Source: an optimization exercise on an open RTL-to-GDS flow (aim: small area and a short achievable clock period). Production flows keep margins and buffers that such runs may drop. Where RTL was checked, it was by simulation tests only, not by an equivalence proof against the original. Not every run is shown, and edits may drop behaviour that the tests do not exercise. Only the layout flow was run in runs 2 to 9; the RTL was not checked for function there.

## run.sh

```bash
#!/bin/bash
# synth_recipe.tcl (not shown) runs the flow's synth.tcl, then flattens the netlist and writes it again
# the make line also repeats each setting of config.mk as NAME=value (left out here)
make -C /OpenROAD-flow-scripts/flow DESIGN_CONFIG=/design/flow/config.mk WORK_HOME=/design/flow/orfs CLKGATE_MAP_FILE= SYNTH_SCRIPT=/design/flow/synth_recipe.tcl finish
```

## config.mk

```make
export PLATFORM = sky130hd
export DESIGN_NAME = Synth
export DESIGN_NICKNAME = Synth
export VERILOG_FILES = /design/flow/design.v
export SDC_FILE = /design/flow/constraint.sdc
export NUM_CORES = 4
export LEC_CHECK = 0
export CAP_MARGIN = 20
export CORE_MARGIN = 2
export CORE_UTILIZATION = 40
export SLEW_MARGIN = 20
```

## constraint.sdc

```tcl
create_clock -name core_clock -period 15.0 [get_ports {clock}]
set_input_delay 3.0000 -clock core_clock [delete_from_list [all_inputs] [get_ports {clock}]]
set_output_delay 3.0000 -clock core_clock [all_outputs]
set_load 0.01 [all_outputs]
```

## design.v

```verilog
module DSP(
  input  [17:0] io_Input1,
  input  [17:0] io_Input2,
  output [35:0] io_Out
);
  assign io_Out = io_Input1 * io_Input2;  
endmodule
module SineGenerator(
  input         clock,
  input         reset,
  output [19:0] io_WaveOut,
  input  [17:0] io_Amp,
  input  [19:0] io_Index,
  output        io_OutputValid
);
  wire [17:0] DSP_io_Input1;  
  wire [17:0] DSP_io_Input2;  
  wire [35:0] DSP_io_Out;  
  reg  OpCounter;  
  reg [17:0] WaveReg;  
  reg [19:0] WaveReg2;  
  wire [17:0] _IndexAr_T_3 = 18'h3ffff - io_Index[17:0];  
  wire [17:0] IndexAr = io_Index[18] ? io_Index[17:0] : _IndexAr_T_3;  
  wire [35:0] DSPOut = DSP_io_Out;  
  wire [19:0] _io_WaveOut_T_1 = {1'b0,$signed(DSPOut[35:17])};  
  wire [19:0] _io_WaveOut_T_4 = 20'sh0 - $signed(_io_WaveOut_T_1);  
  wire [19:0] _GEN_2 = io_Index[19] ? $signed(_io_WaveOut_T_4) : $signed(_io_WaveOut_T_1);  
  wire [17:0] _WaveReg_T_2 = 18'h3ffff - DSPOut[35:18];  
  DSP DSP (  
    .io_Input1(DSP_io_Input1),
    .io_Input2(DSP_io_Input2),
    .io_Out(DSP_io_Out)
  );
  assign io_WaveOut = OpCounter ? $signed(_GEN_2) : $signed(WaveReg2);  
  assign io_OutputValid = OpCounter;  
  assign DSP_io_Input1 = OpCounter ? WaveReg : IndexAr;  
  assign DSP_io_Input2 = OpCounter ? io_Amp : IndexAr;  
  always @(posedge clock) begin
    if (reset) begin  
      OpCounter <= 1'h0;  
    end else if (OpCounter) begin  
      OpCounter <= 1'h0;  
    end else begin
      OpCounter <= OpCounter + 1'h1;  
    end
    if (reset) begin  
      WaveReg <= 18'h0;  
    end else if (!(OpCounter)) begin  
      WaveReg <= _WaveReg_T_2;  
    end
    if (reset) begin  
      WaveReg2 <= 20'sh0;  
    end else if (OpCounter) begin  
      if (io_Index[19]) begin  
        WaveReg2 <= _io_WaveOut_T_4;  
      end else begin
        WaveReg2 <= _io_WaveOut_T_1;  
      end
    end
  end
endmodule
module IntructionMemory(
  input  [2:0] io_Step,
  output [5:0] io_ReadReg,
  output [2:0] io_WriteReg,
  output       io_IsOutput
);
  wire [7:0] _GEN_6 = {{5'd0}, io_Step};  
  wire [7:0] Address = 8'h8 + _GEN_6;  
  wire [9:0] _GEN_1 = 3'h1 == Address[2:0] ? 10'h160 : 10'h180;  
  wire [9:0] _GEN_2 = 3'h2 == Address[2:0] ? 10'h110 : _GEN_1;  
  wire [9:0] _GEN_3 = 3'h3 == Address[2:0] ? 10'h2c8 : _GEN_2;  
  wire [9:0] _GEN_4 = 3'h4 == Address[2:0] ? 10'h82 : _GEN_3;  
  wire [9:0] Data = 3'h5 == Address[2:0] ? 10'h242 : _GEN_4;  
  assign io_ReadReg = Data[5:0];  
  assign io_WriteReg = Data[8:6];  
  assign io_IsOutput = Data[9];  
endmodule
module Voice(
  input         clock,
  input         reset,
  output [22:0] io_WaveOut,
  input  [19:0] io_Freq_0,
  input  [19:0] io_Freq_1,
  input  [19:0] io_Freq_2,
  input  [19:0] io_Freq_3,
  input  [19:0] io_Freq_4,
  input  [19:0] io_Freq_5,
  input  [17:0] io_Amp_0,
  input  [17:0] io_Amp_1,
  input  [17:0] io_Amp_2,
  input  [17:0] io_Amp_3,
  input  [17:0] io_Amp_4,
  input  [17:0] io_Amp_5
);
  wire  SineGenerator_clock;  
  wire  SineGenerator_reset;  
  wire [19:0] SineGenerator_io_WaveOut;  
  wire [17:0] SineGenerator_io_Amp;  
  wire [19:0] SineGenerator_io_Index;  
  wire  SineGenerator_io_OutputValid;  
  wire [2:0] Mem_io_Step;  
  wire [5:0] Mem_io_ReadReg;  
  wire [2:0] Mem_io_WriteReg;  
  wire  Mem_io_IsOutput;  
  reg [19:0] WaveReg_0;  
  reg [19:0] WaveReg_1;  
  reg [19:0] WaveReg_2;  
  reg [19:0] WaveReg_3;  
  reg [19:0] WaveReg_4;  
  reg [19:0] WaveReg_5;  
  reg [2:0] OpCounter;  
  reg [1:0] ScaleReg;  
  reg [19:0] FreqReg_0;  
  reg [19:0] FreqReg_1;  
  reg [19:0] FreqReg_2;  
  reg [19:0] FreqReg_3;  
  reg [19:0] FreqReg_4;  
  reg [19:0] FreqReg_5;  
  reg [19:0] IndexReg_0;  
  reg [19:0] IndexReg_1;  
  reg [19:0] IndexReg_2;  
  reg [19:0] IndexReg_3;  
  reg [19:0] IndexReg_4;  
  reg [19:0] IndexReg_5;  
  reg [22:0] OutputTempReg;  
  reg [22:0] OutputReg;  
  wire [19:0] _FreqReg_0_T_1 = FreqReg_0 + 20'h1;  
  wire [19:0] _IndexReg_0_T_1 = IndexReg_0 + 20'h1;  
  wire [19:0] _FreqReg_1_T_1 = FreqReg_1 + 20'h1;  
  wire [19:0] _IndexReg_1_T_1 = IndexReg_1 + 20'h1;  
  wire [19:0] _FreqReg_2_T_1 = FreqReg_2 + 20'h1;  
  wire [19:0] _IndexReg_2_T_1 = IndexReg_2 + 20'h1;  
  wire [19:0] _FreqReg_3_T_1 = FreqReg_3 + 20'h1;  
  wire [19:0] _IndexReg_3_T_1 = IndexReg_3 + 20'h1;  
  wire [19:0] _FreqReg_4_T_1 = FreqReg_4 + 20'h1;  
  wire [19:0] _IndexReg_4_T_1 = IndexReg_4 + 20'h1;  
  wire [19:0] _FreqReg_5_T_1 = FreqReg_5 + 20'h1;  
  wire [19:0] _IndexReg_5_T_1 = IndexReg_5 + 20'h1;  
  wire [1:0] _ScaleReg_T_1 = ScaleReg + 2'h1;  
  wire  _T_6 = ScaleReg == 2'h1;  
  wire [2:0] _OpCounter_T_1 = OpCounter + 3'h1;  
  wire [19:0] _IndexTemp_T_2 = Mem_io_ReadReg[0] ? $signed(WaveReg_0) : $signed(20'sh0);  
  wire [19:0] _IndexTemp_T_5 = Mem_io_ReadReg[1] ? $signed(WaveReg_1) : $signed(20'sh0);  
  wire [19:0] _IndexTemp_T_8 = $signed(_IndexTemp_T_2) + $signed(_IndexTemp_T_5);  
  wire [19:0] _IndexTemp_T_11 = Mem_io_ReadReg[2] ? $signed(WaveReg_2) : $signed(20'sh0);  
  wire [19:0] _IndexTemp_T_14 = $signed(_IndexTemp_T_8) + $signed(_IndexTemp_T_11);  
  wire [19:0] _IndexTemp_T_17 = Mem_io_ReadReg[3] ? $signed(WaveReg_3) : $signed(20'sh0);  
  wire [19:0] _IndexTemp_T_20 = $signed(_IndexTemp_T_14) + $signed(_IndexTemp_T_17);  
  wire [19:0] _IndexTemp_T_23 = Mem_io_ReadReg[4] ? $signed(WaveReg_4) : $signed(20'sh0);  
  wire [19:0] _IndexTemp_T_26 = $signed(_IndexTemp_T_20) + $signed(_IndexTemp_T_23);  
  wire [19:0] _IndexTemp_T_29 = Mem_io_ReadReg[5] ? $signed(WaveReg_5) : $signed(20'sh0);  
  wire [19:0] _IndexTemp_T_32 = $signed(_IndexTemp_T_26) + $signed(_IndexTemp_T_29);  
  wire [22:0] _SineGenerator_io_Index_T = {{3{_IndexTemp_T_32[19]}},_IndexTemp_T_32};  
  wire [19:0] _GEN_16 = 3'h1 == OpCounter ? IndexReg_1 : IndexReg_0;  
  wire [19:0] _GEN_17 = 3'h2 == OpCounter ? IndexReg_2 : _GEN_16;  
  wire [19:0] _GEN_18 = 3'h3 == OpCounter ? IndexReg_3 : _GEN_17;  
  wire [19:0] _GEN_19 = 3'h4 == OpCounter ? IndexReg_4 : _GEN_18;  
  wire [19:0] _GEN_20 = 3'h5 == OpCounter ? IndexReg_5 : _GEN_19;  
  wire [22:0] _GEN_45 = {{3'd0}, _GEN_20};  
  wire [22:0] _SineGenerator_io_Index_T_2 = _SineGenerator_io_Index_T + _GEN_45;  
  wire [17:0] _GEN_21 = 3'h1 == OpCounter ? io_Amp_1 : io_Amp_0;  
  wire [17:0] _GEN_22 = 3'h2 == OpCounter ? io_Amp_2 : _GEN_21;  
  wire [17:0] _GEN_23 = 3'h3 == OpCounter ? io_Amp_3 : _GEN_22;  
  wire [17:0] _GEN_24 = 3'h4 == OpCounter ? io_Amp_4 : _GEN_23;  
  wire [17:0] _GEN_25 = 3'h5 == OpCounter ? io_Amp_5 : _GEN_24;  
  wire [2:0] _T_9 = Mem_io_WriteReg - 3'h1;  
  wire [19:0] _WaveReg_T_9 = SineGenerator_io_WaveOut;  
  wire [22:0] _GEN_46 = {{3{SineGenerator_io_WaveOut[19]}},SineGenerator_io_WaveOut};  
  wire [22:0] _OutputTempReg_T_2 = $signed(OutputTempReg) + $signed(_GEN_46);  
  SineGenerator SineGenerator (  
    .clock(SineGenerator_clock),
    .reset(SineGenerator_reset),
    .io_WaveOut(SineGenerator_io_WaveOut),
    .io_Amp(SineGenerator_io_Amp),
    .io_Index(SineGenerator_io_Index),
    .io_OutputValid(SineGenerator_io_OutputValid)
  );
  IntructionMemory Mem (  
    .io_Step(Mem_io_Step),
    .io_ReadReg(Mem_io_ReadReg),
    .io_WriteReg(Mem_io_WriteReg),
    .io_IsOutput(Mem_io_IsOutput)
  );
  assign io_WaveOut = OutputReg;  
  assign SineGenerator_clock = clock;
  assign SineGenerator_reset = reset;
  assign SineGenerator_io_Amp = _GEN_25;  
  assign SineGenerator_io_Index = _SineGenerator_io_Index_T_2[19:0];  
  assign Mem_io_Step = OpCounter;  
  always @(posedge clock) begin
    if (reset) begin
      WaveReg_0 <= 20'h0;
    end else if (SineGenerator_io_OutputValid) begin  
      if (3'h0 == _T_9) begin  
        WaveReg_0 <= _WaveReg_T_9;  
      end
    end
    if (reset) begin
      WaveReg_1 <= 20'h0;
    end else if (SineGenerator_io_OutputValid) begin  
      if (3'h1 == _T_9) begin  
        WaveReg_1 <= _WaveReg_T_9;  
      end
    end
    if (reset) begin
      WaveReg_2 <= 20'h0;
    end else if (SineGenerator_io_OutputValid) begin  
      if (3'h2 == _T_9) begin  
        WaveReg_2 <= _WaveReg_T_9;  
      end
    end
    if (reset) begin
      WaveReg_3 <= 20'h0;
    end else if (SineGenerator_io_OutputValid) begin  
      if (3'h3 == _T_9) begin  
        WaveReg_3 <= _WaveReg_T_9;  
      end
    end
    if (reset) begin
      WaveReg_4 <= 20'h0;
    end else if (SineGenerator_io_OutputValid) begin  
      if (3'h4 == _T_9) begin  
        WaveReg_4 <= _WaveReg_T_9;  
      end
    end
    if (reset) begin
      WaveReg_5 <= 20'h0;
    end else if (SineGenerator_io_OutputValid) begin  
      if (3'h5 == _T_9) begin  
        WaveReg_5 <= _WaveReg_T_9;  
      end
    end
    if (reset) begin  
      OpCounter <= 3'h0;  
    end else if (ScaleReg == 2'h1) begin  
      if (OpCounter != 3'h5) begin  
        OpCounter <= _OpCounter_T_1;  
      end else begin
        OpCounter <= 3'h0;  
      end
    end
    if (reset) begin  
      ScaleReg <= 2'h0;  
    end else if (ScaleReg == 2'h1) begin  
      ScaleReg <= 2'h0;  
    end else begin
      ScaleReg <= _ScaleReg_T_1;  
    end
    if (reset) begin
      FreqReg_0 <= 20'h0;
    end else if (FreqReg_0 == io_Freq_0) begin  
      FreqReg_0 <= 20'h0;  
    end else begin
      FreqReg_0 <= _FreqReg_0_T_1;  
    end
    if (reset) begin
      FreqReg_1 <= 20'h0;
    end else if (FreqReg_1 == io_Freq_1) begin  
      FreqReg_1 <= 20'h0;  
    end else begin
      FreqReg_1 <= _FreqReg_1_T_1;  
    end
    if (reset) begin
      FreqReg_2 <= 20'h0;
    end else if (FreqReg_2 == io_Freq_2) begin  
      FreqReg_2 <= 20'h0;  
    end else begin
      FreqReg_2 <= _FreqReg_2_T_1;  
    end
    if (reset) begin
      FreqReg_3 <= 20'h0;
    end else if (FreqReg_3 == io_Freq_3) begin  
      FreqReg_3 <= 20'h0;  
    end else begin
      FreqReg_3 <= _FreqReg_3_T_1;  
    end
    if (reset) begin
      FreqReg_4 <= 20'h0;
    end else if (FreqReg_4 == io_Freq_4) begin  
      FreqReg_4 <= 20'h0;  
    end else begin
      FreqReg_4 <= _FreqReg_4_T_1;  
    end
    if (reset) begin
      FreqReg_5 <= 20'h0;
    end else if (FreqReg_5 == io_Freq_5) begin  
      FreqReg_5 <= 20'h0;  
    end else begin
      FreqReg_5 <= _FreqReg_5_T_1;  
    end
    if (reset) begin
      IndexReg_0 <= 20'h0;
    end else if (FreqReg_0 == io_Freq_0) begin  
      IndexReg_0 <= _IndexReg_0_T_1;  
    end
    if (reset) begin
      IndexReg_1 <= 20'h0;
    end else if (FreqReg_1 == io_Freq_1) begin  
      IndexReg_1 <= _IndexReg_1_T_1;  
    end
    if (reset) begin
      IndexReg_2 <= 20'h0;
    end else if (FreqReg_2 == io_Freq_2) begin  
      IndexReg_2 <= _IndexReg_2_T_1;  
    end
    if (reset) begin
      IndexReg_3 <= 20'h0;
    end else if (FreqReg_3 == io_Freq_3) begin  
      IndexReg_3 <= _IndexReg_3_T_1;  
    end
    if (reset) begin
      IndexReg_4 <= 20'h0;
    end else if (FreqReg_4 == io_Freq_4) begin  
      IndexReg_4 <= _IndexReg_4_T_1;  
    end
    if (reset) begin
      IndexReg_5 <= 20'h0;
    end else if (FreqReg_5 == io_Freq_5) begin  
      IndexReg_5 <= _IndexReg_5_T_1;  
    end
    if (reset) begin  
      OutputTempReg <= 23'sh0;  
    end else if (SineGenerator_io_OutputValid) begin  
      if (Mem_io_IsOutput) begin  
        if (OpCounter == 3'h5 & _T_6) begin  
          OutputTempReg <= 23'sh0;  
        end else begin
          OutputTempReg <= _OutputTempReg_T_2;  
        end
      end
    end
    if (reset) begin  
      OutputReg <= 23'sh0;  
    end else if (SineGenerator_io_OutputValid) begin  
      if (Mem_io_IsOutput) begin  
        if (OpCounter == 3'h5 & _T_6) begin  
          OutputReg <= _OutputTempReg_T_2;  
        end
      end
    end
  end
endmodule
module Synth(
  input         clock,
  input         reset,
  input  [19:0] io_Freq_0,
  input  [19:0] io_Freq_1,
  input  [19:0] io_Freq_2,
  input  [19:0] io_Freq_3,
  input  [19:0] io_Freq_4,
  input  [19:0] io_Freq_5,
  input  [17:0] io_Amp_0,
  input  [17:0] io_Amp_1,
  input  [17:0] io_Amp_2,
  input  [17:0] io_Amp_3,
  input  [17:0] io_Amp_4,
  input  [17:0] io_Amp_5,
  output [22:0] io_Out
);
  wire [22:0] Voice0_io_WaveOut;  
  Voice Voice0 (  
    .clock(clock),
    .reset(reset),
    .io_WaveOut(Voice0_io_WaveOut),
    .io_Freq_0(io_Freq_0),
    .io_Freq_1(io_Freq_1),
    .io_Freq_2(io_Freq_2),
    .io_Freq_3(io_Freq_3),
    .io_Freq_4(io_Freq_4),
    .io_Freq_5(io_Freq_5),
    .io_Amp_0(io_Amp_0),
    .io_Amp_1(io_Amp_1),
    .io_Amp_2(io_Amp_2),
    .io_Amp_3(io_Amp_3),
    .io_Amp_4(io_Amp_4),
    .io_Amp_5(io_Amp_5)
  );
  assign io_Out = Voice0_io_WaveOut;  
endmodule
```

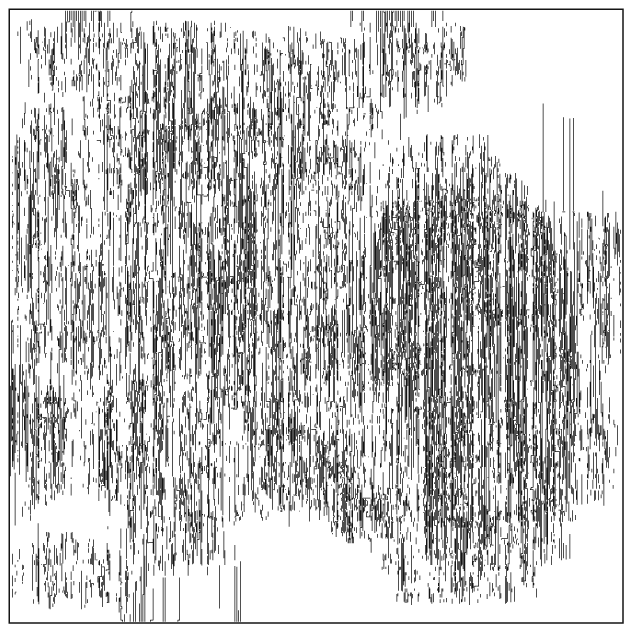
run_1/layer_met2.png
Drawn at 2 px/µm.
share of all routed wire: 44%
nets with wire on the layer: 4,552
longest straight run: 114 µm
main direction: vertical
wire length on this layer: 58.6 mm

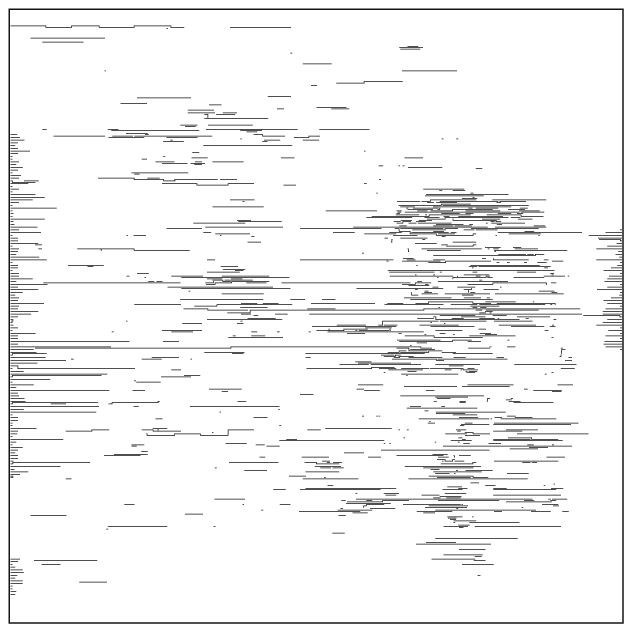
run_1/layer_met3.png
Drawn at 2 px/µm.
share of all routed wire: 8.4%
nets with wire on the layer: 547

==> run summary, run 1 <==
max-cap violations 0; NumNets Final 5,557; Post-CTS Setup Bufs 0; worst setup margin 495 ps; Placed Area 0.0418 mm²; htree depth 2; Num CTS Buffers 46; Synth Area in Adders 22.7%; final worst path period share 96.7%; fraction of layout instances using a drive strength above 1 10.3%; clock buffers 62; Final Cell Area 0.0439 mm²; Multi-input comb cells 3,391; synthesized area 0.0365 mm²; number of global-route vias before repair 32,815; critical path capture point type flop; CP Class reg2reg; most common flop cell mapped by yosys dfxtp_1; Final Setup Violations 0; largest family of logic cells by synthesized area adder cells; Clock Sinks 410; Seq/total area 18.7%; met2 global-route usage 43.8%; Top class by area multi-input gates; crit-path max FO 17; reg2reg end Voice0.OutputReg[22]; die width 306 µm; Root Driver clkbuf_16; top flop regs Voice0.OutputReg: 23 flops, Voice0.OutputTempReg: 23 flops; most used cell along the critical path fa_1; number of synthesis warnings 2; gpl congestion 1.03; multiplexer share of the synthesized area 3.99%; first-pass GRT wire length 200,000 µm; post_cts resized 1; Initial Utilization 40.4%; Via density 5.55; ant diodes 0; Die Area 0.0937 mm²; Compound-Gate Fraction of Synth Area 16.0%; Non-Clock Buffer Count 540; Pre-antenna DRT Iters 5; Tot GR Track Use 27.6%; final hold slack 433 ps; area taken by flip-flops and latches 0.00822 mm²; cts hold-fix bufs 0; CTS max path bufs 3; die height 306 µm; CTS tree done; M3 GR Usage 5.39%; Seq/Total Area, Yosys 22.5%; # Taps 1,176; synth-to-layout area growth 20.3%; Hold Crit Start Voice0.ScaleReg[0]; synthesized area per cell 8.11 µm²; Unique masters post-synth 95; global routing usage on met1 36.3%; worst r2r src Voice0.OpCounter[0]; Synth Area in Simple Gates 18.9%; Critical Path Max Stage Delay 660 ps; post-DP HPWL 104,000 µm; met3 WL 11,100 µm; Row Count 110; Critical Path Start Voice0.OpCounter[0]; outcome timing/DRC/antenna clean; worst endpoint required time 15,510 ps; Synth area leader dfxtp_1; Routed Wire Length 132,000 µm; Hold Fails Final Rpt 0; slew margin rel. 35.2%; EDFF count, synth 0; multi-input combinational cell area 0.0260 mm²; number of port buffers 252; inverters 462; Layout Skew 37.7 ps; largest net degree at the start of global routing 164; commonest cells after routing, fill and taps aside nor2_1, inv_1, dfxtp_1; Max Used Layer met5; FF+latch count 410; Hold Path Sink Voice0.ScaleReg[0]; Hold Path Class reg2reg
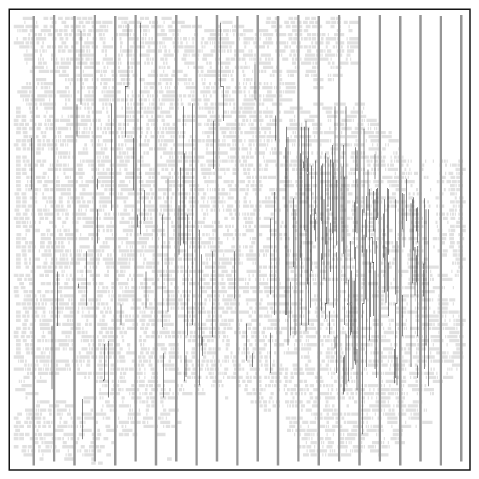
run_1/layer_met4.png
Drawn at 1.5 px/µm. Supply wires on this layer in grey. Cells faint in the background.
share of all routed wire: 5.6%
longest straight run: 152 µm

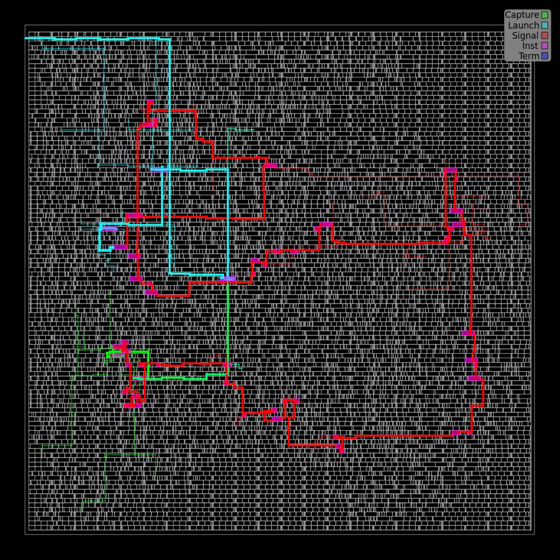
run_1/worst_path.png
Setup TNS: 0 ps
minimum clock period: 14,510 ps
post-layout util: 48.6%
Final Non-Filler Cells: 6,062

run_1/cell_density.png
Drawn at 1 px/µm. 31 x 31 tiles, from dark blue (low) to red (high), 0 to 100% covered.
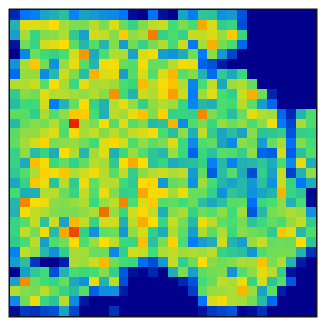

--- run 2 (diff from run 1) ---
==> design.v (replaced) <==
module Synth(
  input         clock,
  input         reset,
  input  [19:0] io_Freq_0,
  input  [19:0] io_Freq_1,
  input  [19:0] io_Freq_2,
  input  [19:0] io_Freq_3,
  input  [19:0] io_Freq_4,
  input  [19:0] io_Freq_5,
  input  [17:0] io_Amp_0,
  input  [17:0] io_Amp_1,
  input  [17:0] io_Amp_2,
  input  [17:0] io_Amp_3,
  input  [17:0] io_Amp_4,
  input  [17:0] io_Amp_5,
  output [22:0] io_Out
);
  reg        ph;             
  reg  [2:0] step;           
  reg [19:0] div [0:5];
  reg [19:0] idx [0:5];
  reg [19:0] P;
  reg [19:0] W1;
  reg [17:0] WaveReg;
  reg [22:0] OutputReg;
  wire [19:0] freq [0:5];
  wire [17:0] amp  [0:5];
  assign freq[0] = io_Freq_0; assign freq[1] = io_Freq_1; assign freq[2] = io_Freq_2;
  assign freq[3] = io_Freq_3; assign freq[4] = io_Freq_4; assign freq[5] = io_Freq_5;
  assign amp[0] = io_Amp_0; assign amp[1] = io_Amp_1; assign amp[2] = io_Amp_2;
  assign amp[3] = io_Amp_3; assign amp[4] = io_Amp_4; assign amp[5] = io_Amp_5;
  integer i;
  always @(posedge clock) begin
    for (i = 0; i < 6; i = i + 1) begin
      if (reset) begin
        div[i] <= 20'h0;
        idx[i] <= 20'h0;
      end else if (div[i] == freq[i]) begin
        div[i] <= 20'h0;
        idx[i] <= idx[i] + 20'h1;
      end else begin
        div[i] <= div[i] + 20'h1;
      end
    end
  end
  reg [19:0] idx_s;
  reg [17:0] amp_s;
  always @* begin
    case (step)
      3'd1: begin idx_s = idx[1]; amp_s = amp[1]; end
      3'd2: begin idx_s = idx[2]; amp_s = amp[2]; end
      3'd3: begin idx_s = idx[3]; amp_s = amp[3]; end
      3'd4: begin idx_s = idx[4]; amp_s = amp[4]; end
      3'd5: begin idx_s = idx[5]; amp_s = amp[5]; end
      default: begin idx_s = idx[0]; amp_s = amp[0]; end
    endcase
  end
  wire [19:0] mod = (step == 3'd0) ? 20'h0 : (step[2] ? W1 : P);
  wire [19:0] index = mod + idx_s;
  wire [17:0] fold = index[18] ? index[17:0] : ~index[17:0];
  wire [17:0] m1 = ph ? WaveReg : fold;
  wire [17:0] m2 = ph ? amp_s : fold;
  wire [35:0] prod = m1 * m2;
  wire [19:0] mag  = {1'b0, prod[35:17]};
  wire [19:0] wave = index[19] ? 20'h0 - mag : mag;
  wire [22:0] sum  = {{3{P[19]}}, P} + {{3{wave[19]}}, wave};
  always @(posedge clock) begin
    if (reset) begin
      ph <= 1'b0;
      step <= 3'd0;
    end else begin
      ph <= ~ph;
      if (ph) step <= (step == 3'd5) ? 3'd0 : step + 3'd1;
    end
    if (!ph) WaveReg <= ~prod[35:18];
    if (ph && !step[2]) P <= wave;
    if (reset) W1 <= 20'h0;
    else if (ph && step == 3'd4) W1 <= wave;
    if (reset) OutputReg <= 23'h0;
    else if (ph && step == 3'd5) OutputReg <= sum;
  end
  assign io_Out = OutputReg;
endmodule
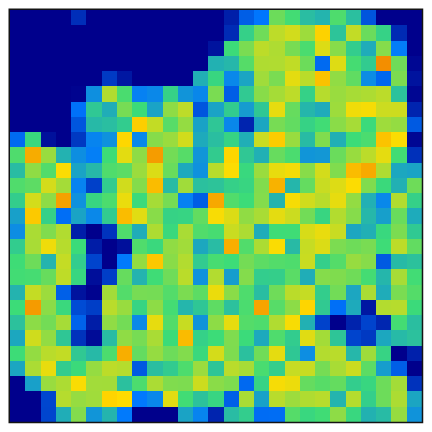
run_2/cell_density.png
Drawn at 1.5 px/µm. 27 x 27 tiles, from dark blue (low) to red (high), 0 to 100% covered.
tiles over 75% full: 3.7%
fullest tile: 84%
mean over tiles: 44%
emptiest ninth of the die: top left
nearly empty tiles: 14%

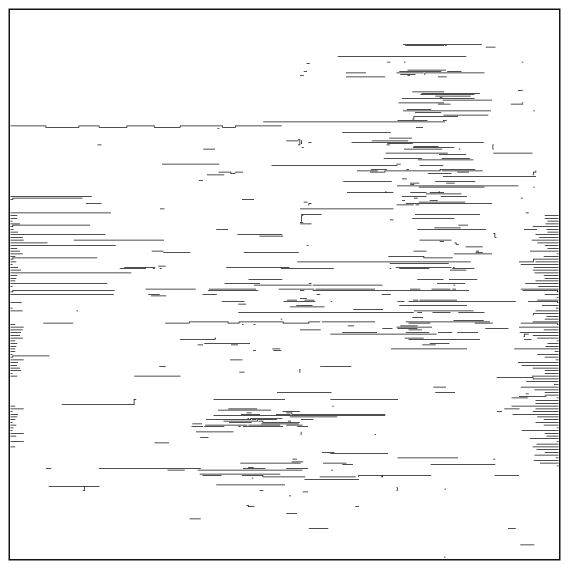
run_2/layer_met3.png
Drawn at 2 px/µm.
wire length on this layer: 6,660 µm
nets with wire on the layer: 369

==> run 2 against run 1 <==
Against the previous run:
- final cell count decreased by 23%
- clock skew decreased by 10 ps
- sequential cell count decreased by 87
- first-iteration DRC count decreased by 40%
- die area decreased by 20%
- worst hold slack improved by 20 ps
==> run summary, run 2 <==
Die Area 0.0754 mm²; global routing usage on met1 33.2%; number of synthesis warnings 3; synth-to-layout area growth 16.2%; # Taps 959; Synth Area in Adders 24.4%; Placed Area 0.0328 mm²; Hold Path Class reg2reg; Tot GR Track Use 23.6%; Seq/Total Area, Yosys 23.4%; EDFF count, synth 38; reg2reg end OutputReg[18]; gpl congestion 0.953; met3 WL 6660 µm; number of port buffers 252; Synth Area in Simple Gates 20.0%; ant diodes 0; Max Used Layer met4; Pre-antenna DRT Iters 5; Critical Path Max Stage Delay 820 ps; Routed Wire Length 88,000 µm; Unique masters post-synth 87; Num CTS Buffers 37; outcome timing/DRC/antenna clean; cts hold-fix bufs 0; final worst path period share 91.7%; synthesized area per cell 8.34 µm²; Setup TNS 0 ps; CP Class reg2reg; post-DP HPWL 70,100 µm; met2 global-route usage 37.5%; Hold Path Sink OutputReg[12]; synthesized area 0.0293 mm²; M3 GR Usage 4.04%; htree depth 2; CTS tree done; Non-Clock Buffer Count 298; die width 275 µm; Final Non-Filler Cells 4,693; worst r2r src step[2]
run_2/layer_met2.png
Drawn at 2 px/µm.
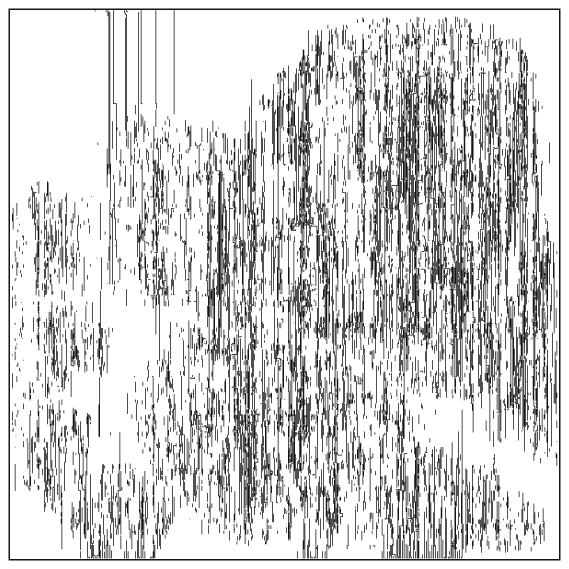

--- run 3 (diff from run 2) ---
--- a/design.v
+++ b/design.v
@@ -56,13 +56,36 @@
     endcase
   end
-  wire [19:0] mod = (step == 3'd0) ? 20'h0 : (step[2] ? W1 : P);
+  wire [19:0] mod   = (step == 3'd0) ? 20'h0 : (step[2] ? W1 : P);
   wire [19:0] index = mod + idx_s;
-  wire [17:0] fold = index[18] ? index[17:0] : ~index[17:0];
+  wire [17:0] fold  = index[18] ? index[17:0] : ~index[17:0];
+  wire        negw  = ph & index[19];
+  wire        acc   = ph & (step == 3'd5);
   wire [17:0] m1 = ph ? WaveReg : fold;
   wire [17:0] m2 = ph ? amp_s : fold;
-  wire [35:0] prod = m1 * m2;
-  wire [19:0] mag  = {1'b0, prod[35:17]};
-  wire [19:0] wave = index[19] ? 20'h0 - mag : mag;
-  wire [22:0] sum  = {{3{P[19]}}, P} + {{3{wave[19]}}, wave};
+  wire [20:0] m1x = {2'b00, m1, 1'b0};
+  wire [39:0] row [0:9];
+  wire [39:0] nrow;
+  genvar k;
+  generate
+    for (k = 0; k < 10; k = k + 1) begin : booth
+      wire b0 = m1x[2*k];
+      wire b1 = m1x[2*k+1];
+      wire b2 = m1x[2*k+2];
+      wire one = b1 ^ b0;
+      wire two = (b2 & ~b1 & ~b0) | (~b2 & b1 & b0);
+      wire neg = b2 ^ negw;
+      wire [18:0] mag = ({19{one}} & {1'b0, m2}) | ({19{two}} & {m2, 1'b0});
+      wire [19:0] pp = {~neg, mag ^ {19{neg}}};
+      assign row[k] = {20'h0, pp} << (2*k);
+      assign nrow[2*k] = neg;
+      assign nrow[2*k+1] = 1'b0;
+    end
+  endgenerate
+  assign nrow[39:20] = 20'h0;
+  localparam [39:0] BOOTHK = 40'hD5_5558_0000;  
+  wire [39:0] krow = {23'h0, {17{negw}}};                  
+  wire [39:0] prow = acc ? {{3{P[19]}}, P, 17'h0} : 40'h0;  
+  wire [39:0] sum = row[0] + row[1] + row[2] + row[3] + row[4] + row[5] + row[6]
+                  + row[7] + row[8] + row[9] + nrow + krow + prow + BOOTHK;
   always @(posedge clock) begin
     if (reset) begin
@@ -73,10 +96,10 @@
       if (ph) step <= (step == 3'd5) ? 3'd0 : step + 3'd1;
     end
-    if (!ph) WaveReg <= ~prod[35:18];
-    if (ph && !step[2]) P <= wave;
+    WaveReg <= ~sum[35:18];
+    if (ph && !step[2]) P <= sum[36:17];
     if (reset) W1 <= 20'h0;
-    else if (ph && step == 3'd4) W1 <= wave;
+    else if (ph && step == 3'd4) W1 <= sum[36:17];
     if (reset) OutputReg <= 23'h0;
-    else if (ph && step == 3'd5) OutputReg <= sum;
+    else if (acc) OutputReg <= sum[39:17];
   end
   assign io_Out = OutputReg;
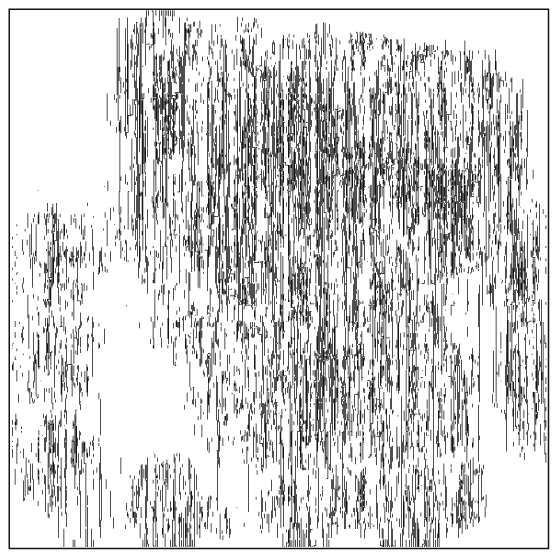
run_3/layer_met2.png
Drawn at 2 px/µm.
nets with wire on the layer: 3,223
longest straight run: 92.1 µm
wire length on this layer: 36.3 mm

==> run 3 against run 2 <==
Against the previous run:
- sequential share of layout area up 0.29 points
- worst hold slack gained 4.2 ps
- clock skew grew 7.6 ps
- core utilization rose by 0.29 points
- critical path type unchanged
- critical endpoint is now P[18]
==> run summary, run 3 <==
Die Area 0.0723 mm²; largest net degree at the start of global routing 88; largest family of logic cells by synthesized area XOR/XNOR gates; Placed Area 0.0315 mm²; gpl congestion 0.908; crit-path max FO 51; Multi-input comb cells 2,564; number of port buffers 252; Seq/Total Area, Yosys 23.9%; slew margin rel. 19.3%; inverters 255; Row Count 97; Synth Area in Simple Gates 16.3%; Hold Crit Start OutputReg[17]; outcome timing/DRC/antenna clean; Final Cell Area 0.0329 mm²; M3 GR Usage 3.95%; Tot GR Track Use 23.6%; clock buffers 50; global routing usage on met1 34.3%; Compound-Gate Fraction of Synth Area 14.5%; Root Driver clkbuf_16; Num CTS Buffers 39; Hold Fails Final Rpt 0; commonest cells after routing, fill and taps aside nor2_1, xnor2_1, dfxtp_1; Final Non-Filler Cells 4,459; EDFF count, synth 20; final hold slack 458 ps; Via density 5.35; synthesized area per cell 8.47 µm²; max-cap violations 0; reg2reg end P[18]; Seq/total area 20.4%; htree depth 2; NumNets Final 4,028; Routed Wire Length 85,500 µm; die height 269 µm; Critical Path Max Stage Delay 890 ps; met2 global-route usage 35.7%; Unique masters post-synth 82; Layout Skew 34.9 ps; Synth area leader dfxtp_1; Non-Clock Buffer Count 302; cts hold-fix bufs 0; synthesized area 0.0281 mm²; worst setup margin 1820 ps; number of global-route vias before repair 23,180; CP Class reg2reg; worst endpoint required time 15,300 ps; fraction of layout instances using a drive strength above 1 6.51%
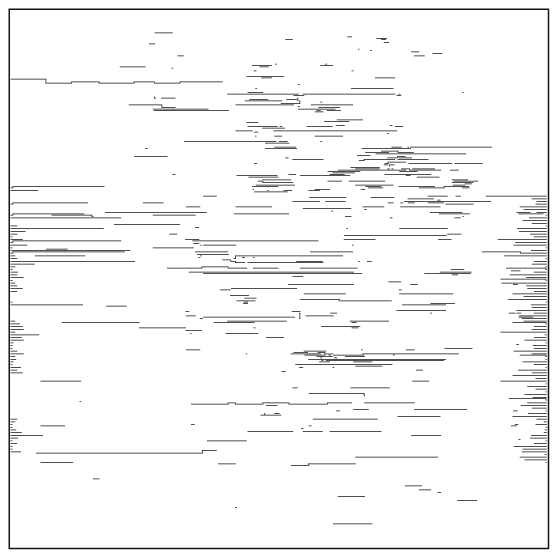
run_3/layer_met3.png
Drawn at 2 px/µm.
main direction: horizontal
wire length on this layer: 6,030 µm
longest straight run: 83.0 µm
nets with wire on the layer: 355
share of all routed wire: 7.0%

run_3/cell_density.png
Drawn at 1.5 px/µm. 27 x 27 tiles, from dark blue (low) to red (high), 0 to 100% covered.
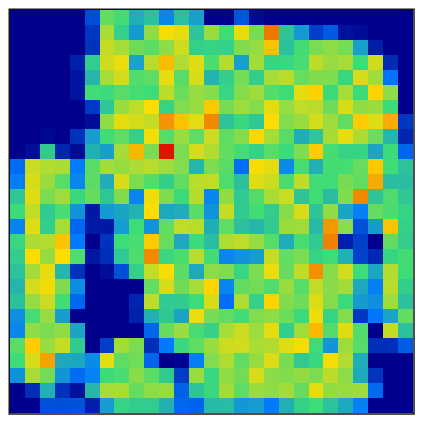

--- run 4 (diff from run 3) ---
==> design.v (replaced) <==
module Synth(
  input         clock,
  input         reset,
  input  [19:0] io_Freq_0,
  input  [19:0] io_Freq_1,
  input  [19:0] io_Freq_2,
  input  [19:0] io_Freq_3,
  input  [19:0] io_Freq_4,
  input  [19:0] io_Freq_5,
  input  [17:0] io_Amp_0,
  input  [17:0] io_Amp_1,
  input  [17:0] io_Amp_2,
  input  [17:0] io_Amp_3,
  input  [17:0] io_Amp_4,
  input  [17:0] io_Amp_5,
  output [22:0] io_Out
);
  reg [11:0] t;              
  reg [19:0] div [0:5];
  reg [19:0] idx [0:5];
  reg [19:0] IRS;            
  reg [19:0] P;
  reg [19:0] W1;
  reg [17:0] WaveReg;
  reg [22:0] OutputReg;
  wire [19:0] freq [0:5];
  wire [17:0] amp  [0:5];
  assign freq[0] = io_Freq_0; assign freq[1] = io_Freq_1; assign freq[2] = io_Freq_2;
  assign freq[3] = io_Freq_3; assign freq[4] = io_Freq_4; assign freq[5] = io_Freq_5;
  assign amp[0] = io_Amp_0; assign amp[1] = io_Amp_1; assign amp[2] = io_Amp_2;
  assign amp[3] = io_Amp_3; assign amp[4] = io_Amp_4; assign amp[5] = io_Amp_5;
  wire ph = t[1] | t[3] | t[5] | t[7] | t[9] | t[11];
  reg [19:0] idx_n [0:5];
  integer i;
  always @* begin
    for (i = 0; i < 6; i = i + 1)
      idx_n[i] = (div[i] == freq[i]) ? idx[i] + 20'h1 : idx[i];
  end
  always @(posedge clock) begin
    for (i = 0; i < 6; i = i + 1) begin
      if (reset) begin
        div[i] <= 20'h0;
        idx[i] <= 20'h0;
      end else begin
        div[i] <= (div[i] == freq[i]) ? 20'h0 : div[i] + 20'h1;
        idx[i] <= idx_n[i];
      end
    end
  end
  reg [19:0] irs_n;
  reg [17:0] amp_s;
  always @* begin
    irs_n = 20'h0;
    amp_s = 18'h0;
    for (i = 0; i < 6; i = i + 1) begin
      if (t[(2*i+11) % 12] | t[2*i]) irs_n = irs_n | idx_n[i];
      if (t[2*i+1]) amp_s = amp_s | amp[i];
    end
  end
  wire [19:0] mod   = ({20{t[2] | t[3] | t[4] | t[5] | t[6] | t[7]}} & P)
                    | ({20{t[8] | t[9] | t[10] | t[11]}} & W1);
  wire [19:0] index = mod + IRS;
  wire [17:0] fold  = index[18] ? index[17:0] : ~index[17:0];
  wire        negw  = ph & index[19];
  wire [17:0] m1 = ph ? WaveReg : fold;
  wire [17:0] m2 = ({18{~ph}} & fold) | amp_s;
  wire [20:0] m1x = {2'b00, m1, 1'b0};
  wire [39:0] row [0:9];
  wire [39:0] nrow;
  genvar k;
  generate
    for (k = 0; k < 10; k = k + 1) begin : booth
      wire b0 = m1x[2*k];
      wire b1 = m1x[2*k+1];
      wire b2 = m1x[2*k+2];
      wire one = b1 ^ b0;
      wire two = (b2 & ~b1 & ~b0) | (~b2 & b1 & b0);
      wire neg = b2 ^ negw;
      wire [18:0] mag = ({19{one}} & {1'b0, m2}) | ({19{two}} & {m2, 1'b0});
      wire [19:0] pp = {~neg, mag ^ {19{neg}}};
      assign row[k] = {20'h0, pp} << (2*k);
      assign nrow[2*k] = neg;
      assign nrow[2*k+1] = 1'b0;
    end
  endgenerate
  assign nrow[39:20] = 20'h0;
  localparam [39:0] BOOTHK = 40'hD5_5558_0000;  
  wire [39:0] krow = {23'h0, {17{negw}}};                   
  wire [39:0] prow = t[11] ? {{3{P[19]}}, P, 17'h0} : 40'h0;  
  wire [39:0] sum = row[0] + row[1] + row[2] + row[3] + row[4] + row[5] + row[6]
                  + row[7] + row[8] + row[9] + nrow + krow + prow + BOOTHK;
  always @(posedge clock) begin
    if (reset) t <= 12'h001;
    else t <= {t[10:0], t[11]};
    if (reset) IRS <= 20'h0;
    else IRS <= irs_n;
    WaveReg <= ~sum[35:18];
    if (t[1] | t[3] | t[5] | t[7]) P <= sum[36:17];
    if (reset) W1 <= 20'h0;
    else if (t[9]) W1 <= sum[36:17];
    if (reset) OutputReg <= 23'h0;
    else if (t[11]) OutputReg <= sum[39:17];
  end
  assign io_Out = OutputReg;
endmodule
--- a/config.mk
+++ b/config.mk
@@ -9,3 +9,4 @@
 export CORE_MARGIN = 2
 export CORE_UTILIZATION = 40
+export SETUP_SLACK_MARGIN = 5
 export SLEW_MARGIN = 20
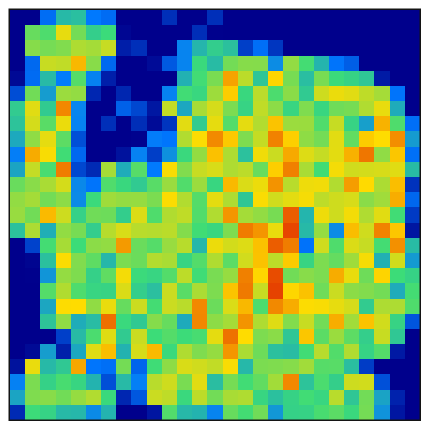
run_4/cell_density.png
Drawn at 1.5 px/µm. 27 x 27 tiles, from dark blue (low) to red (high), 0 to 100% covered.
tiles over 75% full: 9.6%
fullest tile: 93%
nearly empty tiles: 15%

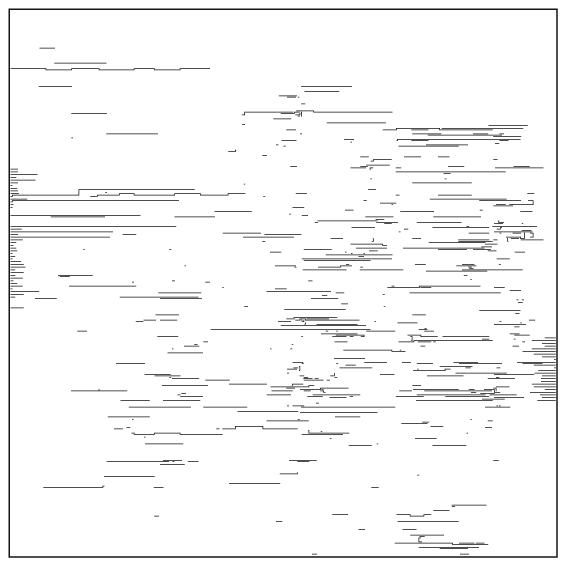
run_4/layer_met3.png
Drawn at 2 px/µm.
main direction: horizontal
wire length on this layer: 5,480 µm
nets with wire on the layer: 310

==> run 4 against run 3 <==
Against the previous run:
- first-iteration DRC count rose by 8.2%
- count of clock-buffer cells in the layout up 6
- synthesized cell count increased by 0.33%
- synthesized area rose by 3.2%
- worst hold slack better by 12 ps
==> run summary, run 4 <==
die width 273 µm; Pre-antenna DRT Iters 6; EDFF count, synth 20; global routing usage on met1 32.1%; Post-CTS Setup Bufs 58; area taken by flip-flops and latches 0.00728 mm²; Seq/Total Area, Yosys 25.1%; worst endpoint required time 15,280 ps; final hold slack 470 ps; post_cts resized 101; ant diodes 0; Critical Path Max Stage Delay 620 ps; first-pass GRT wire length 143,000 µm; final worst path period share 66.2%; worst r2r src t[2]; outcome timing/DRC/antenna clean; crit-path max FO 10; number of global-route vias before repair 24,589; gpl congestion 0.959; clock buffers 56; largest net degree at the start of global routing 73; # Taps 950; Synth area leader dfxtp_1; reg2reg end P[18]; Tot GR Track Use 24.5%; fraction of layout instances using a drive strength above 1 12.7%; number of synthesis warnings 4; Hold Path Class reg2reg; largest family of logic cells by synthesized area XOR/XNOR gates; Placed Area 0.0323 mm²; Setup TNS 0 ps; Root Driver clkbuf_16; slew margin rel. 28.3%; top flop regs div: 120 flops, idx: 120 flops, OutputReg: 23 flops; Hold Path Sink t[11]; FF+latch count 353; Max Used Layer met4; Final Setup Violations 0; most used cell along the critical path fa_1; post-layout util 50.2%; Clock Sinks 353; Top class by area multi-input gates; commonest cells after routing, fill and taps aside nor2_1, dfxtp_1, xnor2_1; Multi-input comb cells 2,572; critical path capture point type flop; Non-Clock Buffer Count 400; Unique masters post-synth 100
run_4/layer_met4.png
Drawn at 1.5 px/µm. Supply wires on this layer in grey. Cells faint in the background.
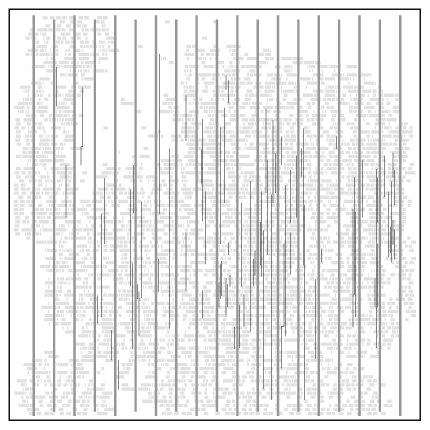

--- run 5 (diff from run 4) ---
--- a/config.mk
+++ b/config.mk
@@ -9,4 +9,3 @@
 export CORE_MARGIN = 2
 export CORE_UTILIZATION = 40
-export SETUP_SLACK_MARGIN = 5
 export SLEW_MARGIN = 20
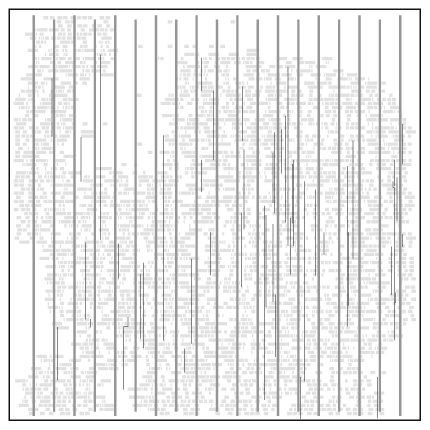
run_5/layer_met4.png
Drawn at 1.5 px/µm. Supply wires on this layer in grey. Cells faint in the background.
nets with wire on the layer: 36
share of all routed wire: 2.6%
main direction: vertical
longest straight run: 137 µm

==> run 5 against run 4 <==
Against the previous run:
- global-route usage decreased by 0.50 points
- die area stayed put
- synthesized area did not move
- fmax shrank 19%
- count of clock-buffer cells in the layout down 5
- sequential share of layout area grew 1.3 points
- core utilization down 3.0 points
- setup slack worse by 2300 ps
- sequential cell count did not move
- via count down 3.6%
- worst hold slack better by 9.2 ps
- critical endpoint is now P[15]
==> run summary, run 5 <==
area taken by flip-flops and latches 0.00727 mm²; inverters 241; Iter 0 DRT Violations 1,534; fraction of layout instances using a drive strength above 1 5.47%; Synth area leader dfxtp_1; Clock Sinks 353; htree depth 2; met2 global-route usage 40.6%; Die Area 0.0746 mm²; most used cell along the critical path fa_1; EDFF count, synth 20; minimum clock period 12,240 ps; most common flop cell mapped by yosys dfxtp_1; worst endpoint required time 15,300 ps; Post-CTS Setup Bufs 0; Initial Utilization 40.4%; first-pass GRT wire length 141,000 µm; FF+latch count 353; Multi-input comb cells 2,565; number of synthesis warnings 4; number of global-route vias before repair 23,751; crit-path max FO 24; Tot GR Track Use 24.0%; Hold Path Class reg2reg; worst r2r path cells 31; max-cap violations 0; Hold Fails Final Rpt 0; Synth Area in Adders 17.7%; Setup TNS 0 ps; post-DP HPWL 69,500 µm; final hold slack 479 ps; multi-input combinational cell area 0.0201 mm²; Max Used Layer met4; Pre-antenna DRT Iters 5; Final Setup Violations 0; Root Driver clkbuf_16; Routed Wire Length 90,100 µm; Slew Viols, Final 0; CP Class reg2reg; worst setup margin 2760 ps; multiplexer share of the synthesized area 1.81%; Reg clk slew, reported paths 70 ps; Unique masters post-synth 100; final worst path period share 81.6%; post-synthesis xor/xnor area fraction 18.4%; CP bufs+invs 3; clock buffers 51; slew margin rel. 18.4%; Critical Path Max Stage Delay 870 ps; synthesized area 0.0290 mm²; Critical Path Start t[5]; Seq/Total Area, Yosys 25.1%; Placed Area 0.0323 mm²; Compound-Gate Fraction of Synth Area 13.3%; worst r2r src t[5]; Non-Clock Buffer Count 296; M3 GR Usage 3.37%; FILL cells 6,997; largest family of logic cells by synthesized area XOR/XNOR gates; Top class by area multi-input gates; Row Count 98; Seq/total area 21.5%; Num CTS Buffers 39; Layout Skew 19.9 ps; global routing usage on met1 31.9%; Final Non-Filler Cells 4,476; ant diodes 0; routed wl met2 42,800 µm; core area 0.0716 mm²; total number of vias 23,971; Via density 5.36; CTS tree done; Hold Path Sink t[7]; outcome timing/DRC/antenna clean; die width 273 µm; placed cell count 4,405; worst slew pin tran 1220 ps; critical path capture point type flop; gpl congestion 0.944; post-layout util 47.2%; met3 WL 4840 µm; die height 273 µm; top flop regs div: 120 flops, idx: 120 flops, OutputReg: 23 flops; Synth Area in Simple Gates 18.2%; synth-to-layout area growth 16.7%; Final Cell Area 0.0338 mm²; post_cts resized 0; number of port buffers 252; reg2reg end P[15]; busiest grt layer met2; cts hold-fix bufs 0; # Taps 950; number of synthesized register bits 353; commonest cells after routing, fill and taps aside nor2_1, xnor2_1, dfxtp_1
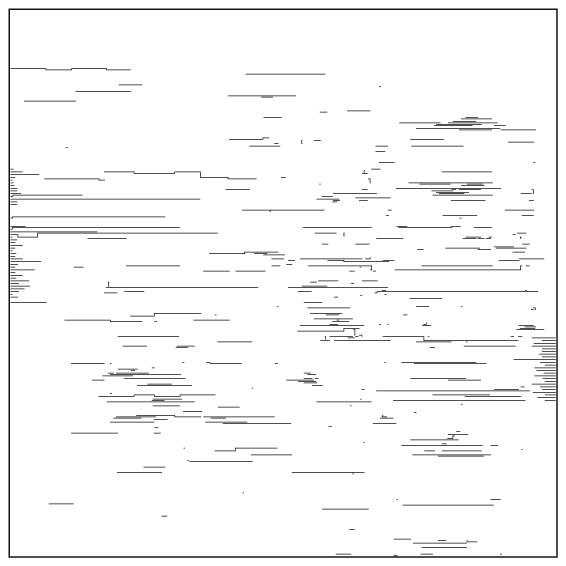
run_5/layer_met3.png
Drawn at 2 px/µm.
nets with wire on the layer: 249
main direction: horizontal
share of all routed wire: 5.4%
wire length on this layer: 4,840 µm

run_5/cell_density.png
Drawn at 1.5 px/µm. 27 x 27 tiles, from dark blue (low) to red (high), 0 to 100% covered.
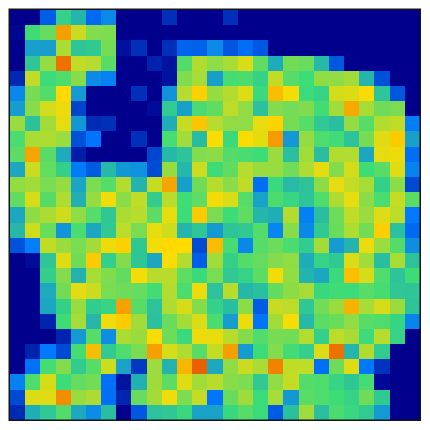

--- run 6 (diff from run 5) ---
--- a/design.v
+++ b/design.v
@@ -32,18 +32,25 @@
   wire ph = t[1] | t[3] | t[5] | t[7] | t[9] | t[11];
   reg [19:0] idx_n [0:5];
-  integer i;
+  reg [19:0] div_n [0:5];
+  reg [20:0] cd, cp;
+  reg        eq;
+  integer i, b;
   always @* begin
-    for (i = 0; i < 6; i = i + 1)
-      idx_n[i] = (div[i] == freq[i]) ? idx[i] + 20'h1 : idx[i];
+    for (i = 0; i < 6; i = i + 1) begin
+      eq = ~|(div[i] ^ freq[i]);
+      cd[0] = 1'b1;
+      cp[0] = 1'b1;
+      for (b = 0; b < 20; b = b + 1) begin
+        cd[b+1] = cd[b] & div[i][b];
+        cp[b+1] = cp[b] & idx[i][b];
+      end
+      div_n[i] = (div[i] ^ cd[19:0]) & {20{~eq}};
+      idx_n[i] = idx[i] ^ (cp[19:0] & {20{eq}});
+    end
   end
   always @(posedge clock) begin
     for (i = 0; i < 6; i = i + 1) begin
-      if (reset) begin
-        div[i] <= 20'h0;
-        idx[i] <= 20'h0;
-      end else begin
-        div[i] <= (div[i] == freq[i]) ? 20'h0 : div[i] + 20'h1;
-        idx[i] <= idx_n[i];
-      end
+      div[i] <= div_n[i] & {20{~reset}};
+      idx[i] <= idx_n[i] & {20{~reset}};
     end
   end
==> flow/run.sh (new file) <==
#!/bin/bash
# Standard ORFS layout with a tighter setup-repair target and minimum-size
# port buffers. Full tool output goes to standard.log in the work folder.
set -euo pipefail
bash standard.sh SETUP_SLACK_MARGIN=8 'BUFFER_PORTS_ARGS=-buffer_cell sky130_fd_sc_hd__buf_1' finish > standard.log 2>&1
==> standard.sh (new file) <==
#!/bin/bash
# synth_recipe.tcl (not shown) runs the flow's synth.tcl, then flattens the netlist and writes it again
# the make line also repeats each setting of config.mk as NAME=value (left out here)
make -C /OpenROAD-flow-scripts/flow DESIGN_CONFIG=/design/flow/config.mk WORK_HOME=/design/flow/orfs CLKGATE_MAP_FILE= SYNTH_SCRIPT=/design/flow/synth_recipe.tcl "${@:-finish}"
removed: run.sh
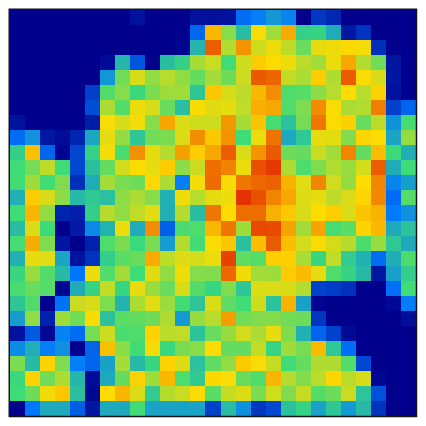
run_6/cell_density.png
Drawn at 1.5 px/µm. 27 x 27 tiles, from dark blue (low) to red (high), 0 to 100% covered.
nearly empty tiles: 16%
mean over tiles: 47%
tiles over 75% full: 15%
densest ninth of the die: middle

==> run 6 against run 5 <==
Against the previous run:
- count of clock-buffer cells in the layout grew 10
- via count grew 4.9%
- critical path depth grew 2
- non-clock buffer count grew 232
- largest cell class unchanged
- fmax grew 25%
- register-to-register slack gained 2400 ps
- synthesized cell count shrank 6.3%
- final cell count grew 0.58%
- wire length grew 7.9%
- synthesized area shrank 1.9%
==> run summary, run 6 <==
outcome timing/DRC/antenna clean; Root Driver clkbuf_16; Synth Area in Adders 22.5%; post-DP HPWL 70,400 µm; Seq/Total Area, Yosys 25.6%; most used cell along the critical path fa_1; Routed Wire Length 97,200 µm; multi-input combinational cell area 0.0216 mm²; critical path capture point type flop; final worst path period share 65.4%; inverters 202; Final Non-Filler Cells 4,502; Reg clk slew, reported paths 60 ps; Setup TNS 0 ps; post_cts resized 185; CP Class reg2reg; Seq/total area 20.4%; CTS tree done; Synth area leader dfxtp_1; Clock Sinks 353; Pre-antenna DRT Iters 6; Placed Area 0.0307 mm²; Initial Utilization 40.5%; area taken by flip-flops and latches 0.00727 mm²; CTS max path bufs 3; top flop regs div: 120 flops, idx: 120 flops, OutputReg: 23 flops; M3 GR Usage 6.12%; max-cap violations 0; Hold Path Sink OutputReg[20]; most common flop cell mapped by yosys dfxtp_1; Unique masters post-synth 99; Iter 0 DRT Violations 2,480; number of port buffers 252; Tot GR Track Use 25.6%; Layout Skew 16.0 ps; wire per inst 21.6 µm; htree depth 2; met2 global-route usage 39.7%; die height 271 µm; number of synthesis warnings 5; worst r2r path cells 33; cts hold-fix bufs 0; Critical Path Max Stage Delay 630 ps; largest net degree at the start of global routing 63; crit-path max FO 8; Num CTS Buffers 40; die width 271 µm; CP bufs+invs 4; Die Area 0.0732 mm²; # Taps 940; Compound-Gate Fraction of Synth Area 14.1%; synthesized area 0.0284 mm²; Top class by area multi-input gates; routed wl met2 42,200 µm; Via density 5.59; post-synthesis xor/xnor area fraction 15.9%; Final Cell Area 0.0357 mm²; Hold Path Class reg2reg; number of global-route vias before repair 24,547; worst r2r src t[7]; Max Used Layer met5; placed cell count 4,190; reg2reg end OutputReg[19]; total number of vias 25,145; EDFF count, synth 20; Non-Clock Buffer Count 528; busiest grt layer met2; core area 0.0701 mm²; Synth Area in Simple Gates 15.9%; clock buffers 61; number of synthesized register bits 353; largest family of logic cells by synthesized area adder cells; ant diodes 3; FILL cells 6,499; gpl congestion 0.947; Critical Path Start t[7]; NumNets Final 4,169; met3 WL 10,300 µm; worst endpoint required time 15,460 ps; final hold slack 449 ps; Post-CTS Setup Bufs 167; multiplexer share of the synthesized area 1.02%; fraction of layout instances using a drive strength above 1 18.8%; global routing usage on met1 35.2%; synthesized area per cell 9.13 µm²; synth-to-layout area growth 25.6%; Slew Viols, Final 0; slew margin rel. 30.7%; minimum clock period 9820 ps; Multi-input comb cells 2,402; worst slew pin tran 1040 ps
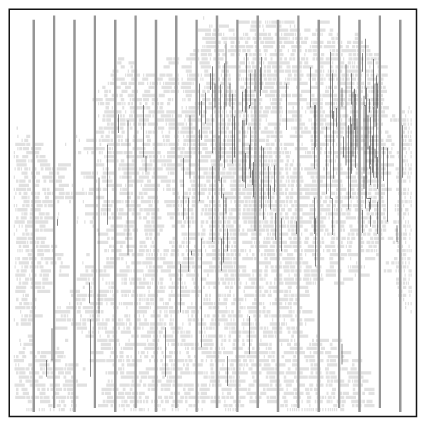
run_6/layer_met4.png
Drawn at 1.5 px/µm. Supply wires on this layer in grey. Cells faint in the background.
longest straight run: 97.5 µm
wire length on this layer: 3,560 µm
nets with wire on the layer: 88
share of all routed wire: 3.7%

run_6/layer_met3.png
Drawn at 2 px/µm.
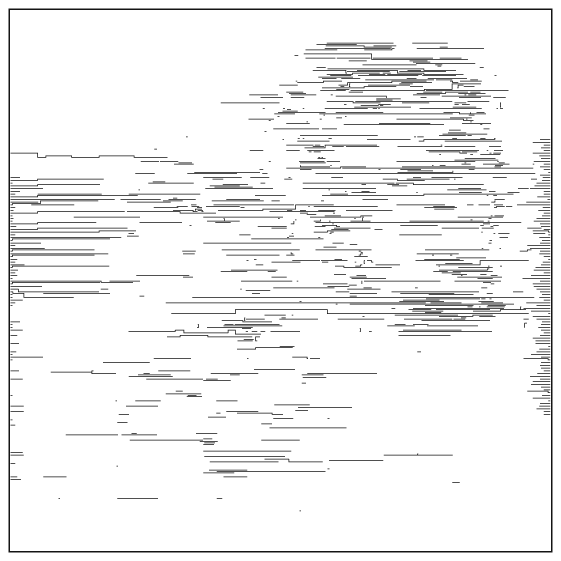

--- run 7 (diff from run 6) ---
==> flow/run.sh (replaced) <==
#!/bin/bash
# Standard ORFS layout with a tighter setup-repair target and minimum-size
# port buffers. Full tool output goes to standard.log in the work folder.
set -euo pipefail
bash standard.sh SETUP_SLACK_MARGIN=6.5 'BUFFER_PORTS_ARGS=-buffer_cell sky130_fd_sc_hd__buf_1' finish > standard.log 2>&1
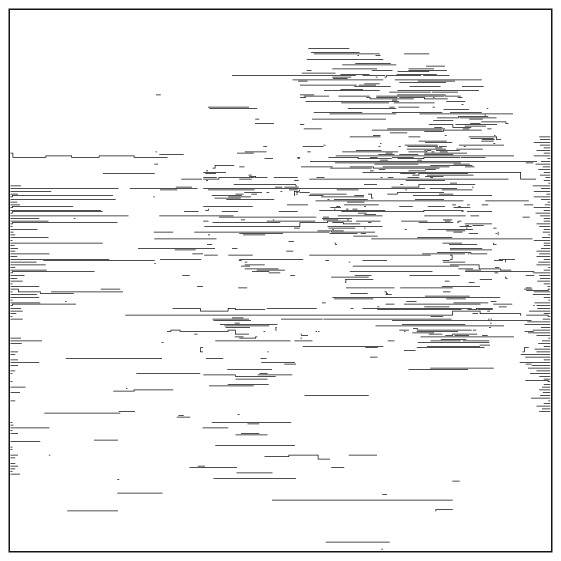
run_7/layer_met3.png
Drawn at 2 px/µm.
longest straight run: 164 µm
share of all routed wire: 9.7%
wire length on this layer: 9,480 µm
nets with wire on the layer: 471
main direction: horizontal

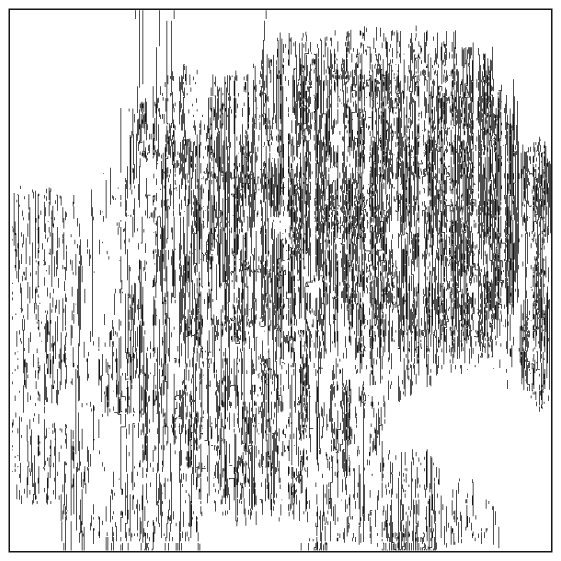
run_7/layer_met2.png
Drawn at 2 px/µm.
wire length on this layer: 42.4 mm
nets with wire on the layer: 3,455

==> run 7 against run 6 <==
Against the previous run:
- non-clock buffer count is 10 lower
- worst hold slack better by 2.1 ps
- largest cell class unchanged
==> run summary, run 7 <==
outcome timing/DRC/antenna clean; NumNets Final 4,161; worst slew pin tran 923 ps; Synth Area in Simple Gates 15.9%; Max Used Layer met5; critical path capture point type flop; Root Driver clkbuf_16; fraction of layout instances using a drive strength above 1 18.6%; core area 0.0701 mm²; die width 271 µm; Via density 5.55; Non-Clock Buffer Count 518; final hold slack 451 ps; CP Class reg2reg; Final Setup Violations 0; Initial Utilization 40.5%; ant diodes 0; crit-path max FO 6; Reg clk slew, reported paths 60 ps; Routed Wire Length 97,900 µm; minimum clock period 9810 ps; Pre-antenna DRT Iters 6; number of synthesized register bits 353; Hold Crit Start OutputReg[20]; Compound-Gate Fraction of Synth Area 14.1%; Placed Area 0.0306 mm²; number of port buffers 252; Post-CTS Setup Bufs 177; total number of vias 24,912; wire per inst 21.8 µm; Setup TNS 0 ps; post_cts resized 284; die height 271 µm; Seq/Total Area, Yosys 25.6%; reg2reg end OutputReg[15]; final worst path period share 65.4%; slew margin rel. 38.2%; synthesized area per cell 9.13 µm²; Hold Path Class reg2reg; Layout Skew 22.2 ps; htree depth 2; Top class by area multi-input gates; Final Cell Area 0.0357 mm²; Hold Path Sink OutputReg[20]; gpl congestion 0.970; worst setup margin 5190 ps; Multi-input comb cells 2,403; inverters 202; placed cell count 4,191; post-synthesis xor/xnor area fraction 15.9%; cts hold-fix bufs 0; Slew Viols, Final 0; M3 GR Usage 6.29%; most common flop cell mapped by yosys dfxtp_1; global routing usage on met1 36.0%; # Taps 940; Seq/total area 20.4%; Synth area leader dfxtp_1; Critical Path Max Stage Delay 550 ps; Unique masters post-synth 99; worst endpoint required time 15,450 ps; post-DP HPWL 70,000 µm; worst r2r src t[7]; top flop regs div: 120 flops, idx: 120 flops, OutputReg: 23 flops; Final Non-Filler Cells 4,487; Die Area 0.0732 mm²; Clock Sinks 353; Hold Fails Final Rpt 0; busiest grt layer met2; Synth Area in Adders 22.5%; synth-to-layout area growth 25.6%; synthesized area 0.0284 mm²; FF+latch count 353; area taken by flip-flops and latches 0.00727 mm²; number of global-route vias before repair 24,780; met2 global-route usage 40.1%
run_7/worst_path.png
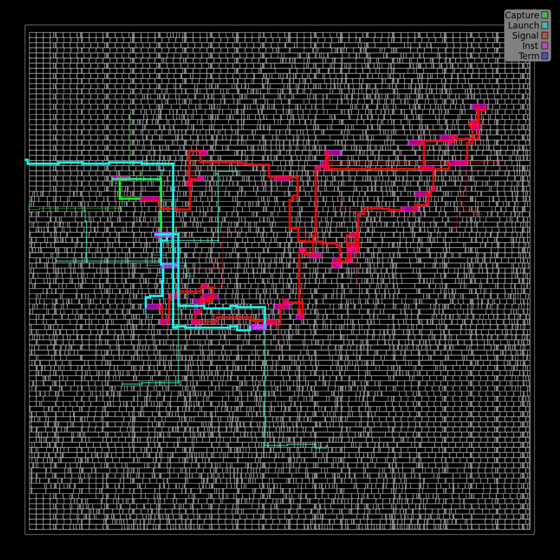

--- run 8 (changed files replaced; the others as in run 7) ---
==> design.v <==
module Synth(
  input         clock,
  input         reset,
  input  [19:0] io_Freq_0,
  input  [19:0] io_Freq_1,
  input  [19:0] io_Freq_2,
  input  [19:0] io_Freq_3,
  input  [19:0] io_Freq_4,
  input  [19:0] io_Freq_5,
  input  [17:0] io_Amp_0,
  input  [17:0] io_Amp_1,
  input  [17:0] io_Amp_2,
  input  [17:0] io_Amp_3,
  input  [17:0] io_Amp_4,
  input  [17:0] io_Amp_5,
  output [22:0] io_Out
);
  reg [11:0] t;              
  reg        ph;             
  reg        selP, selW;     
  reg [19:0] div [0:5];
  reg [19:0] idx [0:5];
  reg [19:0] IRS;            
  reg [17:0] WS, WC;         
  reg        Wc;
  reg [19:0] PS, PC;         
  reg        Pc;
  reg [19:0] W1S, W1C;       
  reg        W1c;
  reg [20:0] OS, OC;         
  reg        Oc;
  wire [19:0] freq [0:5];
  wire [17:0] amp  [0:5];
  assign freq[0] = io_Freq_0; assign freq[1] = io_Freq_1; assign freq[2] = io_Freq_2;
  assign freq[3] = io_Freq_3; assign freq[4] = io_Freq_4; assign freq[5] = io_Freq_5;
  assign amp[0] = io_Amp_0; assign amp[1] = io_Amp_1; assign amp[2] = io_Amp_2;
  assign amp[3] = io_Amp_3; assign amp[4] = io_Amp_4; assign amp[5] = io_Amp_5;
  reg [19:0] idx_n [0:5];
  reg [19:0] div_n [0:5];
  reg [20:0] cd, cp;
  reg        eq;
  integer i, b;
  always @* begin
    for (i = 0; i < 6; i = i + 1) begin
      eq = ~|(div[i] ^ freq[i]);
      cd[0] = 1'b1;
      cp[0] = 1'b1;
      for (b = 0; b < 20; b = b + 1) begin
        cd[b+1] = cd[b] & div[i][b];
        cp[b+1] = cp[b] & idx[i][b];
      end
      div_n[i] = (div[i] ^ cd[19:0]) & {20{~eq}};
      idx_n[i] = idx[i] ^ (cp[19:0] & {20{eq}});
    end
  end
  always @(posedge clock) begin
    for (i = 0; i < 6; i = i + 1) begin
      div[i] <= div_n[i] & {20{~reset}};
      idx[i] <= idx_n[i] & {20{~reset}};
    end
  end
  reg [19:0] irs_n;
  reg [17:0] amp_s;
  always @* begin
    irs_n = 20'h0;
    amp_s = 18'h0;
    for (i = 0; i < 6; i = i + 1) begin
      if (t[(2*i+11) % 12] | t[2*i]) irs_n = irs_n | idx_n[i];
      if (t[2*i+1]) amp_s = amp_s | amp[i];
    end
  end
  wire [19:0] MS = ({20{selP}} & PS) | ({20{selW}} & W1S);
  wire [19:0] MC = ({20{selP}} & PC) | ({20{selW}} & W1C);
  wire        Mc = (selP & Pc) | (selW & W1c);
  wire [19:0] index = MS + MC + IRS + {19'h0, Mc};
  wire [17:0] fold  = index[18] ? index[17:0] : ~index[17:0];
  wire        negw  = ph & index[19];
  wire [17:0] Wv   = ~(WS + WC + {17'h0, Wc});     
  wire [19:0] Pres = PS + PC + {19'h0, Pc};         
  wire [22:0] prow = {23{t[11]}} & {{3{Pres[19]}}, Pres};
  wire [17:0] m1 = ph ? Wv : fold;
  wire [17:0] m2 = ({18{~ph}} & fold) | amp_s;
  wire [20:0] m1x = {2'b00, m1, 1'b0};
  wire [9:0]  neg;
  wire [18:0] pp0, pp1, pp2, pp3, pp4, pp5, pp6, pp7, pp8, pp9;
  wire [18:0] pp [0:9];
  genvar k;
  generate
    for (k = 0; k < 10; k = k + 1) begin : booth
      wire b0 = m1x[2*k];
      wire b1 = m1x[2*k+1];
      wire b2 = m1x[2*k+2];
      wire one = b1 ^ b0;
      wire two = (b2 & ~b1 & ~b0) | (~b2 & b1 & b0);
      assign neg[k] = b2 ^ negw;
      wire [18:0] mag = ({19{one}} & {1'b0, m2}) | ({19{two}} & {m2, 1'b0});
      assign pp[k] = mag ^ {19{neg[k]}};
    end
  endgenerate
  assign pp0 = pp[0]; assign pp1 = pp[1]; assign pp2 = pp[2]; assign pp3 = pp[3];
  assign pp4 = pp[4]; assign pp5 = pp[5]; assign pp6 = pp[6]; assign pp7 = pp[7];
  assign pp8 = pp[8]; assign pp9 = pp[9];
  wire [39:0] R0, R1;
  wire ts1 = neg[0] ^ negw;
  wire tc2 = neg[0] & negw;
  wire ts3 = negw ^ tc2;
  wire tc4 = negw & tc2;
  wire ts5, tc6;
  FA utc6 (.a(neg[1]), .b(negw), .c(tc4), .s(ts5), .co(tc6));
  wire ts7 = ts5 ^ pp0[2];
  wire tc8 = ts5 & pp0[2];
  wire ts9, tc10;
  FA utc10 (.a(negw), .b(tc6), .c(pp0[3]), .s(ts9), .co(tc10));
  wire ts11 = pp1[1] ^ tc8;
  wire tc12 = pp1[1] & tc8;
  wire ts13, tc14;
  FA utc14 (.a(neg[2]), .b(negw), .c(pp0[4]), .s(ts13), .co(tc14));
  wire ts15, tc16;
  FA utc16 (.a(pp1[2]), .b(pp2[0]), .c(tc10), .s(ts15), .co(tc16));
  wire ts17 = tc12 ^ ts13;
  wire tc18 = tc12 & ts13;
  wire ts19, tc20;
  FA utc20 (.a(negw), .b(pp0[5]), .c(pp1[3]), .s(ts19), .co(tc20));
  wire ts21, tc22;
  FA utc22 (.a(pp2[1]), .b(tc14), .c(ts19), .s(ts21), .co(tc22));
  wire ts23 = tc18 ^ tc16;
  wire tc24 = tc18 & tc16;
  wire ts25, tc26;
  FA utc26 (.a(neg[3]), .b(negw), .c(pp0[6]), .s(ts25), .co(tc26));
  wire ts27, tc28;
  FA utc28 (.a(pp1[4]), .b(pp2[2]), .c(pp3[0]), .s(ts27), .co(tc28));
  wire ts29, tc30;
  FA utc30 (.a(tc20), .b(ts25), .c(ts27), .s(ts29), .co(tc30));
  wire ts31 = tc22 ^ tc24;
  wire tc32 = tc22 & tc24;
  wire ts33, tc34;
  FA utc34 (.a(negw), .b(pp0[7]), .c(pp1[5]), .s(ts33), .co(tc34));
  wire ts35, tc36;
  FA utc36 (.a(pp2[3]), .b(pp3[1]), .c(tc26), .s(ts35), .co(tc36));
  wire ts37, tc38;
  FA utc38 (.a(tc28), .b(ts33), .c(tc30), .s(ts37), .co(tc38));
  wire ts39 = ts35 ^ tc32;
  wire tc40 = ts35 & tc32;
  wire ts41, tc42;
  FA utc42 (.a(neg[4]), .b(negw), .c(pp0[8]), .s(ts41), .co(tc42));
  wire ts43, tc44;
  FA utc44 (.a(pp1[6]), .b(pp2[4]), .c(pp3[2]), .s(ts43), .co(tc44));
  wire ts45, tc46;
  FA utc46 (.a(pp4[0]), .b(tc34), .c(ts41), .s(ts45), .co(tc46));
  wire ts47, tc48;
  FA utc48 (.a(ts43), .b(tc36), .c(ts45), .s(ts47), .co(tc48));
  wire ts49 = tc38 ^ tc40;
  wire tc50 = tc38 & tc40;
  wire ts51, tc52;
  FA utc52 (.a(negw), .b(pp0[9]), .c(pp1[7]), .s(ts51), .co(tc52));
  wire ts53, tc54;
  FA utc54 (.a(pp2[5]), .b(pp3[3]), .c(pp4[1]), .s(ts53), .co(tc54));
  wire ts55, tc56;
  FA utc56 (.a(tc42), .b(tc44), .c(ts51), .s(ts55), .co(tc56));
  wire ts57, tc58;
  FA utc58 (.a(ts53), .b(tc46), .c(ts55), .s(ts57), .co(tc58));
  wire ts59 = tc48 ^ ts57;
  wire tc60 = tc48 & ts57;
  wire ts61, tc62;
  FA utc62 (.a(neg[5]), .b(negw), .c(pp0[10]), .s(ts61), .co(tc62));
  wire ts63, tc64;
  FA utc64 (.a(pp1[8]), .b(pp2[6]), .c(pp3[4]), .s(ts63), .co(tc64));
  wire ts65, tc66;
  FA utc66 (.a(pp4[2]), .b(pp5[0]), .c(tc52), .s(ts65), .co(tc66));
  wire ts67, tc68;
  FA utc68 (.a(tc54), .b(ts61), .c(ts63), .s(ts67), .co(tc68));
  wire ts69, tc70;
  FA utc70 (.a(tc56), .b(ts65), .c(ts67), .s(ts69), .co(tc70));
  wire ts71 = tc58 ^ ts69;
  wire tc72 = tc58 & ts69;
  wire ts73, tc74;
  FA utc74 (.a(negw), .b(pp0[11]), .c(pp1[9]), .s(ts73), .co(tc74));
  wire ts75, tc76;
  FA utc76 (.a(pp2[7]), .b(pp3[5]), .c(pp4[3]), .s(ts75), .co(tc76));
  wire ts77, tc78;
  FA utc78 (.a(pp5[1]), .b(tc62), .c(tc64), .s(ts77), .co(tc78));
  wire ts79, tc80;
  FA utc80 (.a(ts73), .b(ts75), .c(tc66), .s(ts79), .co(tc80));
  wire ts81, tc82;
  FA utc82 (.a(tc68), .b(ts77), .c(ts79), .s(ts81), .co(tc82));
  wire ts83 = tc70 ^ tc72;
  wire tc84 = tc70 & tc72;
  wire ts85, tc86;
  FA utc86 (.a(neg[6]), .b(negw), .c(pp0[12]), .s(ts85), .co(tc86));
  wire ts87, tc88;
  FA utc88 (.a(pp1[10]), .b(pp2[8]), .c(pp3[6]), .s(ts87), .co(tc88));
  wire ts89, tc90;
  FA utc90 (.a(pp4[4]), .b(pp5[2]), .c(pp6[0]), .s(ts89), .co(tc90));
  wire ts91, tc92;
  FA utc92 (.a(tc74), .b(tc76), .c(ts85), .s(ts91), .co(tc92));
  wire ts93, tc94;
  FA utc94 (.a(ts87), .b(ts89), .c(tc78), .s(ts93), .co(tc94));
  wire ts95, tc96;
  FA utc96 (.a(ts91), .b(tc80), .c(ts93), .s(ts95), .co(tc96));
  wire ts97 = tc82 ^ ts95;
  wire tc98 = tc82 & ts95;
  wire ts99, tc100;
  FA utc100 (.a(negw), .b(pp0[13]), .c(pp1[11]), .s(ts99), .co(tc100));
  wire ts101, tc102;
  FA utc102 (.a(pp2[9]), .b(pp3[7]), .c(pp4[5]), .s(ts101), .co(tc102));
  wire ts103, tc104;
  FA utc104 (.a(pp5[3]), .b(pp6[1]), .c(tc86), .s(ts103), .co(tc104));
  wire ts105, tc106;
  FA utc106 (.a(tc88), .b(tc90), .c(ts101), .s(ts105), .co(tc106));
  wire ts107, tc108;
  FA utc108 (.a(ts99), .b(tc92), .c(ts103), .s(ts107), .co(tc108));
  wire ts109, tc110;
  FA utc110 (.a(ts105), .b(tc94), .c(ts107), .s(ts109), .co(tc110));
  wire ts111 = tc96 ^ ts109;
  wire tc112 = tc96 & ts109;
  wire ts113, tc114;
  FA utc114 (.a(neg[7]), .b(negw), .c(pp0[14]), .s(ts113), .co(tc114));
  wire ts115, tc116;
  FA utc116 (.a(pp1[12]), .b(pp2[10]), .c(pp3[8]), .s(ts115), .co(tc116));
  wire ts117, tc118;
  FA utc118 (.a(pp4[6]), .b(pp5[4]), .c(pp6[2]), .s(ts117), .co(tc118));
  wire ts119, tc120;
  FA utc120 (.a(pp7[0]), .b(tc100), .c(tc102), .s(ts119), .co(tc120));
  wire ts121, tc122;
  FA utc122 (.a(ts113), .b(ts115), .c(ts117), .s(ts121), .co(tc122));
  wire ts123, tc124;
  FA utc124 (.a(tc104), .b(tc106), .c(ts119), .s(ts123), .co(tc124));
  wire ts125, tc126;
  FA utc126 (.a(ts121), .b(tc108), .c(ts123), .s(ts125), .co(tc126));
  wire ts127 = tc110 ^ ts125;
  wire tc128 = tc110 & ts125;
  wire ts129, tc130;
  FA utc130 (.a(negw), .b(pp0[15]), .c(pp1[13]), .s(ts129), .co(tc130));
  wire ts131, tc132;
  FA utc132 (.a(pp2[11]), .b(pp3[9]), .c(pp4[7]), .s(ts131), .co(tc132));
  wire ts133, tc134;
  FA utc134 (.a(pp5[5]), .b(pp6[3]), .c(pp7[1]), .s(ts133), .co(tc134));
  wire ts135, tc136;
  FA utc136 (.a(tc114), .b(tc116), .c(tc118), .s(ts135), .co(tc136));
  wire ts137, tc138;
  FA utc138 (.a(ts129), .b(ts131), .c(ts133), .s(ts137), .co(tc138));
  wire ts139, tc140;
  FA utc140 (.a(tc120), .b(tc122), .c(ts135), .s(ts139), .co(tc140));
  wire ts141, tc142;
  FA utc142 (.a(ts137), .b(tc124), .c(ts139), .s(ts141), .co(tc142));
  wire ts143 = tc126 ^ ts141;
  wire tc144 = tc126 & ts141;
  wire ts145, tc146;
  FA utc146 (.a(neg[8]), .b(negw), .c(pp0[16]), .s(ts145), .co(tc146));
  wire ts147, tc148;
  FA utc148 (.a(pp1[14]), .b(pp2[12]), .c(pp3[10]), .s(ts147), .co(tc148));
  wire ts149, tc150;
  FA utc150 (.a(pp4[8]), .b(pp5[6]), .c(pp6[4]), .s(ts149), .co(tc150));
  wire ts151, tc152;
  FA utc152 (.a(pp7[2]), .b(pp8[0]), .c(tc130), .s(ts151), .co(tc152));
  wire ts153, tc154;
  FA utc154 (.a(tc132), .b(tc134), .c(ts145), .s(ts153), .co(tc154));
  wire ts155, tc156;
  FA utc156 (.a(ts147), .b(ts149), .c(tc136), .s(ts155), .co(tc156));
  wire ts157, tc158;
  FA utc158 (.a(tc138), .b(ts151), .c(ts153), .s(ts157), .co(tc158));
  wire ts159, tc160;
  FA utc160 (.a(tc140), .b(ts155), .c(ts157), .s(ts159), .co(tc160));
  wire ts161 = tc142 ^ ts159;
  wire tc162 = tc142 & ts159;
  wire ts163, tc164;
  FA utc164 (.a(prow[0]), .b(pp0[17]), .c(pp1[15]), .s(ts163), .co(tc164));
  wire ts165, tc166;
  FA utc166 (.a(pp2[13]), .b(pp3[11]), .c(pp4[9]), .s(ts165), .co(tc166));
  wire ts167, tc168;
  FA utc168 (.a(pp5[7]), .b(pp6[5]), .c(pp7[3]), .s(ts167), .co(tc168));
  wire ts169, tc170;
  FA utc170 (.a(pp8[1]), .b(tc146), .c(tc148), .s(ts169), .co(tc170));
  wire ts171, tc172;
  FA utc172 (.a(tc150), .b(ts163), .c(ts165), .s(ts171), .co(tc172));
  wire ts173, tc174;
  FA utc174 (.a(ts167), .b(tc152), .c(tc154), .s(ts173), .co(tc174));
  wire ts175, tc176;
  FA utc176 (.a(ts169), .b(ts171), .c(tc156), .s(ts175), .co(tc176));
  wire ts177, tc178;
  FA utc178 (.a(tc158), .b(ts173), .c(ts175), .s(ts177), .co(tc178));
  wire ts179 = tc160 ^ ts177;
  wire tc180 = tc160 & ts177;
  wire ts181, tc182;
  FA utc182 (.a(neg[9]), .b(prow[1]), .c(pp0[18]), .s(ts181), .co(tc182));
  wire ts183, tc184;
  FA utc184 (.a(pp1[16]), .b(pp2[14]), .c(pp3[12]), .s(ts183), .co(tc184));
  wire ts185, tc186;
  FA utc186 (.a(pp4[10]), .b(pp5[8]), .c(pp6[6]), .s(ts185), .co(tc186));
  wire ts187, tc188;
  FA utc188 (.a(pp7[4]), .b(pp8[2]), .c(pp9[0]), .s(ts187), .co(tc188));
  wire ts189, tc190;
  FA utc190 (.a(tc164), .b(tc166), .c(tc168), .s(ts189), .co(tc190));
  wire ts191, tc192;
  FA utc192 (.a(ts181), .b(ts183), .c(ts185), .s(ts191), .co(tc192));
  wire ts193, tc194;
  FA utc194 (.a(ts187), .b(tc170), .c(tc172), .s(ts193), .co(tc194));
  wire ts195, tc196;
  FA utc196 (.a(ts189), .b(ts191), .c(tc174), .s(ts195), .co(tc196));
  wire ts197, tc198;
  FA utc198 (.a(ts193), .b(tc176), .c(ts195), .s(ts197), .co(tc198));
  wire ts199 = tc178 ^ ts197;
  wire tc200 = tc178 & ts197;
  wire ts201 = ~(prow[2] ^ ~neg[0]);
  wire tc202 = prow[2] | ~neg[0];
  wire ts203, tc204;
  FA utc204 (.a(ts201), .b(pp1[17]), .c(pp2[15]), .s(ts203), .co(tc204));
  wire ts205, tc206;
  FA utc206 (.a(pp3[13]), .b(pp4[11]), .c(pp5[9]), .s(ts205), .co(tc206));
  wire ts207, tc208;
  FA utc208 (.a(pp6[7]), .b(pp7[5]), .c(pp8[3]), .s(ts207), .co(tc208));
  wire ts209, tc210;
  FA utc210 (.a(pp9[1]), .b(tc182), .c(tc184), .s(ts209), .co(tc210));
  wire ts211, tc212;
  FA utc212 (.a(tc186), .b(tc188), .c(ts203), .s(ts211), .co(tc212));
  wire ts213, tc214;
  FA utc214 (.a(ts205), .b(ts207), .c(tc190), .s(ts213), .co(tc214));
  wire ts215, tc216;
  FA utc216 (.a(tc192), .b(ts209), .c(ts211), .s(ts215), .co(tc216));
  wire ts217, tc218;
  FA utc218 (.a(tc194), .b(ts213), .c(ts215), .s(ts217), .co(tc218));
  wire ts219, tc220;
  FA utc220 (.a(tc196), .b(ts217), .c(tc198), .s(ts219), .co(tc220));
  wire ts221 = ~(prow[3] ^ tc202);
  wire tc222 = prow[3] | tc202;
  wire ts223, tc224;
  FA utc224 (.a(ts221), .b(pp1[18]), .c(pp2[16]), .s(ts223), .co(tc224));
  wire ts225, tc226;
  FA utc226 (.a(pp3[14]), .b(pp4[12]), .c(pp5[10]), .s(ts225), .co(tc226));
  wire ts227, tc228;
  FA utc228 (.a(pp6[8]), .b(pp7[6]), .c(pp8[4]), .s(ts227), .co(tc228));
  wire ts229, tc230;
  FA utc230 (.a(pp9[2]), .b(tc204), .c(tc206), .s(ts229), .co(tc230));
  wire ts231, tc232;
  FA utc232 (.a(tc208), .b(ts223), .c(ts225), .s(ts231), .co(tc232));
  wire ts233, tc234;
  FA utc234 (.a(ts227), .b(tc210), .c(tc212), .s(ts233), .co(tc234));
  wire ts235, tc236;
  FA utc236 (.a(ts229), .b(ts231), .c(tc214), .s(ts235), .co(tc236));
  wire ts237, tc238;
  FA utc238 (.a(tc216), .b(ts233), .c(ts235), .s(ts237), .co(tc238));
  wire ts239 = tc218 ^ ts237;
  wire tc240 = tc218 & ts237;
  wire ts241, tc242;
  FA utc242 (.a(prow[4]), .b(~neg[1]), .c(tc222), .s(ts241), .co(tc242));
  wire ts243, tc244;
  FA utc244 (.a(pp2[17]), .b(pp3[15]), .c(pp4[13]), .s(ts243), .co(tc244));
  wire ts245, tc246;
  FA utc246 (.a(pp5[11]), .b(pp6[9]), .c(pp7[7]), .s(ts245), .co(tc246));
  wire ts247, tc248;
  FA utc248 (.a(pp8[5]), .b(pp9[3]), .c(ts241), .s(ts247), .co(tc248));
  wire ts249, tc250;
  FA utc250 (.a(tc224), .b(tc226), .c(tc228), .s(ts249), .co(tc250));
  wire ts251, tc252;
  FA utc252 (.a(ts243), .b(ts245), .c(tc230), .s(ts251), .co(tc252));
  wire ts253, tc254;
  FA utc254 (.a(ts247), .b(tc232), .c(ts249), .s(ts253), .co(tc254));
  wire ts255, tc256;
  FA utc256 (.a(tc234), .b(ts251), .c(ts253), .s(ts255), .co(tc256));
  wire ts257, tc258;
  FA utc258 (.a(tc236), .b(ts255), .c(tc238), .s(ts257), .co(tc258));
  wire ts259 = ~(prow[5] ^ pp2[18]);
  wire tc260 = prow[5] | pp2[18];
  wire ts261, tc262;
  FA utc262 (.a(pp3[16]), .b(pp4[14]), .c(pp5[12]), .s(ts261), .co(tc262));
  wire ts263, tc264;
  FA utc264 (.a(pp6[10]), .b(pp7[8]), .c(pp8[6]), .s(ts263), .co(tc264));
  wire ts265, tc266;
  FA utc266 (.a(pp9[4]), .b(tc242), .c(tc244), .s(ts265), .co(tc266));
  wire ts267, tc268;
  FA utc268 (.a(tc246), .b(ts259), .c(ts261), .s(ts267), .co(tc268));
  wire ts269, tc270;
  FA utc270 (.a(ts263), .b(tc248), .c(tc250), .s(ts269), .co(tc270));
  wire ts271, tc272;
  FA utc272 (.a(ts265), .b(ts267), .c(tc252), .s(ts271), .co(tc272));
  wire ts273, tc274;
  FA utc274 (.a(tc254), .b(ts269), .c(ts271), .s(ts273), .co(tc274));
  wire ts275 = tc256 ^ ts273;
  wire tc276 = tc256 & ts273;
  wire ts277, tc278;
  FA utc278 (.a(prow[6]), .b(~neg[2]), .c(pp3[17]), .s(ts277), .co(tc278));
  wire ts279, tc280;
  FA utc280 (.a(pp4[15]), .b(pp5[13]), .c(pp6[11]), .s(ts279), .co(tc280));
  wire ts281, tc282;
  FA utc282 (.a(pp7[9]), .b(pp8[7]), .c(pp9[5]), .s(ts281), .co(tc282));
  wire ts283, tc284;
  FA utc284 (.a(tc260), .b(tc262), .c(tc264), .s(ts283), .co(tc284));
  wire ts285, tc286;
  FA utc286 (.a(ts277), .b(ts279), .c(ts281), .s(ts285), .co(tc286));
  wire ts287, tc288;
  FA utc288 (.a(tc266), .b(tc268), .c(ts283), .s(ts287), .co(tc288));
  wire ts289, tc290;
  FA utc290 (.a(ts285), .b(tc270), .c(ts287), .s(ts289), .co(tc290));
  wire ts291, tc292;
  FA utc292 (.a(tc272), .b(ts289), .c(tc274), .s(ts291), .co(tc292));
  wire ts293 = ~(prow[7] ^ pp3[18]);
  wire tc294 = prow[7] | pp3[18];
  wire ts295, tc296;
  FA utc296 (.a(pp4[16]), .b(pp5[14]), .c(pp6[12]), .s(ts295), .co(tc296));
  wire ts297, tc298;
  FA utc298 (.a(pp7[10]), .b(pp8[8]), .c(pp9[6]), .s(ts297), .co(tc298));
  wire ts299, tc300;
  FA utc300 (.a(tc278), .b(tc280), .c(tc282), .s(ts299), .co(tc300));
  wire ts301, tc302;
  FA utc302 (.a(ts293), .b(ts295), .c(ts297), .s(ts301), .co(tc302));
  wire ts303, tc304;
  FA utc304 (.a(tc284), .b(tc286), .c(ts299), .s(ts303), .co(tc304));
  wire ts305, tc306;
  FA utc306 (.a(ts301), .b(tc288), .c(ts303), .s(ts305), .co(tc306));
  wire ts307 = tc290 ^ ts305;
  wire tc308 = tc290 & ts305;
  wire ts309, tc310;
  FA utc310 (.a(prow[8]), .b(~neg[3]), .c(pp4[17]), .s(ts309), .co(tc310));
  wire ts311, tc312;
  FA utc312 (.a(pp5[15]), .b(pp6[13]), .c(pp7[11]), .s(ts311), .co(tc312));
  wire ts313, tc314;
  FA utc314 (.a(pp8[9]), .b(pp9[7]), .c(tc294), .s(ts313), .co(tc314));
  wire ts315, tc316;
  FA utc316 (.a(tc296), .b(tc298), .c(ts309), .s(ts315), .co(tc316));
  wire ts317, tc318;
  FA utc318 (.a(ts311), .b(tc300), .c(tc302), .s(ts317), .co(tc318));
  wire ts319, tc320;
  FA utc320 (.a(ts313), .b(ts315), .c(tc304), .s(ts319), .co(tc320));
  wire ts321, tc322;
  FA utc322 (.a(ts317), .b(tc306), .c(ts319), .s(ts321), .co(tc322));
  wire ts323 = ~(prow[9] ^ pp4[18]);
  wire tc324 = prow[9] | pp4[18];
  wire ts325, tc326;
  FA utc326 (.a(pp5[16]), .b(pp6[14]), .c(pp7[12]), .s(ts325), .co(tc326));
  wire ts327, tc328;
  FA utc328 (.a(pp8[10]), .b(pp9[8]), .c(tc310), .s(ts327), .co(tc328));
  wire ts329, tc330;
  FA utc330 (.a(tc312), .b(ts323), .c(ts325), .s(ts329), .co(tc330));
  wire ts331, tc332;
  FA utc332 (.a(tc314), .b(tc316), .c(ts327), .s(ts331), .co(tc332));
  wire ts333, tc334;
  FA utc334 (.a(ts329), .b(tc318), .c(ts331), .s(ts333), .co(tc334));
  wire ts335 = tc320 ^ ts333;
  wire tc336 = tc320 & ts333;
  wire ts337, tc338;
  FA utc338 (.a(prow[10]), .b(~neg[4]), .c(pp5[17]), .s(ts337), .co(tc338));
  wire ts339, tc340;
  FA utc340 (.a(pp6[15]), .b(pp7[13]), .c(pp8[11]), .s(ts339), .co(tc340));
  wire ts341, tc342;
  FA utc342 (.a(pp9[9]), .b(tc324), .c(tc326), .s(ts341), .co(tc342));
  wire ts343, tc344;
  FA utc344 (.a(ts337), .b(ts339), .c(tc328), .s(ts343), .co(tc344));
  wire ts345, tc346;
  FA utc346 (.a(tc330), .b(ts341), .c(tc332), .s(ts345), .co(tc346));
  wire ts347, tc348;
  FA utc348 (.a(ts343), .b(tc334), .c(ts345), .s(ts347), .co(tc348));
  wire ts349 = ~(prow[11] ^ pp5[18]);
  wire tc350 = prow[11] | pp5[18];
  wire ts351, tc352;
  FA utc352 (.a(pp6[16]), .b(pp7[14]), .c(pp8[12]), .s(ts351), .co(tc352));
  wire ts353, tc354;
  FA utc354 (.a(pp9[10]), .b(tc338), .c(tc340), .s(ts353), .co(tc354));
  wire ts355, tc356;
  FA utc356 (.a(ts349), .b(ts351), .c(tc342), .s(ts355), .co(tc356));
  wire ts357, tc358;
  FA utc358 (.a(ts353), .b(tc344), .c(ts355), .s(ts357), .co(tc358));
  wire ts359 = tc346 ^ ts357;
  wire tc360 = tc346 & ts357;
  wire ts361, tc362;
  FA utc362 (.a(prow[12]), .b(~neg[5]), .c(pp6[17]), .s(ts361), .co(tc362));
  wire ts363, tc364;
  FA utc364 (.a(pp7[15]), .b(pp8[13]), .c(pp9[11]), .s(ts363), .co(tc364));
  wire ts365, tc366;
  FA utc366 (.a(tc350), .b(tc352), .c(ts361), .s(ts365), .co(tc366));
  wire ts367, tc368;
  FA utc368 (.a(ts363), .b(tc354), .c(ts365), .s(ts367), .co(tc368));
  wire ts369, tc370;
  FA utc370 (.a(tc356), .b(ts367), .c(tc358), .s(ts369), .co(tc370));
  wire ts371 = ~(prow[13] ^ pp6[18]);
  wire tc372 = prow[13] | pp6[18];
  wire ts373, tc374;
  FA utc374 (.a(pp7[16]), .b(pp8[14]), .c(pp9[12]), .s(ts373), .co(tc374));
  wire ts375, tc376;
  FA utc376 (.a(tc362), .b(tc364), .c(ts371), .s(ts375), .co(tc376));
  wire ts377, tc378;
  FA utc378 (.a(ts373), .b(tc366), .c(ts375), .s(ts377), .co(tc378));
  wire ts379 = tc368 ^ ts377;
  wire tc380 = tc368 & ts377;
  wire ts381, tc382;
  FA utc382 (.a(prow[14]), .b(~neg[6]), .c(pp7[17]), .s(ts381), .co(tc382));
  wire ts383, tc384;
  FA utc384 (.a(pp8[15]), .b(pp9[13]), .c(tc372), .s(ts383), .co(tc384));
  wire ts385, tc386;
  FA utc386 (.a(tc374), .b(ts381), .c(tc376), .s(ts385), .co(tc386));
  wire ts387, tc388;
  FA utc388 (.a(ts383), .b(tc378), .c(ts385), .s(ts387), .co(tc388));
  wire ts389 = ~(prow[15] ^ pp7[18]);
  wire tc390 = prow[15] | pp7[18];
  wire ts391, tc392;
  FA utc392 (.a(pp8[16]), .b(pp9[14]), .c(tc382), .s(ts391), .co(tc392));
  wire ts393, tc394;
  FA utc394 (.a(ts389), .b(tc384), .c(ts391), .s(ts393), .co(tc394));
  wire ts395 = tc386 ^ ts393;
  wire tc396 = tc386 & ts393;
  wire ts397, tc398;
  FA utc398 (.a(prow[16]), .b(~neg[7]), .c(pp8[17]), .s(ts397), .co(tc398));
  wire ts399, tc400;
  FA utc400 (.a(pp9[15]), .b(tc390), .c(ts397), .s(ts399), .co(tc400));
  wire ts401, tc402;
  FA utc402 (.a(tc392), .b(ts399), .c(tc394), .s(ts401), .co(tc402));
  wire ts403 = ~(prow[17] ^ pp8[18]);
  wire tc404 = prow[17] | pp8[18];
  wire ts405, tc406;
  FA utc406 (.a(pp9[16]), .b(tc398), .c(ts403), .s(ts405), .co(tc406));
  wire ts407 = tc400 ^ ts405;
  wire tc408 = tc400 & ts405;
  wire ts409, tc410;
  FA utc410 (.a(prow[18]), .b(~neg[8]), .c(pp9[17]), .s(ts409), .co(tc410));
  wire ts411, tc412;
  FA utc412 (.a(tc404), .b(ts409), .c(tc406), .s(ts411), .co(tc412));
  wire ts413 = ~(prow[19] ^ pp9[18]);
  wire tc414 = prow[19] | pp9[18];
  wire ts415 = tc410 ^ ts413;
  wire tc416 = tc410 & ts413;
  wire ts417, tc418;
  FA utc418 (.a(prow[20]), .b(~neg[9]), .c(tc414), .s(ts417), .co(tc418));
  wire ts419 = ~prow[21];
  wire tc420 = prow[21];
  wire ts421 = ~prow[22];
  wire tc422 = prow[22];
  assign R0 = {tc420, tc418, tc416, tc412, tc408, tc402, tc396, tc388, tc380, tc370, tc360, tc348, tc336, tc322, tc308, tc292, tc276, tc258, tc240, tc220, tc200, tc180, tc162, tc144, tc128, tc112, tc98, tc84, ts81, tc60, tc50, ts47, ts37, ts29, ts21, ts15, ts9, pp1[0], pp0[1], pp0[0]};
  assign R1 = {ts421, ts419, ts417, ts415, ts411, ts407, ts401, ts395, ts387, ts379, ts369, ts359, ts347, ts335, ts321, ts307, ts291, ts275, ts257, ts239, ts219, ts199, ts179, ts161, ts143, ts127, ts111, ts97, ts83, ts71, ts59, ts49, ts39, ts31, ts23, ts17, ts11, ts7, ts3, ts1};
  wire [17:0] lo = {1'b0, R0[16:0]} + {1'b0, R1[16:0]};
  wire        c17 = lo[17];
  wire        c18 = (R0[17] & R1[17]) | ((R0[17] ^ R1[17]) & c17);
  always @(posedge clock) begin
    if (reset) begin
      t <= 12'h001;
      ph <= 1'b0;
      selP <= 1'b0;
      selW <= 1'b0;
      IRS <= 20'h0;
    end else begin
      t <= {t[10:0], t[11]};
      ph <= ~ph;
      selP <= t[1] | t[2] | t[3] | t[4] | t[5] | t[6];
      selW <= t[7] | t[8] | t[9] | t[10];
      IRS <= irs_n;
    end
    WS <= R0[35:18];
    WC <= R1[35:18];
    Wc <= c18;
    if (t[1] | t[3] | t[5] | t[7]) begin
      PS <= R0[36:17];
      PC <= R1[36:17];
      Pc <= c17;
    end
    if (reset) begin
      W1S <= 20'h0;
      W1C <= 20'h0;
      W1c <= 1'b0;
    end else if (t[9]) begin
      W1S <= R0[36:17];
      W1C <= R1[36:17];
      W1c <= c17;
    end
    if (reset) begin
      OS <= 21'h0;
      OC <= 21'h0;
      Oc <= 1'b0;
    end else if (t[11]) begin
      OS <= R0[37:17];
      OC <= R1[37:17];
      Oc <= c17;
    end
  end
  wire [20:0] out = OS + OC + {20'h0, Oc};
  assign io_Out = {{2{out[20]}}, out};
endmodule
module FA(
  input  a,
  input  b,
  input  c,
  output s,
  output co
);
  assign s  = a ^ b ^ c;
  assign co = (a & b) | (a & c) | (b & c);
endmodule
==> flow/run.sh <==
#!/bin/bash
# Standard ORFS layout with a tighter setup-repair target and minimum-size
# port buffers. Full tool output goes to standard.log in the work folder.
set -euo pipefail
bash standard.sh SETUP_SLACK_MARGIN=8.5 'BUFFER_PORTS_ARGS=-buffer_cell sky130_fd_sc_hd__buf_1' finish > standard.log 2>&1
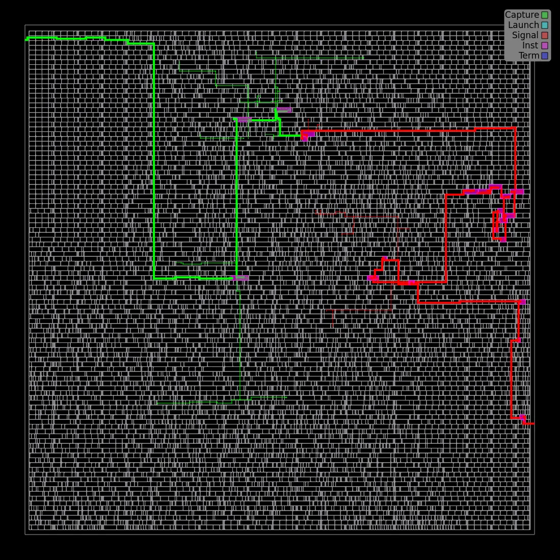
run_8/worst_path.png
minimum clock period: 7960 ps
post-layout util: 49.9%
Final Non-Filler Cells: 5,006
worst setup margin: 7040 ps

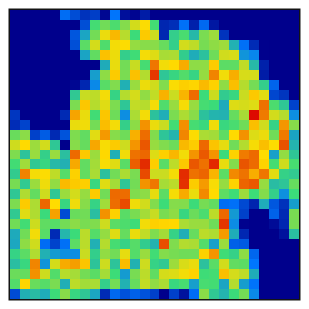
run_8/cell_density.png
Drawn at 1 px/µm. 29 x 29 tiles, from dark blue (low) to red (high), 0 to 100% covered.
nearly empty tiles: 19%
tiles over 75% full: 15%
emptiest ninth of the die: top left
mean over tiles: 47%
fullest tile: 99%

==> run 8 against run 7 <==
Against the previous run:
- first-iteration DRC count up 26%
- fmax up 23%
- register-to-register slack better by 1900 ps
- final cell count up 12%
- critical path depth down 20
- core utilization down 0.95 points
- sequential share of layout area up 2.5 points
- final area up 13%
- still clean on timing, DRC and antenna
- synthesized area up 14%
- setup slack better by 1900 ps
==> run summary, run 8 <==
outcome timing/DRC/antenna clean; final worst path period share 53.1%; Post-CTS Setup Bufs 130; largest family of logic cells by synthesized area adder cells; worst r2r src selW; NumNets Final 4,565; crit-path max FO 11; EDFF count, synth 41; Clock Sinks 437; Final Setup Violations 0; die height 289 µm; Non-Clock Buffer Count 482; Placed Area 0.0349 mm²; M3 GR Usage 4.03%; ant diodes 1; final hold slack 472 ps; Compound-Gate Fraction of Synth Area 14.0%; met2 global-route usage 39.9%; Tot GR Track Use 24.5%; met3 WL 8170 µm; routed wl met2 46,700 µm; total number of vias 27,329; placed cell count 4,732; Synth area leader dfxtp_1; worst endpoint required time 15,480 ps; # Taps 1,060; Die Area 0.0835 mm²; number of global-route vias before repair 27,052; die width 289 µm; CTS tree done; Hold Fails Final Rpt 0; slew margin rel. 28.3%; FF+latch count 437; Final Cell Area 0.0401 mm²; post-synthesis xor/xnor area fraction 13.0%; cts hold-fix bufs 0; synthesized area per cell 9.17 µm²; Reg clk slew, reported paths 60 ps; Seq/total area 22.9%; critical path capture point type flop; Max Used Layer met4; number of port buffers 252; reg2reg end Wc; wire per inst 20.7 µm; area taken by flip-flops and latches 0.00918 mm²; Setup TNS 0 ps; Via density 5.46; gpl congestion 0.966; synthesized area 0.0325 mm²
run_8/layer_met2.png
Drawn at 2 px/µm.
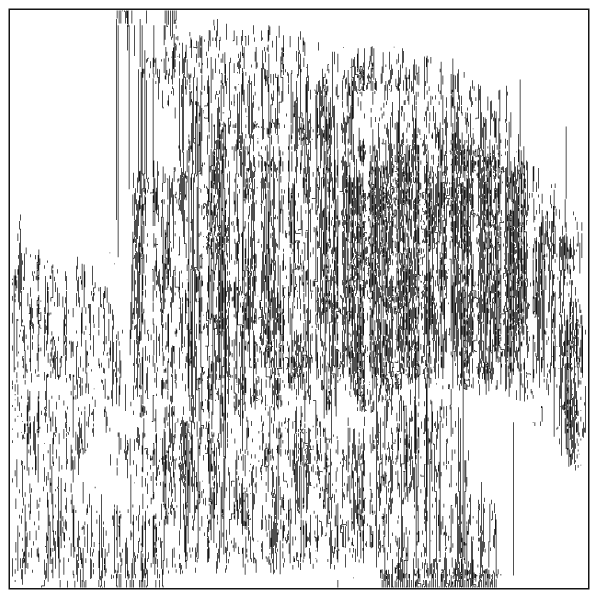

--- run 9 (diff from run 8) ---
--- a/config.mk
+++ b/config.mk
@@ -10,2 +10,4 @@
 export CORE_UTILIZATION = 40
 export SLEW_MARGIN = 20
+export SYNTH_HIERARCHICAL = 1
+export SYNTH_MINIMUM_KEEP_SIZE = 0
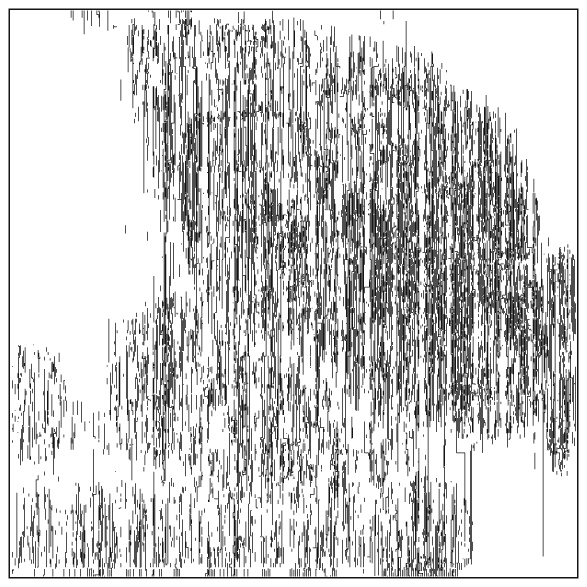
run_9/layer_met2.png
Drawn at 2 px/µm.
main direction: vertical
nets with wire on the layer: 3,583
longest straight run: 85.0 µm
wire length on this layer: 46.1 mm
share of all routed wire: 47%

==> run 9 against run 8 <==
Against the previous run:
- still clean
- count of clock-buffer cells in the layout is the same
- critical path depth grew 13
- first-iteration DRC count shrank 13%
- synthesized area shrank 3.8%
- via count shrank 5.7%
- critical endpoint is now W1C[2]
==> run summary, run 9 <==
Num CTS Buffers 48; die height 283 µm; met3 WL 7430 µm; Hold Path Class reg2reg; Iter 0 DRT Violations 2,244; post-DP HPWL 70,500 µm; met2 global-route usage 39.3%; clock buffers 65; number of synthesis warnings 11; Synth Area in Simple Gates 15.0%; outcome timing/DRC/antenna clean; critical path capture point type flop; slew margin rel. 25.0%; largest net degree at the start of global routing 96; Critical Path Max Stage Delay 690 ps; Final Non-Filler Cells 4,715; CTS max path bufs 3; Routed Wire Length 98,700 µm; FF+latch count 437; Compound-Gate Fraction of Synth Area 11.8%; area taken by flip-flops and latches 0.00918 mm²; Hold Path Sink t[9]; Post-CTS Setup Bufs 92; most common flop cell mapped by yosys dfxtp_1; Tot GR Track Use 23.7%; Unique masters post-synth 83; gpl congestion 0.914; Seq/total area 23.9%; M3 GR Usage 4.53%; final worst path period share 53.2%; multi-input combinational cell area 0.0224 mm²; post-layout util 49.6%; Synth area leader dfxtp_1; max-cap violations 0; crit-path max FO 6; Top class by area multi-input gates; Setup TNS 0 ps; fraction of layout instances using a drive strength above 1 16.8%; top flop regs div: 120 flops, idx: 120 flops; Multi-input comb cells 2,548; Clock Sinks 437; number of port buffers 252; Placed Area 0.0334 mm²; placed cell count 4,453; commonest cells after routing, fill and taps aside nor2_1, dfxtp_1, xor2_1; die width 283 µm; busiest grt layer met2; Max Used Layer met5; CP bufs+invs 12; Root Driver clkbuf_16; largest family of logic cells by synthesized area adder cells; post-synthesis xor/xnor area fraction 14.7%; synthesized area per cell 9.53 µm²; Final Cell Area 0.0383 mm²; number of global-route vias before repair 25,522; Initial Utilization 40.4%; Pre-antenna DRT Iters 8; global routing usage on met1 30.3%; routed wl met2 46,100 µm; Hold Crit Start t[8]; NumNets Final 4,303; minimum clock period 7980 ps; CP Class reg2reg; Critical Path Start selP; wire per inst 20.9 µm; synthesized area 0.0312 mm²; htree depth 2; Layout Skew 23.2 ps; Seq/Total Area, Yosys 29.3%; CTS tree done; worst r2r path cells 33; core area 0.0773 mm²; Via density 5.47; Slew Viols, Final 0; number of synthesized register bits 437; # Taps 1,040; Die Area 0.0804 mm²
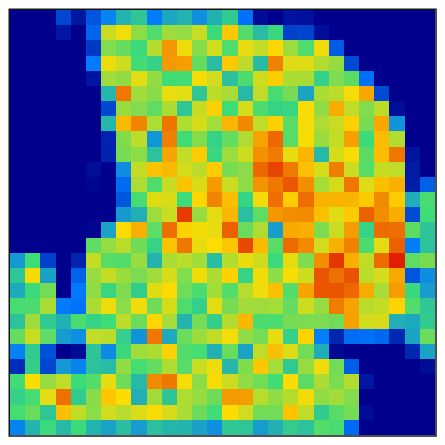
run_9/cell_density.png
Drawn at 1.5 px/µm. 28 x 28 tiles, from dark blue (low) to red (high), 0 to 100% covered.
tiles over 75% full: 16%
mean over tiles: 46%
nearly empty tiles: 21%
fullest tile: 97%

run_9/layer_met4.png
Drawn at 1.5 px/µm. Supply wires on this layer in grey. Cells faint in the background.
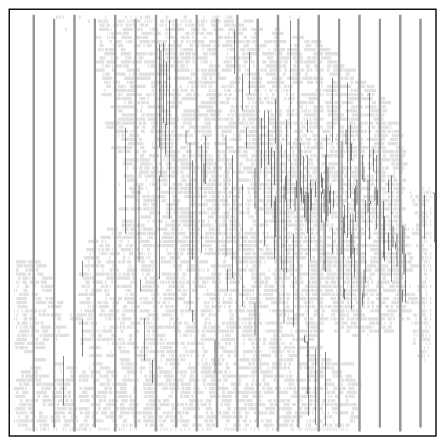

--- run 10 (diff from run 9) ---
--- a/design.v
+++ b/design.v
@@ -18,8 +18,8 @@
   reg [11:0] t;              
   reg        ph;             
-  reg        selP, selW;     
   reg [19:0] div [0:5];
   reg [19:0] idx [0:5];
-  reg [19:0] IRS;            
+  reg [19:0] X0, X1;         
+  reg        incR;           
   reg [17:0] WS, WC;         
   reg        Wc;
@@ -40,8 +40,10 @@
   reg [20:0] cd, cp;
   reg        eq;
+  reg  [5:0] eqv;
   integer i, b;
   always @* begin
     for (i = 0; i < 6; i = i + 1) begin
       eq = ~|(div[i] ^ freq[i]);
+      eqv[i] = eq;
       cd[0] = 1'b1;
       cp[0] = 1'b1;
@@ -70,8 +72,5 @@
     end
   end
-  wire [19:0] MS = ({20{selP}} & PS) | ({20{selW}} & W1S);
-  wire [19:0] MC = ({20{selP}} & PC) | ({20{selW}} & W1C);
-  wire        Mc = (selP & Pc) | (selW & W1c);
-  wire [19:0] index = MS + MC + IRS + {19'h0, Mc};
+  wire [19:0] index = X0 + X1 + {19'h0, ph & incR};
   wire [17:0] fold  = index[18] ? index[17:0] : ~index[17:0];
   wire        negw  = ph & index[19];
@@ -524,27 +523,99 @@
   wire ts421 = ~prow[22];
   wire tc422 = prow[22];
+  wire g0_0 = pp0[0] & ts1;
+  wire p0_0 = pp0[0] | ts1;
+  wire g1_1 = pp0[1] & ts3;
+  wire p1_1 = pp0[1] | ts3;
+  wire g2_2 = pp1[0] & ts7;
+  wire p2_2 = pp1[0] | ts7;
+  wire g3_3 = ts9 & ts11;
+  wire p3_3 = ts9 | ts11;
+  wire g4_4 = ts15 & ts17;
+  wire p4_4 = ts15 | ts17;
+  wire g5_5 = ts21 & ts23;
+  wire p5_5 = ts21 | ts23;
+  wire g6_6 = ts29 & ts31;
+  wire p6_6 = ts29 | ts31;
+  wire g7_7 = ts37 & ts39;
+  wire p7_7 = ts37 | ts39;
+  wire g8_8 = ts47 & ts49;
+  wire p8_8 = ts47 | ts49;
+  wire g9_9 = tc50 & ts59;
+  wire p9_9 = tc50 | ts59;
+  wire g10_10 = tc60 & ts71;
+  wire p10_10 = tc60 | ts71;
+  wire g11_11 = ts81 & ts83;
+  wire p11_11 = ts81 | ts83;
+  wire g12_12 = tc84 & ts97;
+  wire p12_12 = tc84 | ts97;
+  wire g13_13 = tc98 & ts111;
+  wire p13_13 = tc98 | ts111;
+  wire g14_14 = tc112 & ts127;
+  wire p14_14 = tc112 | ts127;
+  wire g15_15 = tc128 & ts143;
+  wire p15_15 = tc128 | ts143;
+  wire g16_16 = tc144 & ts161;
+  wire p16_16 = tc144 | ts161;
+  wire g15_16, p15_16;
+  GP ugp15_16 (.gh(g16_16), .ph(p16_16), .gl(g15_15), .pl(p15_15), .g(g15_16), .p(p15_16));
+  wire g13_14, p13_14;
+  GP ugp13_14 (.gh(g14_14), .ph(p14_14), .gl(g13_13), .pl(p13_13), .g(g13_14), .p(p13_14));
+  wire g13_16, p13_16;
+  GP ugp13_16 (.gh(g15_16), .ph(p15_16), .gl(g13_14), .pl(p13_14), .g(g13_16), .p(p13_16));
+  wire g11_12, p11_12;
+  GP ugp11_12 (.gh(g12_12), .ph(p12_12), .gl(g11_11), .pl(p11_11), .g(g11_12), .p(p11_12));
+  wire g9_10, p9_10;
+  GP ugp9_10 (.gh(g10_10), .ph(p10_10), .gl(g9_9), .pl(p9_9), .g(g9_10), .p(p9_10));
+  wire g0_1;
+  GC ugc0_1 (.gh(g1_1), .ph(p1_1), .gl(g0_0), .g(g0_1));
+  wire g0_2;
+  GC ugc0_2 (.gh(g2_2), .ph(p2_2), .gl(g0_1), .g(g0_2));
+  wire g0_3;
+  GC ugc0_3 (.gh(g3_3), .ph(p3_3), .gl(g0_2), .g(g0_3));
+  wire g0_4;
+  GC ugc0_4 (.gh(g4_4), .ph(p4_4), .gl(g0_3), .g(g0_4));
+  wire g0_5;
+  GC ugc0_5 (.gh(g5_5), .ph(p5_5), .gl(g0_4), .g(g0_5));
+  wire g0_6;
+  GC ugc0_6 (.gh(g6_6), .ph(p6_6), .gl(g0_5), .g(g0_6));
+  wire g0_7;
+  GC ugc0_7 (.gh(g7_7), .ph(p7_7), .gl(g0_6), .g(g0_7));
+  wire g0_8;
+  GC ugc0_8 (.gh(g8_8), .ph(p8_8), .gl(g0_7), .g(g0_8));
+  wire g0_10;
+  GC ugc0_10 (.gh(g9_10), .ph(p9_10), .gl(g0_8), .g(g0_10));
+  wire g0_12;
+  GC ugc0_12 (.gh(g11_12), .ph(p11_12), .gl(g0_10), .g(g0_12));
+  wire g0_16;
+  GC ugc0_16 (.gh(g13_16), .ph(p13_16), .gl(g0_12), .g(g0_16));
+  wire c17 = g0_16;
   assign R0 = {tc420, tc418, tc416, tc412, tc408, tc402, tc396, tc388, tc380, tc370, tc360, tc348, tc336, tc322, tc308, tc292, tc276, tc258, tc240, tc220, tc200, tc180, tc162, tc144, tc128, tc112, tc98, tc84, ts81, tc60, tc50, ts47, ts37, ts29, ts21, ts15, ts9, pp1[0], pp0[1], pp0[0]};
   assign R1 = {ts421, ts419, ts417, ts415, ts411, ts407, ts401, ts395, ts387, ts379, ts369, ts359, ts347, ts335, ts321, ts307, ts291, ts275, ts257, ts239, ts219, ts199, ts179, ts161, ts143, ts127, ts111, ts97, ts83, ts71, ts59, ts49, ts39, ts31, ts23, ts17, ts11, ts7, ts3, ts1};
-  wire [17:0] lo = {1'b0, R0[16:0]} + {1'b0, R1[16:0]};
-  wire        c17 = lo[17];
-  wire        c18 = (R0[17] & R1[17]) | ((R0[17] ^ R1[17]) & c17);
+  wire        c18 = (R0[17] & R1[17]) | ((R0[17] | R1[17]) & c17);
+  wire [19:0] A0 = t[7] ? W1S : t[11] ? 20'h0 : R0[36:17];
+  wire [19:0] A1 = t[7] ? W1C : t[11] ? 20'h0 : R1[36:17];
+  wire        ac = t[7] ? W1c : t[11] ? 1'b0  : c17;
+  wire [19:0] X0n = A0 ^ A1 ^ irs_n;
+  wire [19:0] X1n = {(A0[18:0] & A1[18:0]) | (A0[18:0] & irs_n[18:0]) | (A1[18:0] & irs_n[18:0]), ac};
   always @(posedge clock) begin
     if (reset) begin
       t <= 12'h001;
       ph <= 1'b0;
-      selP <= 1'b0;
-      selW <= 1'b0;
-      IRS <= 20'h0;
+      incR <= 1'b0;
+      X0 <= 20'h0;
+      X1 <= 20'h0;
     end else begin
       t <= {t[10:0], t[11]};
       ph <= ~ph;
-      selP <= t[1] | t[2] | t[3] | t[4] | t[5] | t[6];
-      selW <= t[7] | t[8] | t[9] | t[10];
-      IRS <= irs_n;
+      incR <= |(eqv & {t[10], t[8], t[6], t[4], t[2], t[0]});
+      if (ph) begin
+        X0 <= X0n;
+        X1 <= X1n;
+      end
     end
     WS <= R0[35:18];
     WC <= R1[35:18];
     Wc <= c18;
-    if (t[1] | t[3] | t[5] | t[7]) begin
+    if (t[7]) begin
       PS <= R0[36:17];
       PC <= R1[36:17];
@@ -583,2 +654,21 @@
   assign co = (a & b) | (a & c) | (b & c);
 endmodule
+module GP(
+  input  gh,
+  input  ph,
+  input  gl,
+  input  pl,
+  output g,
+  output p
+);
+  assign g = gh | (ph & gl);
+  assign p = ph & pl;
+endmodule
+module GC(
+  input  gh,
+  input  ph,
+  input  gl,
+  output g
+);
+  assign g = gh | (ph & gl);
+endmodule
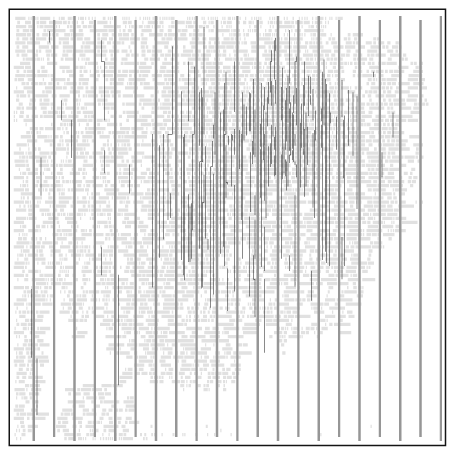
run_10/layer_met4.png
Drawn at 1.5 px/µm. Supply wires on this layer in grey. Cells faint in the background.
nets with wire on the layer: 121
wire length on this layer: 5,960 µm
longest straight run: 125 µm
share of all routed wire: 5.6%
main direction: vertical

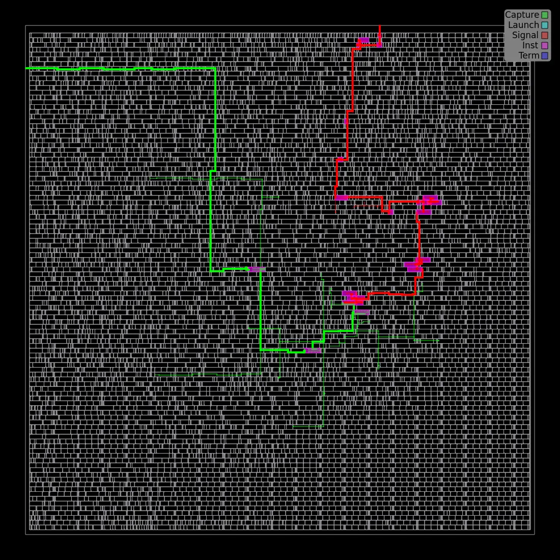
run_10/worst_path.png
worst setup margin: 7470 ps
post-layout util: 51.8%
minimum clock period: 7530 ps

==> run 10 against run 9 <==
Against the previous run:
- critical path depth down 13
- synthesized cell count up 4.9%
- sequential share of layout area down 1.0 points
- largest cell class unchanged
==> run summary, run 10 <==
outcome timing/DRC/antenna clean; Num CTS Buffers 53; FF+latch count 456; Top class by area multi-input gates; Post-CTS Setup Bufs 170; worst r2r path cells 28; fraction of layout instances using a drive strength above 1 23.5%; number of global-route vias before repair 26,908; busiest grt layer met2; Final Setup Violations 0; htree depth 2; ant diodes 0; gpl congestion 0.939; Non-Clock Buffer Count 567; Final Cell Area 0.0418 mm²; Row Count 104; multi-input combinational cell area 0.0246 mm²; area taken by flip-flops and latches 0.00957 mm²; synthesized area 0.0327 mm²; Slew Viols, Final 0; CTS tree done; most common flop cell mapped by yosys dfxtp_1; CP bufs+invs 4; reg2reg end X0[2]; largest net degree at the start of global routing 157; Initial Utilization 40.5%; slew margin rel. 19.7%; Pre-antenna DRT Iters 6; core area 0.0807 mm²; commonest cells after routing, fill and taps aside dfxtp_1, nor2_1, xnor2_1; met3 WL 7670 µm; Setup TNS 0 ps; worst r2r src ph; Final Non-Filler Cells 4,991; # Taps 1,060; Unique masters post-synth 104; CP Class in2reg; M3 GR Usage 3.72%
run_10/cell_density.png
Drawn at 1 px/µm. 29 x 29 tiles, from dark blue (low) to red (high), 0 to 100% covered.
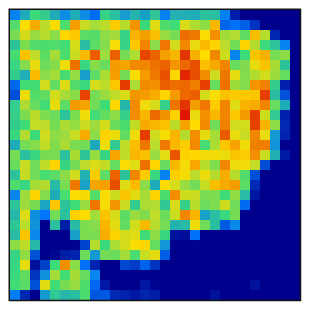

--- run 11 (diff from run 10) ---
==> flow/run.sh (replaced) <==
#!/bin/bash
# Standard ORFS layout with a tighter setup-repair target and minimum-size
# port buffers. Full tool output goes to standard.log in the work folder.
set -euo pipefail
bash standard.sh SETUP_SLACK_MARGIN=8.0 'BUFFER_PORTS_ARGS=-buffer_cell sky130_fd_sc_hd__buf_1' finish > standard.log 2>&1
--- a/config.mk
+++ b/config.mk
@@ -12,2 +12,3 @@
 export SYNTH_HIERARCHICAL = 1
 export SYNTH_MINIMUM_KEEP_SIZE = 0
+export TNS_END_PERCENT = 20
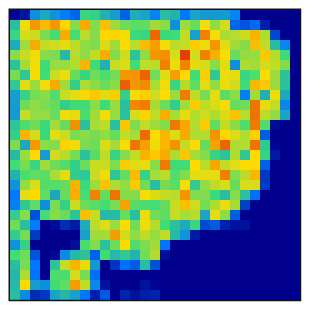
run_11/cell_density.png
Drawn at 1 px/µm. 29 x 29 tiles, from dark blue (low) to red (high), 0 to 100% covered.
emptiest ninth of the die: bottom right
fullest tile: 93%
nearly empty tiles: 21%
mean over tiles: 45%

==> run 11 against run 10 <==
Against the previous run:
- non-clock buffer count decreased by 132
- synthesized area unchanged
- core utilization decreased by 2.9 points
- synthesized cell count unchanged
- global-route usage shrank 1.2 points
- critical path depth did not move
- worst hold slack got worse by 2.5 ps
- fmax increased by 1.3%
==> run summary, run 11 <==
Tot GR Track Use 22.7%; largest family of logic cells by synthesized area adder cells; Hold Crit Start X0[16]; die height 290 µm; total number of vias 26,578; Clock Sinks 456; worst endpoint required time 15,450 ps; largest net degree at the start of global routing 168; wire per inst 20.3 µm; Final Non-Filler Cells 4,852; Multi-input comb cells 2,723; Reg clk slew, reported paths 60 ps; Initial Utilization 40.5%; Final Setup Violations 0; outcome timing/DRC/antenna clean; Synth area leader dfxtp_1; synthesized area per cell 9.50 µm²; worst slew pin tran 1140 ps; htree depth 2; Synth Area in Adders 20.8%; Max Used Layer met5; Row Count 104; slew margin rel. 23.1%; Root Driver clkbuf_16; CP Class in2reg; post-synthesis xor/xnor area fraction 14.4%; Seq/total area 24.2%; Synth Area in Simple Gates 16.0%; CTS max path bufs 3; CTS tree done; Seq/Total Area, Yosys 29.2%; Via density 5.48; FILL cells 7,547; Unique masters post-synth 104; multiplexer share of the synthesized area 3.20%; Num CTS Buffers 51; busiest grt layer met2; Hold Path Sink X0[16]; Setup TNS 0 ps; Slew Viols, Final 0; final worst path period share 49.5%; worst r2r path cells 26; global routing usage on met1 28.7%; # Taps 1,060; Final Cell Area 0.0394 mm²; minimum clock period 7430 ps; most used cell along the critical path fa_2; Routed Wire Length 98,300 µm; number of global-route vias before repair 25,940; EDFF count, synth 41; clock buffers 69; synth-to-layout area growth 20.7%; Top class by area multi-input gates; Compound-Gate Fraction of Synth Area 13.0%; M3 GR Usage 3.12%; core area 0.0807 mm²; post-DP HPWL 70,900 µm; reg2reg end X0[6]; worst r2r src incR; number of synthesis warnings 11; Layout Skew 41.2 ps; Non-Clock Buffer Count 435; met3 WL 6440 µm; crit-path max FO 7; Iter 0 DRT Violations 2,137; most common flop cell mapped by yosys dfxtp_1; cts hold-fix bufs 0; max-cap violations 0; Placed Area 0.0349 mm²; number of synthesized register bits 456; commonest cells after routing, fill and taps aside dfxtp_1, nor2_1, xnor2_1; gpl congestion 0.928; placed cell count 4,613; synthesized area 0.0327 mm²; Die Area 0.0840 mm²; FF+latch count 456; number of port buffers 252
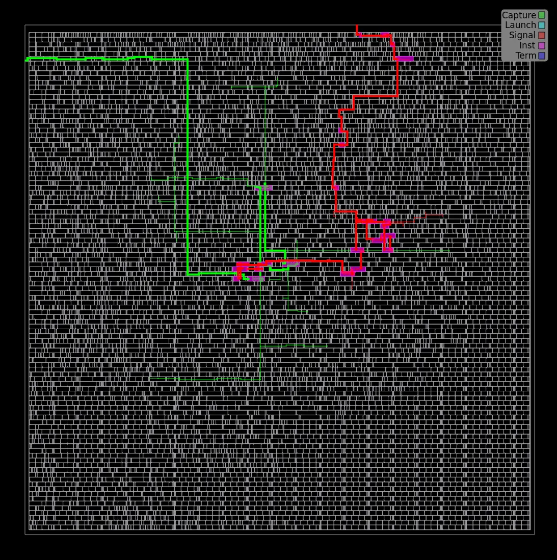
run_11/worst_path.png
post-layout util: 48.9%
worst setup margin: 7570 ps

run_11/layer_met4.png
Drawn at 1.5 px/µm. Supply wires on this layer in grey. Cells faint in the background.
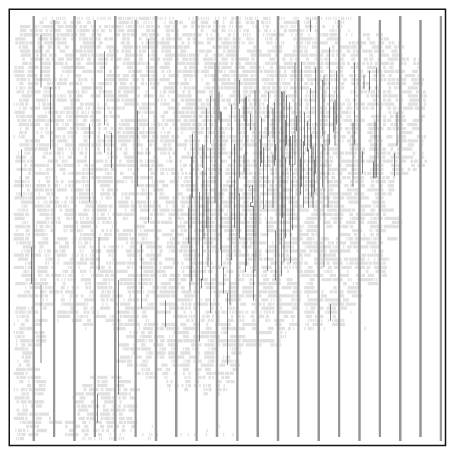

## Run 12: large edit since run 11, in outline
design.v: 674 -> 941 lines; modules unchanged: 3
  Synth: edited, 645 -> 899 lines
  NAND2: new, 7 lines
  NAND7: new, 6 lines
==> module NAND2 as of run 12 <==
module NAND2(
  input  a,
  input  b,
  output y
);
  assign y = ~(a & b);
endmodule
==> module NAND7 as of run 12 <==
module NAND7(
  input  [6:0] a,
  output       y
);
  assign y = ~&a;
endmodule
==> flow/run.sh (replaced) <==
#!/bin/bash
# Standard ORFS layout with a tighter setup-repair target and minimum-size
# port buffers. Full tool output goes to standard.log in the work folder.
set -euo pipefail
bash standard.sh SETUP_SLACK_MARGIN=8.5 'BUFFER_PORTS_ARGS=-buffer_cell sky130_fd_sc_hd__buf_1' finish > standard.log 2>&1
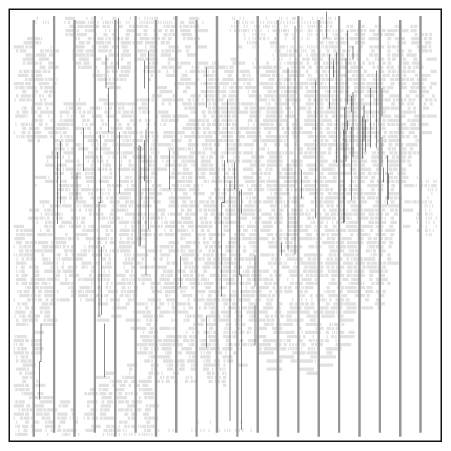
run_12/layer_met4.png
Drawn at 1.5 px/µm. Supply wires on this layer in grey. Cells faint in the background.
wire length on this layer: 2,700 µm
nets with wire on the layer: 42
main direction: vertical
share of all routed wire: 2.9%
longest straight run: 160 µm

==> run 12 against run 11 <==
Against the previous run:
- still clean on timing, DRC and antenna
- register-to-register slack better by 260 ps
- final cell count down 1.9%
- highest routed layer is now met4
==> run summary, run 12 <==
outcome timing/DRC/antenna clean; slew margin rel. 29.7%; inverters 69; global routing usage on met1 29.3%; crit-path max FO 4; htree depth 2; Pre-antenna DRT Iters 5; cts hold-fix bufs 0; CP bufs+invs 2; Multi-input comb cells 2,645; largest net degree at the start of global routing 167; Layout Skew 22.3 ps; worst r2r path cells 28; worst r2r src X0[0]; area taken by flip-flops and latches 0.00961 mm²; multi-input combinational cell area 0.0231 mm²; busiest grt layer met2; Iter 0 DRT Violations 1,827; total number of vias 25,313; post-synthesis xor/xnor area fraction 15.1%; Hold Crit Start X0[13]; Initial Utilization 40.5%; Tot GR Track Use 22.7%; fraction of layout instances using a drive strength above 1 17.6%; ant diodes 1; Synth Area in Adders 20.9%; worst endpoint required time 15,440 ps; Reg clk slew, reported paths 60 ps; post-DP HPWL 65,800 µm; Top class by area multi-input gates; Num CTS Buffers 50; worst setup margin 7860 ps; M3 GR Usage 2.96%; Max Used Layer met4; number of synthesized register bits 458; Row Count 103; first-pass GRT wire length 146,000 µm; critical path capture point type flop; number of synthesis warnings 15; number of port buffers 252; # Taps 1,050; gpl congestion 0.856; Slew Viols, Final 0; worst slew pin tran 1050 ps; Die Area 0.0824 mm²; Final Setup Violations 0; Root Driver clkbuf_16; synthesized area 0.0320 mm²; Hold Path Class reg2reg; Hold Fails Final Rpt 0; top flop regs div: 120 flops, idx: 120 flops; clock buffers 76; max-cap violations 0; Synth Area in Simple Gates 17.5%; EDFF count, synth 41; synthesized area per cell 9.63 µm²; number of global-route vias before repair 25,409; CTS tree done; final hold slack 480 ps; most common flop cell mapped by yosys dfxtp_1; Clock Sinks 458; routed wl met2 46,500 µm; multiplexer share of the synthesized area 2.66%; Critical Path Start io_Amp_2[15]; wire per inst 19.9 µm; post_cts resized 280; Post-CTS Setup Bufs 129; commonest cells after routing, fill and taps aside dfxtp_1, nor2_1, xnor2_1; FILL cells 7,398; core area 0.0791 mm²; Critical Path Max Stage Delay 590 ps; largest family of logic cells by synthesized area adder cells; Hold Path Sink X0[13]; Compound-Gate Fraction of Synth Area 10.8%; CP Class in2reg; Setup TNS 0 ps; reg2reg end X0[2]; FF+latch count 458; Unique masters post-synth 73; Seq/total area 24.6%; Seq/Total Area, Yosys 29.9%
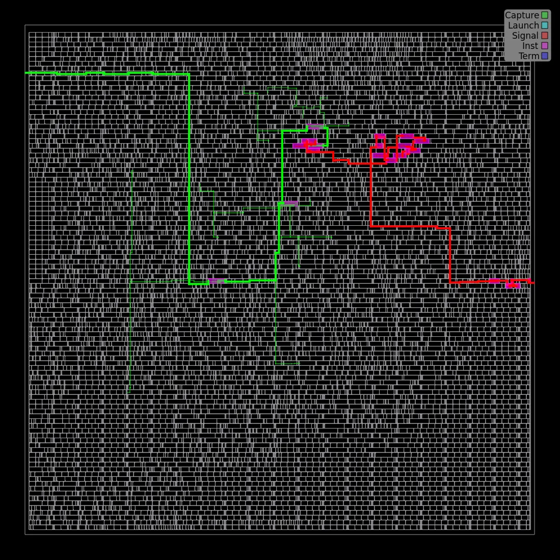
run_12/worst_path.png
post-layout util: 49.3%
Final Non-Filler Cells: 4,759
minimum clock period: 7140 ps

## re-timing with driven ports
Ports are ideal in the flow. The routed layouts listed here were re-timed in OpenROAD.
Step 1: set_driving_cell puts a clkbuf_16 on clock and a buf_2 on each other input, an assumption about the parent block.
Step 2 adds t to the input delays and takes it off the output delays; t is the mean of the earliest and latest rising clock arrival at the registers after step 1. Input paths then give back, and output paths get back, about the clock's delay inside the block.
a / b / c = ideal ports / drivers / drivers and shift; a / b = the first two.
run | t, ns | slack for setup (ns) | worst slew at a driven data input, ns
run 1 | 0.665 | 0.495 / 0.495 / 0.495 | 0.09
run 2 | 0.601 | 1.239 / 1.239 / 1.024 | 0.11
run 3 | 0.626 | 1.820 / 1.820 / 1.820 | 0.08
run 4 | 0.601 | 5.071 / 5.071 / 4.588 | 0.08
run 5 | 0.606 | 2.756 / 2.756 / 2.756 | 0.07
run 6 | 0.617 | 5.183 / 5.183 / 4.746 | 0.07
run 7 | 0.610 | 5.185 / 5.185 / 4.890 | 0.07
run 8 | 0.645 | 7.039 / 7.045 / 6.435 | 0.09
run 9 | 0.657 | 7.022 / 7.022 / 6.524 | 0.07
run 10 | 0.684 | 7.473 / 7.518 / 6.834 | 0.05
run 11 | 0.675 | 7.570 / 7.614 / 6.939 | 0.06
run 12 | 0.653 | 7.865 / 7.904 / 7.251 | 0.06
After both steps setup and hold are still met in every run listed. For run 10, which loses most, drivers alone change the setup slack by +0.045 ns; drivers and shift together by -0.639 ns.
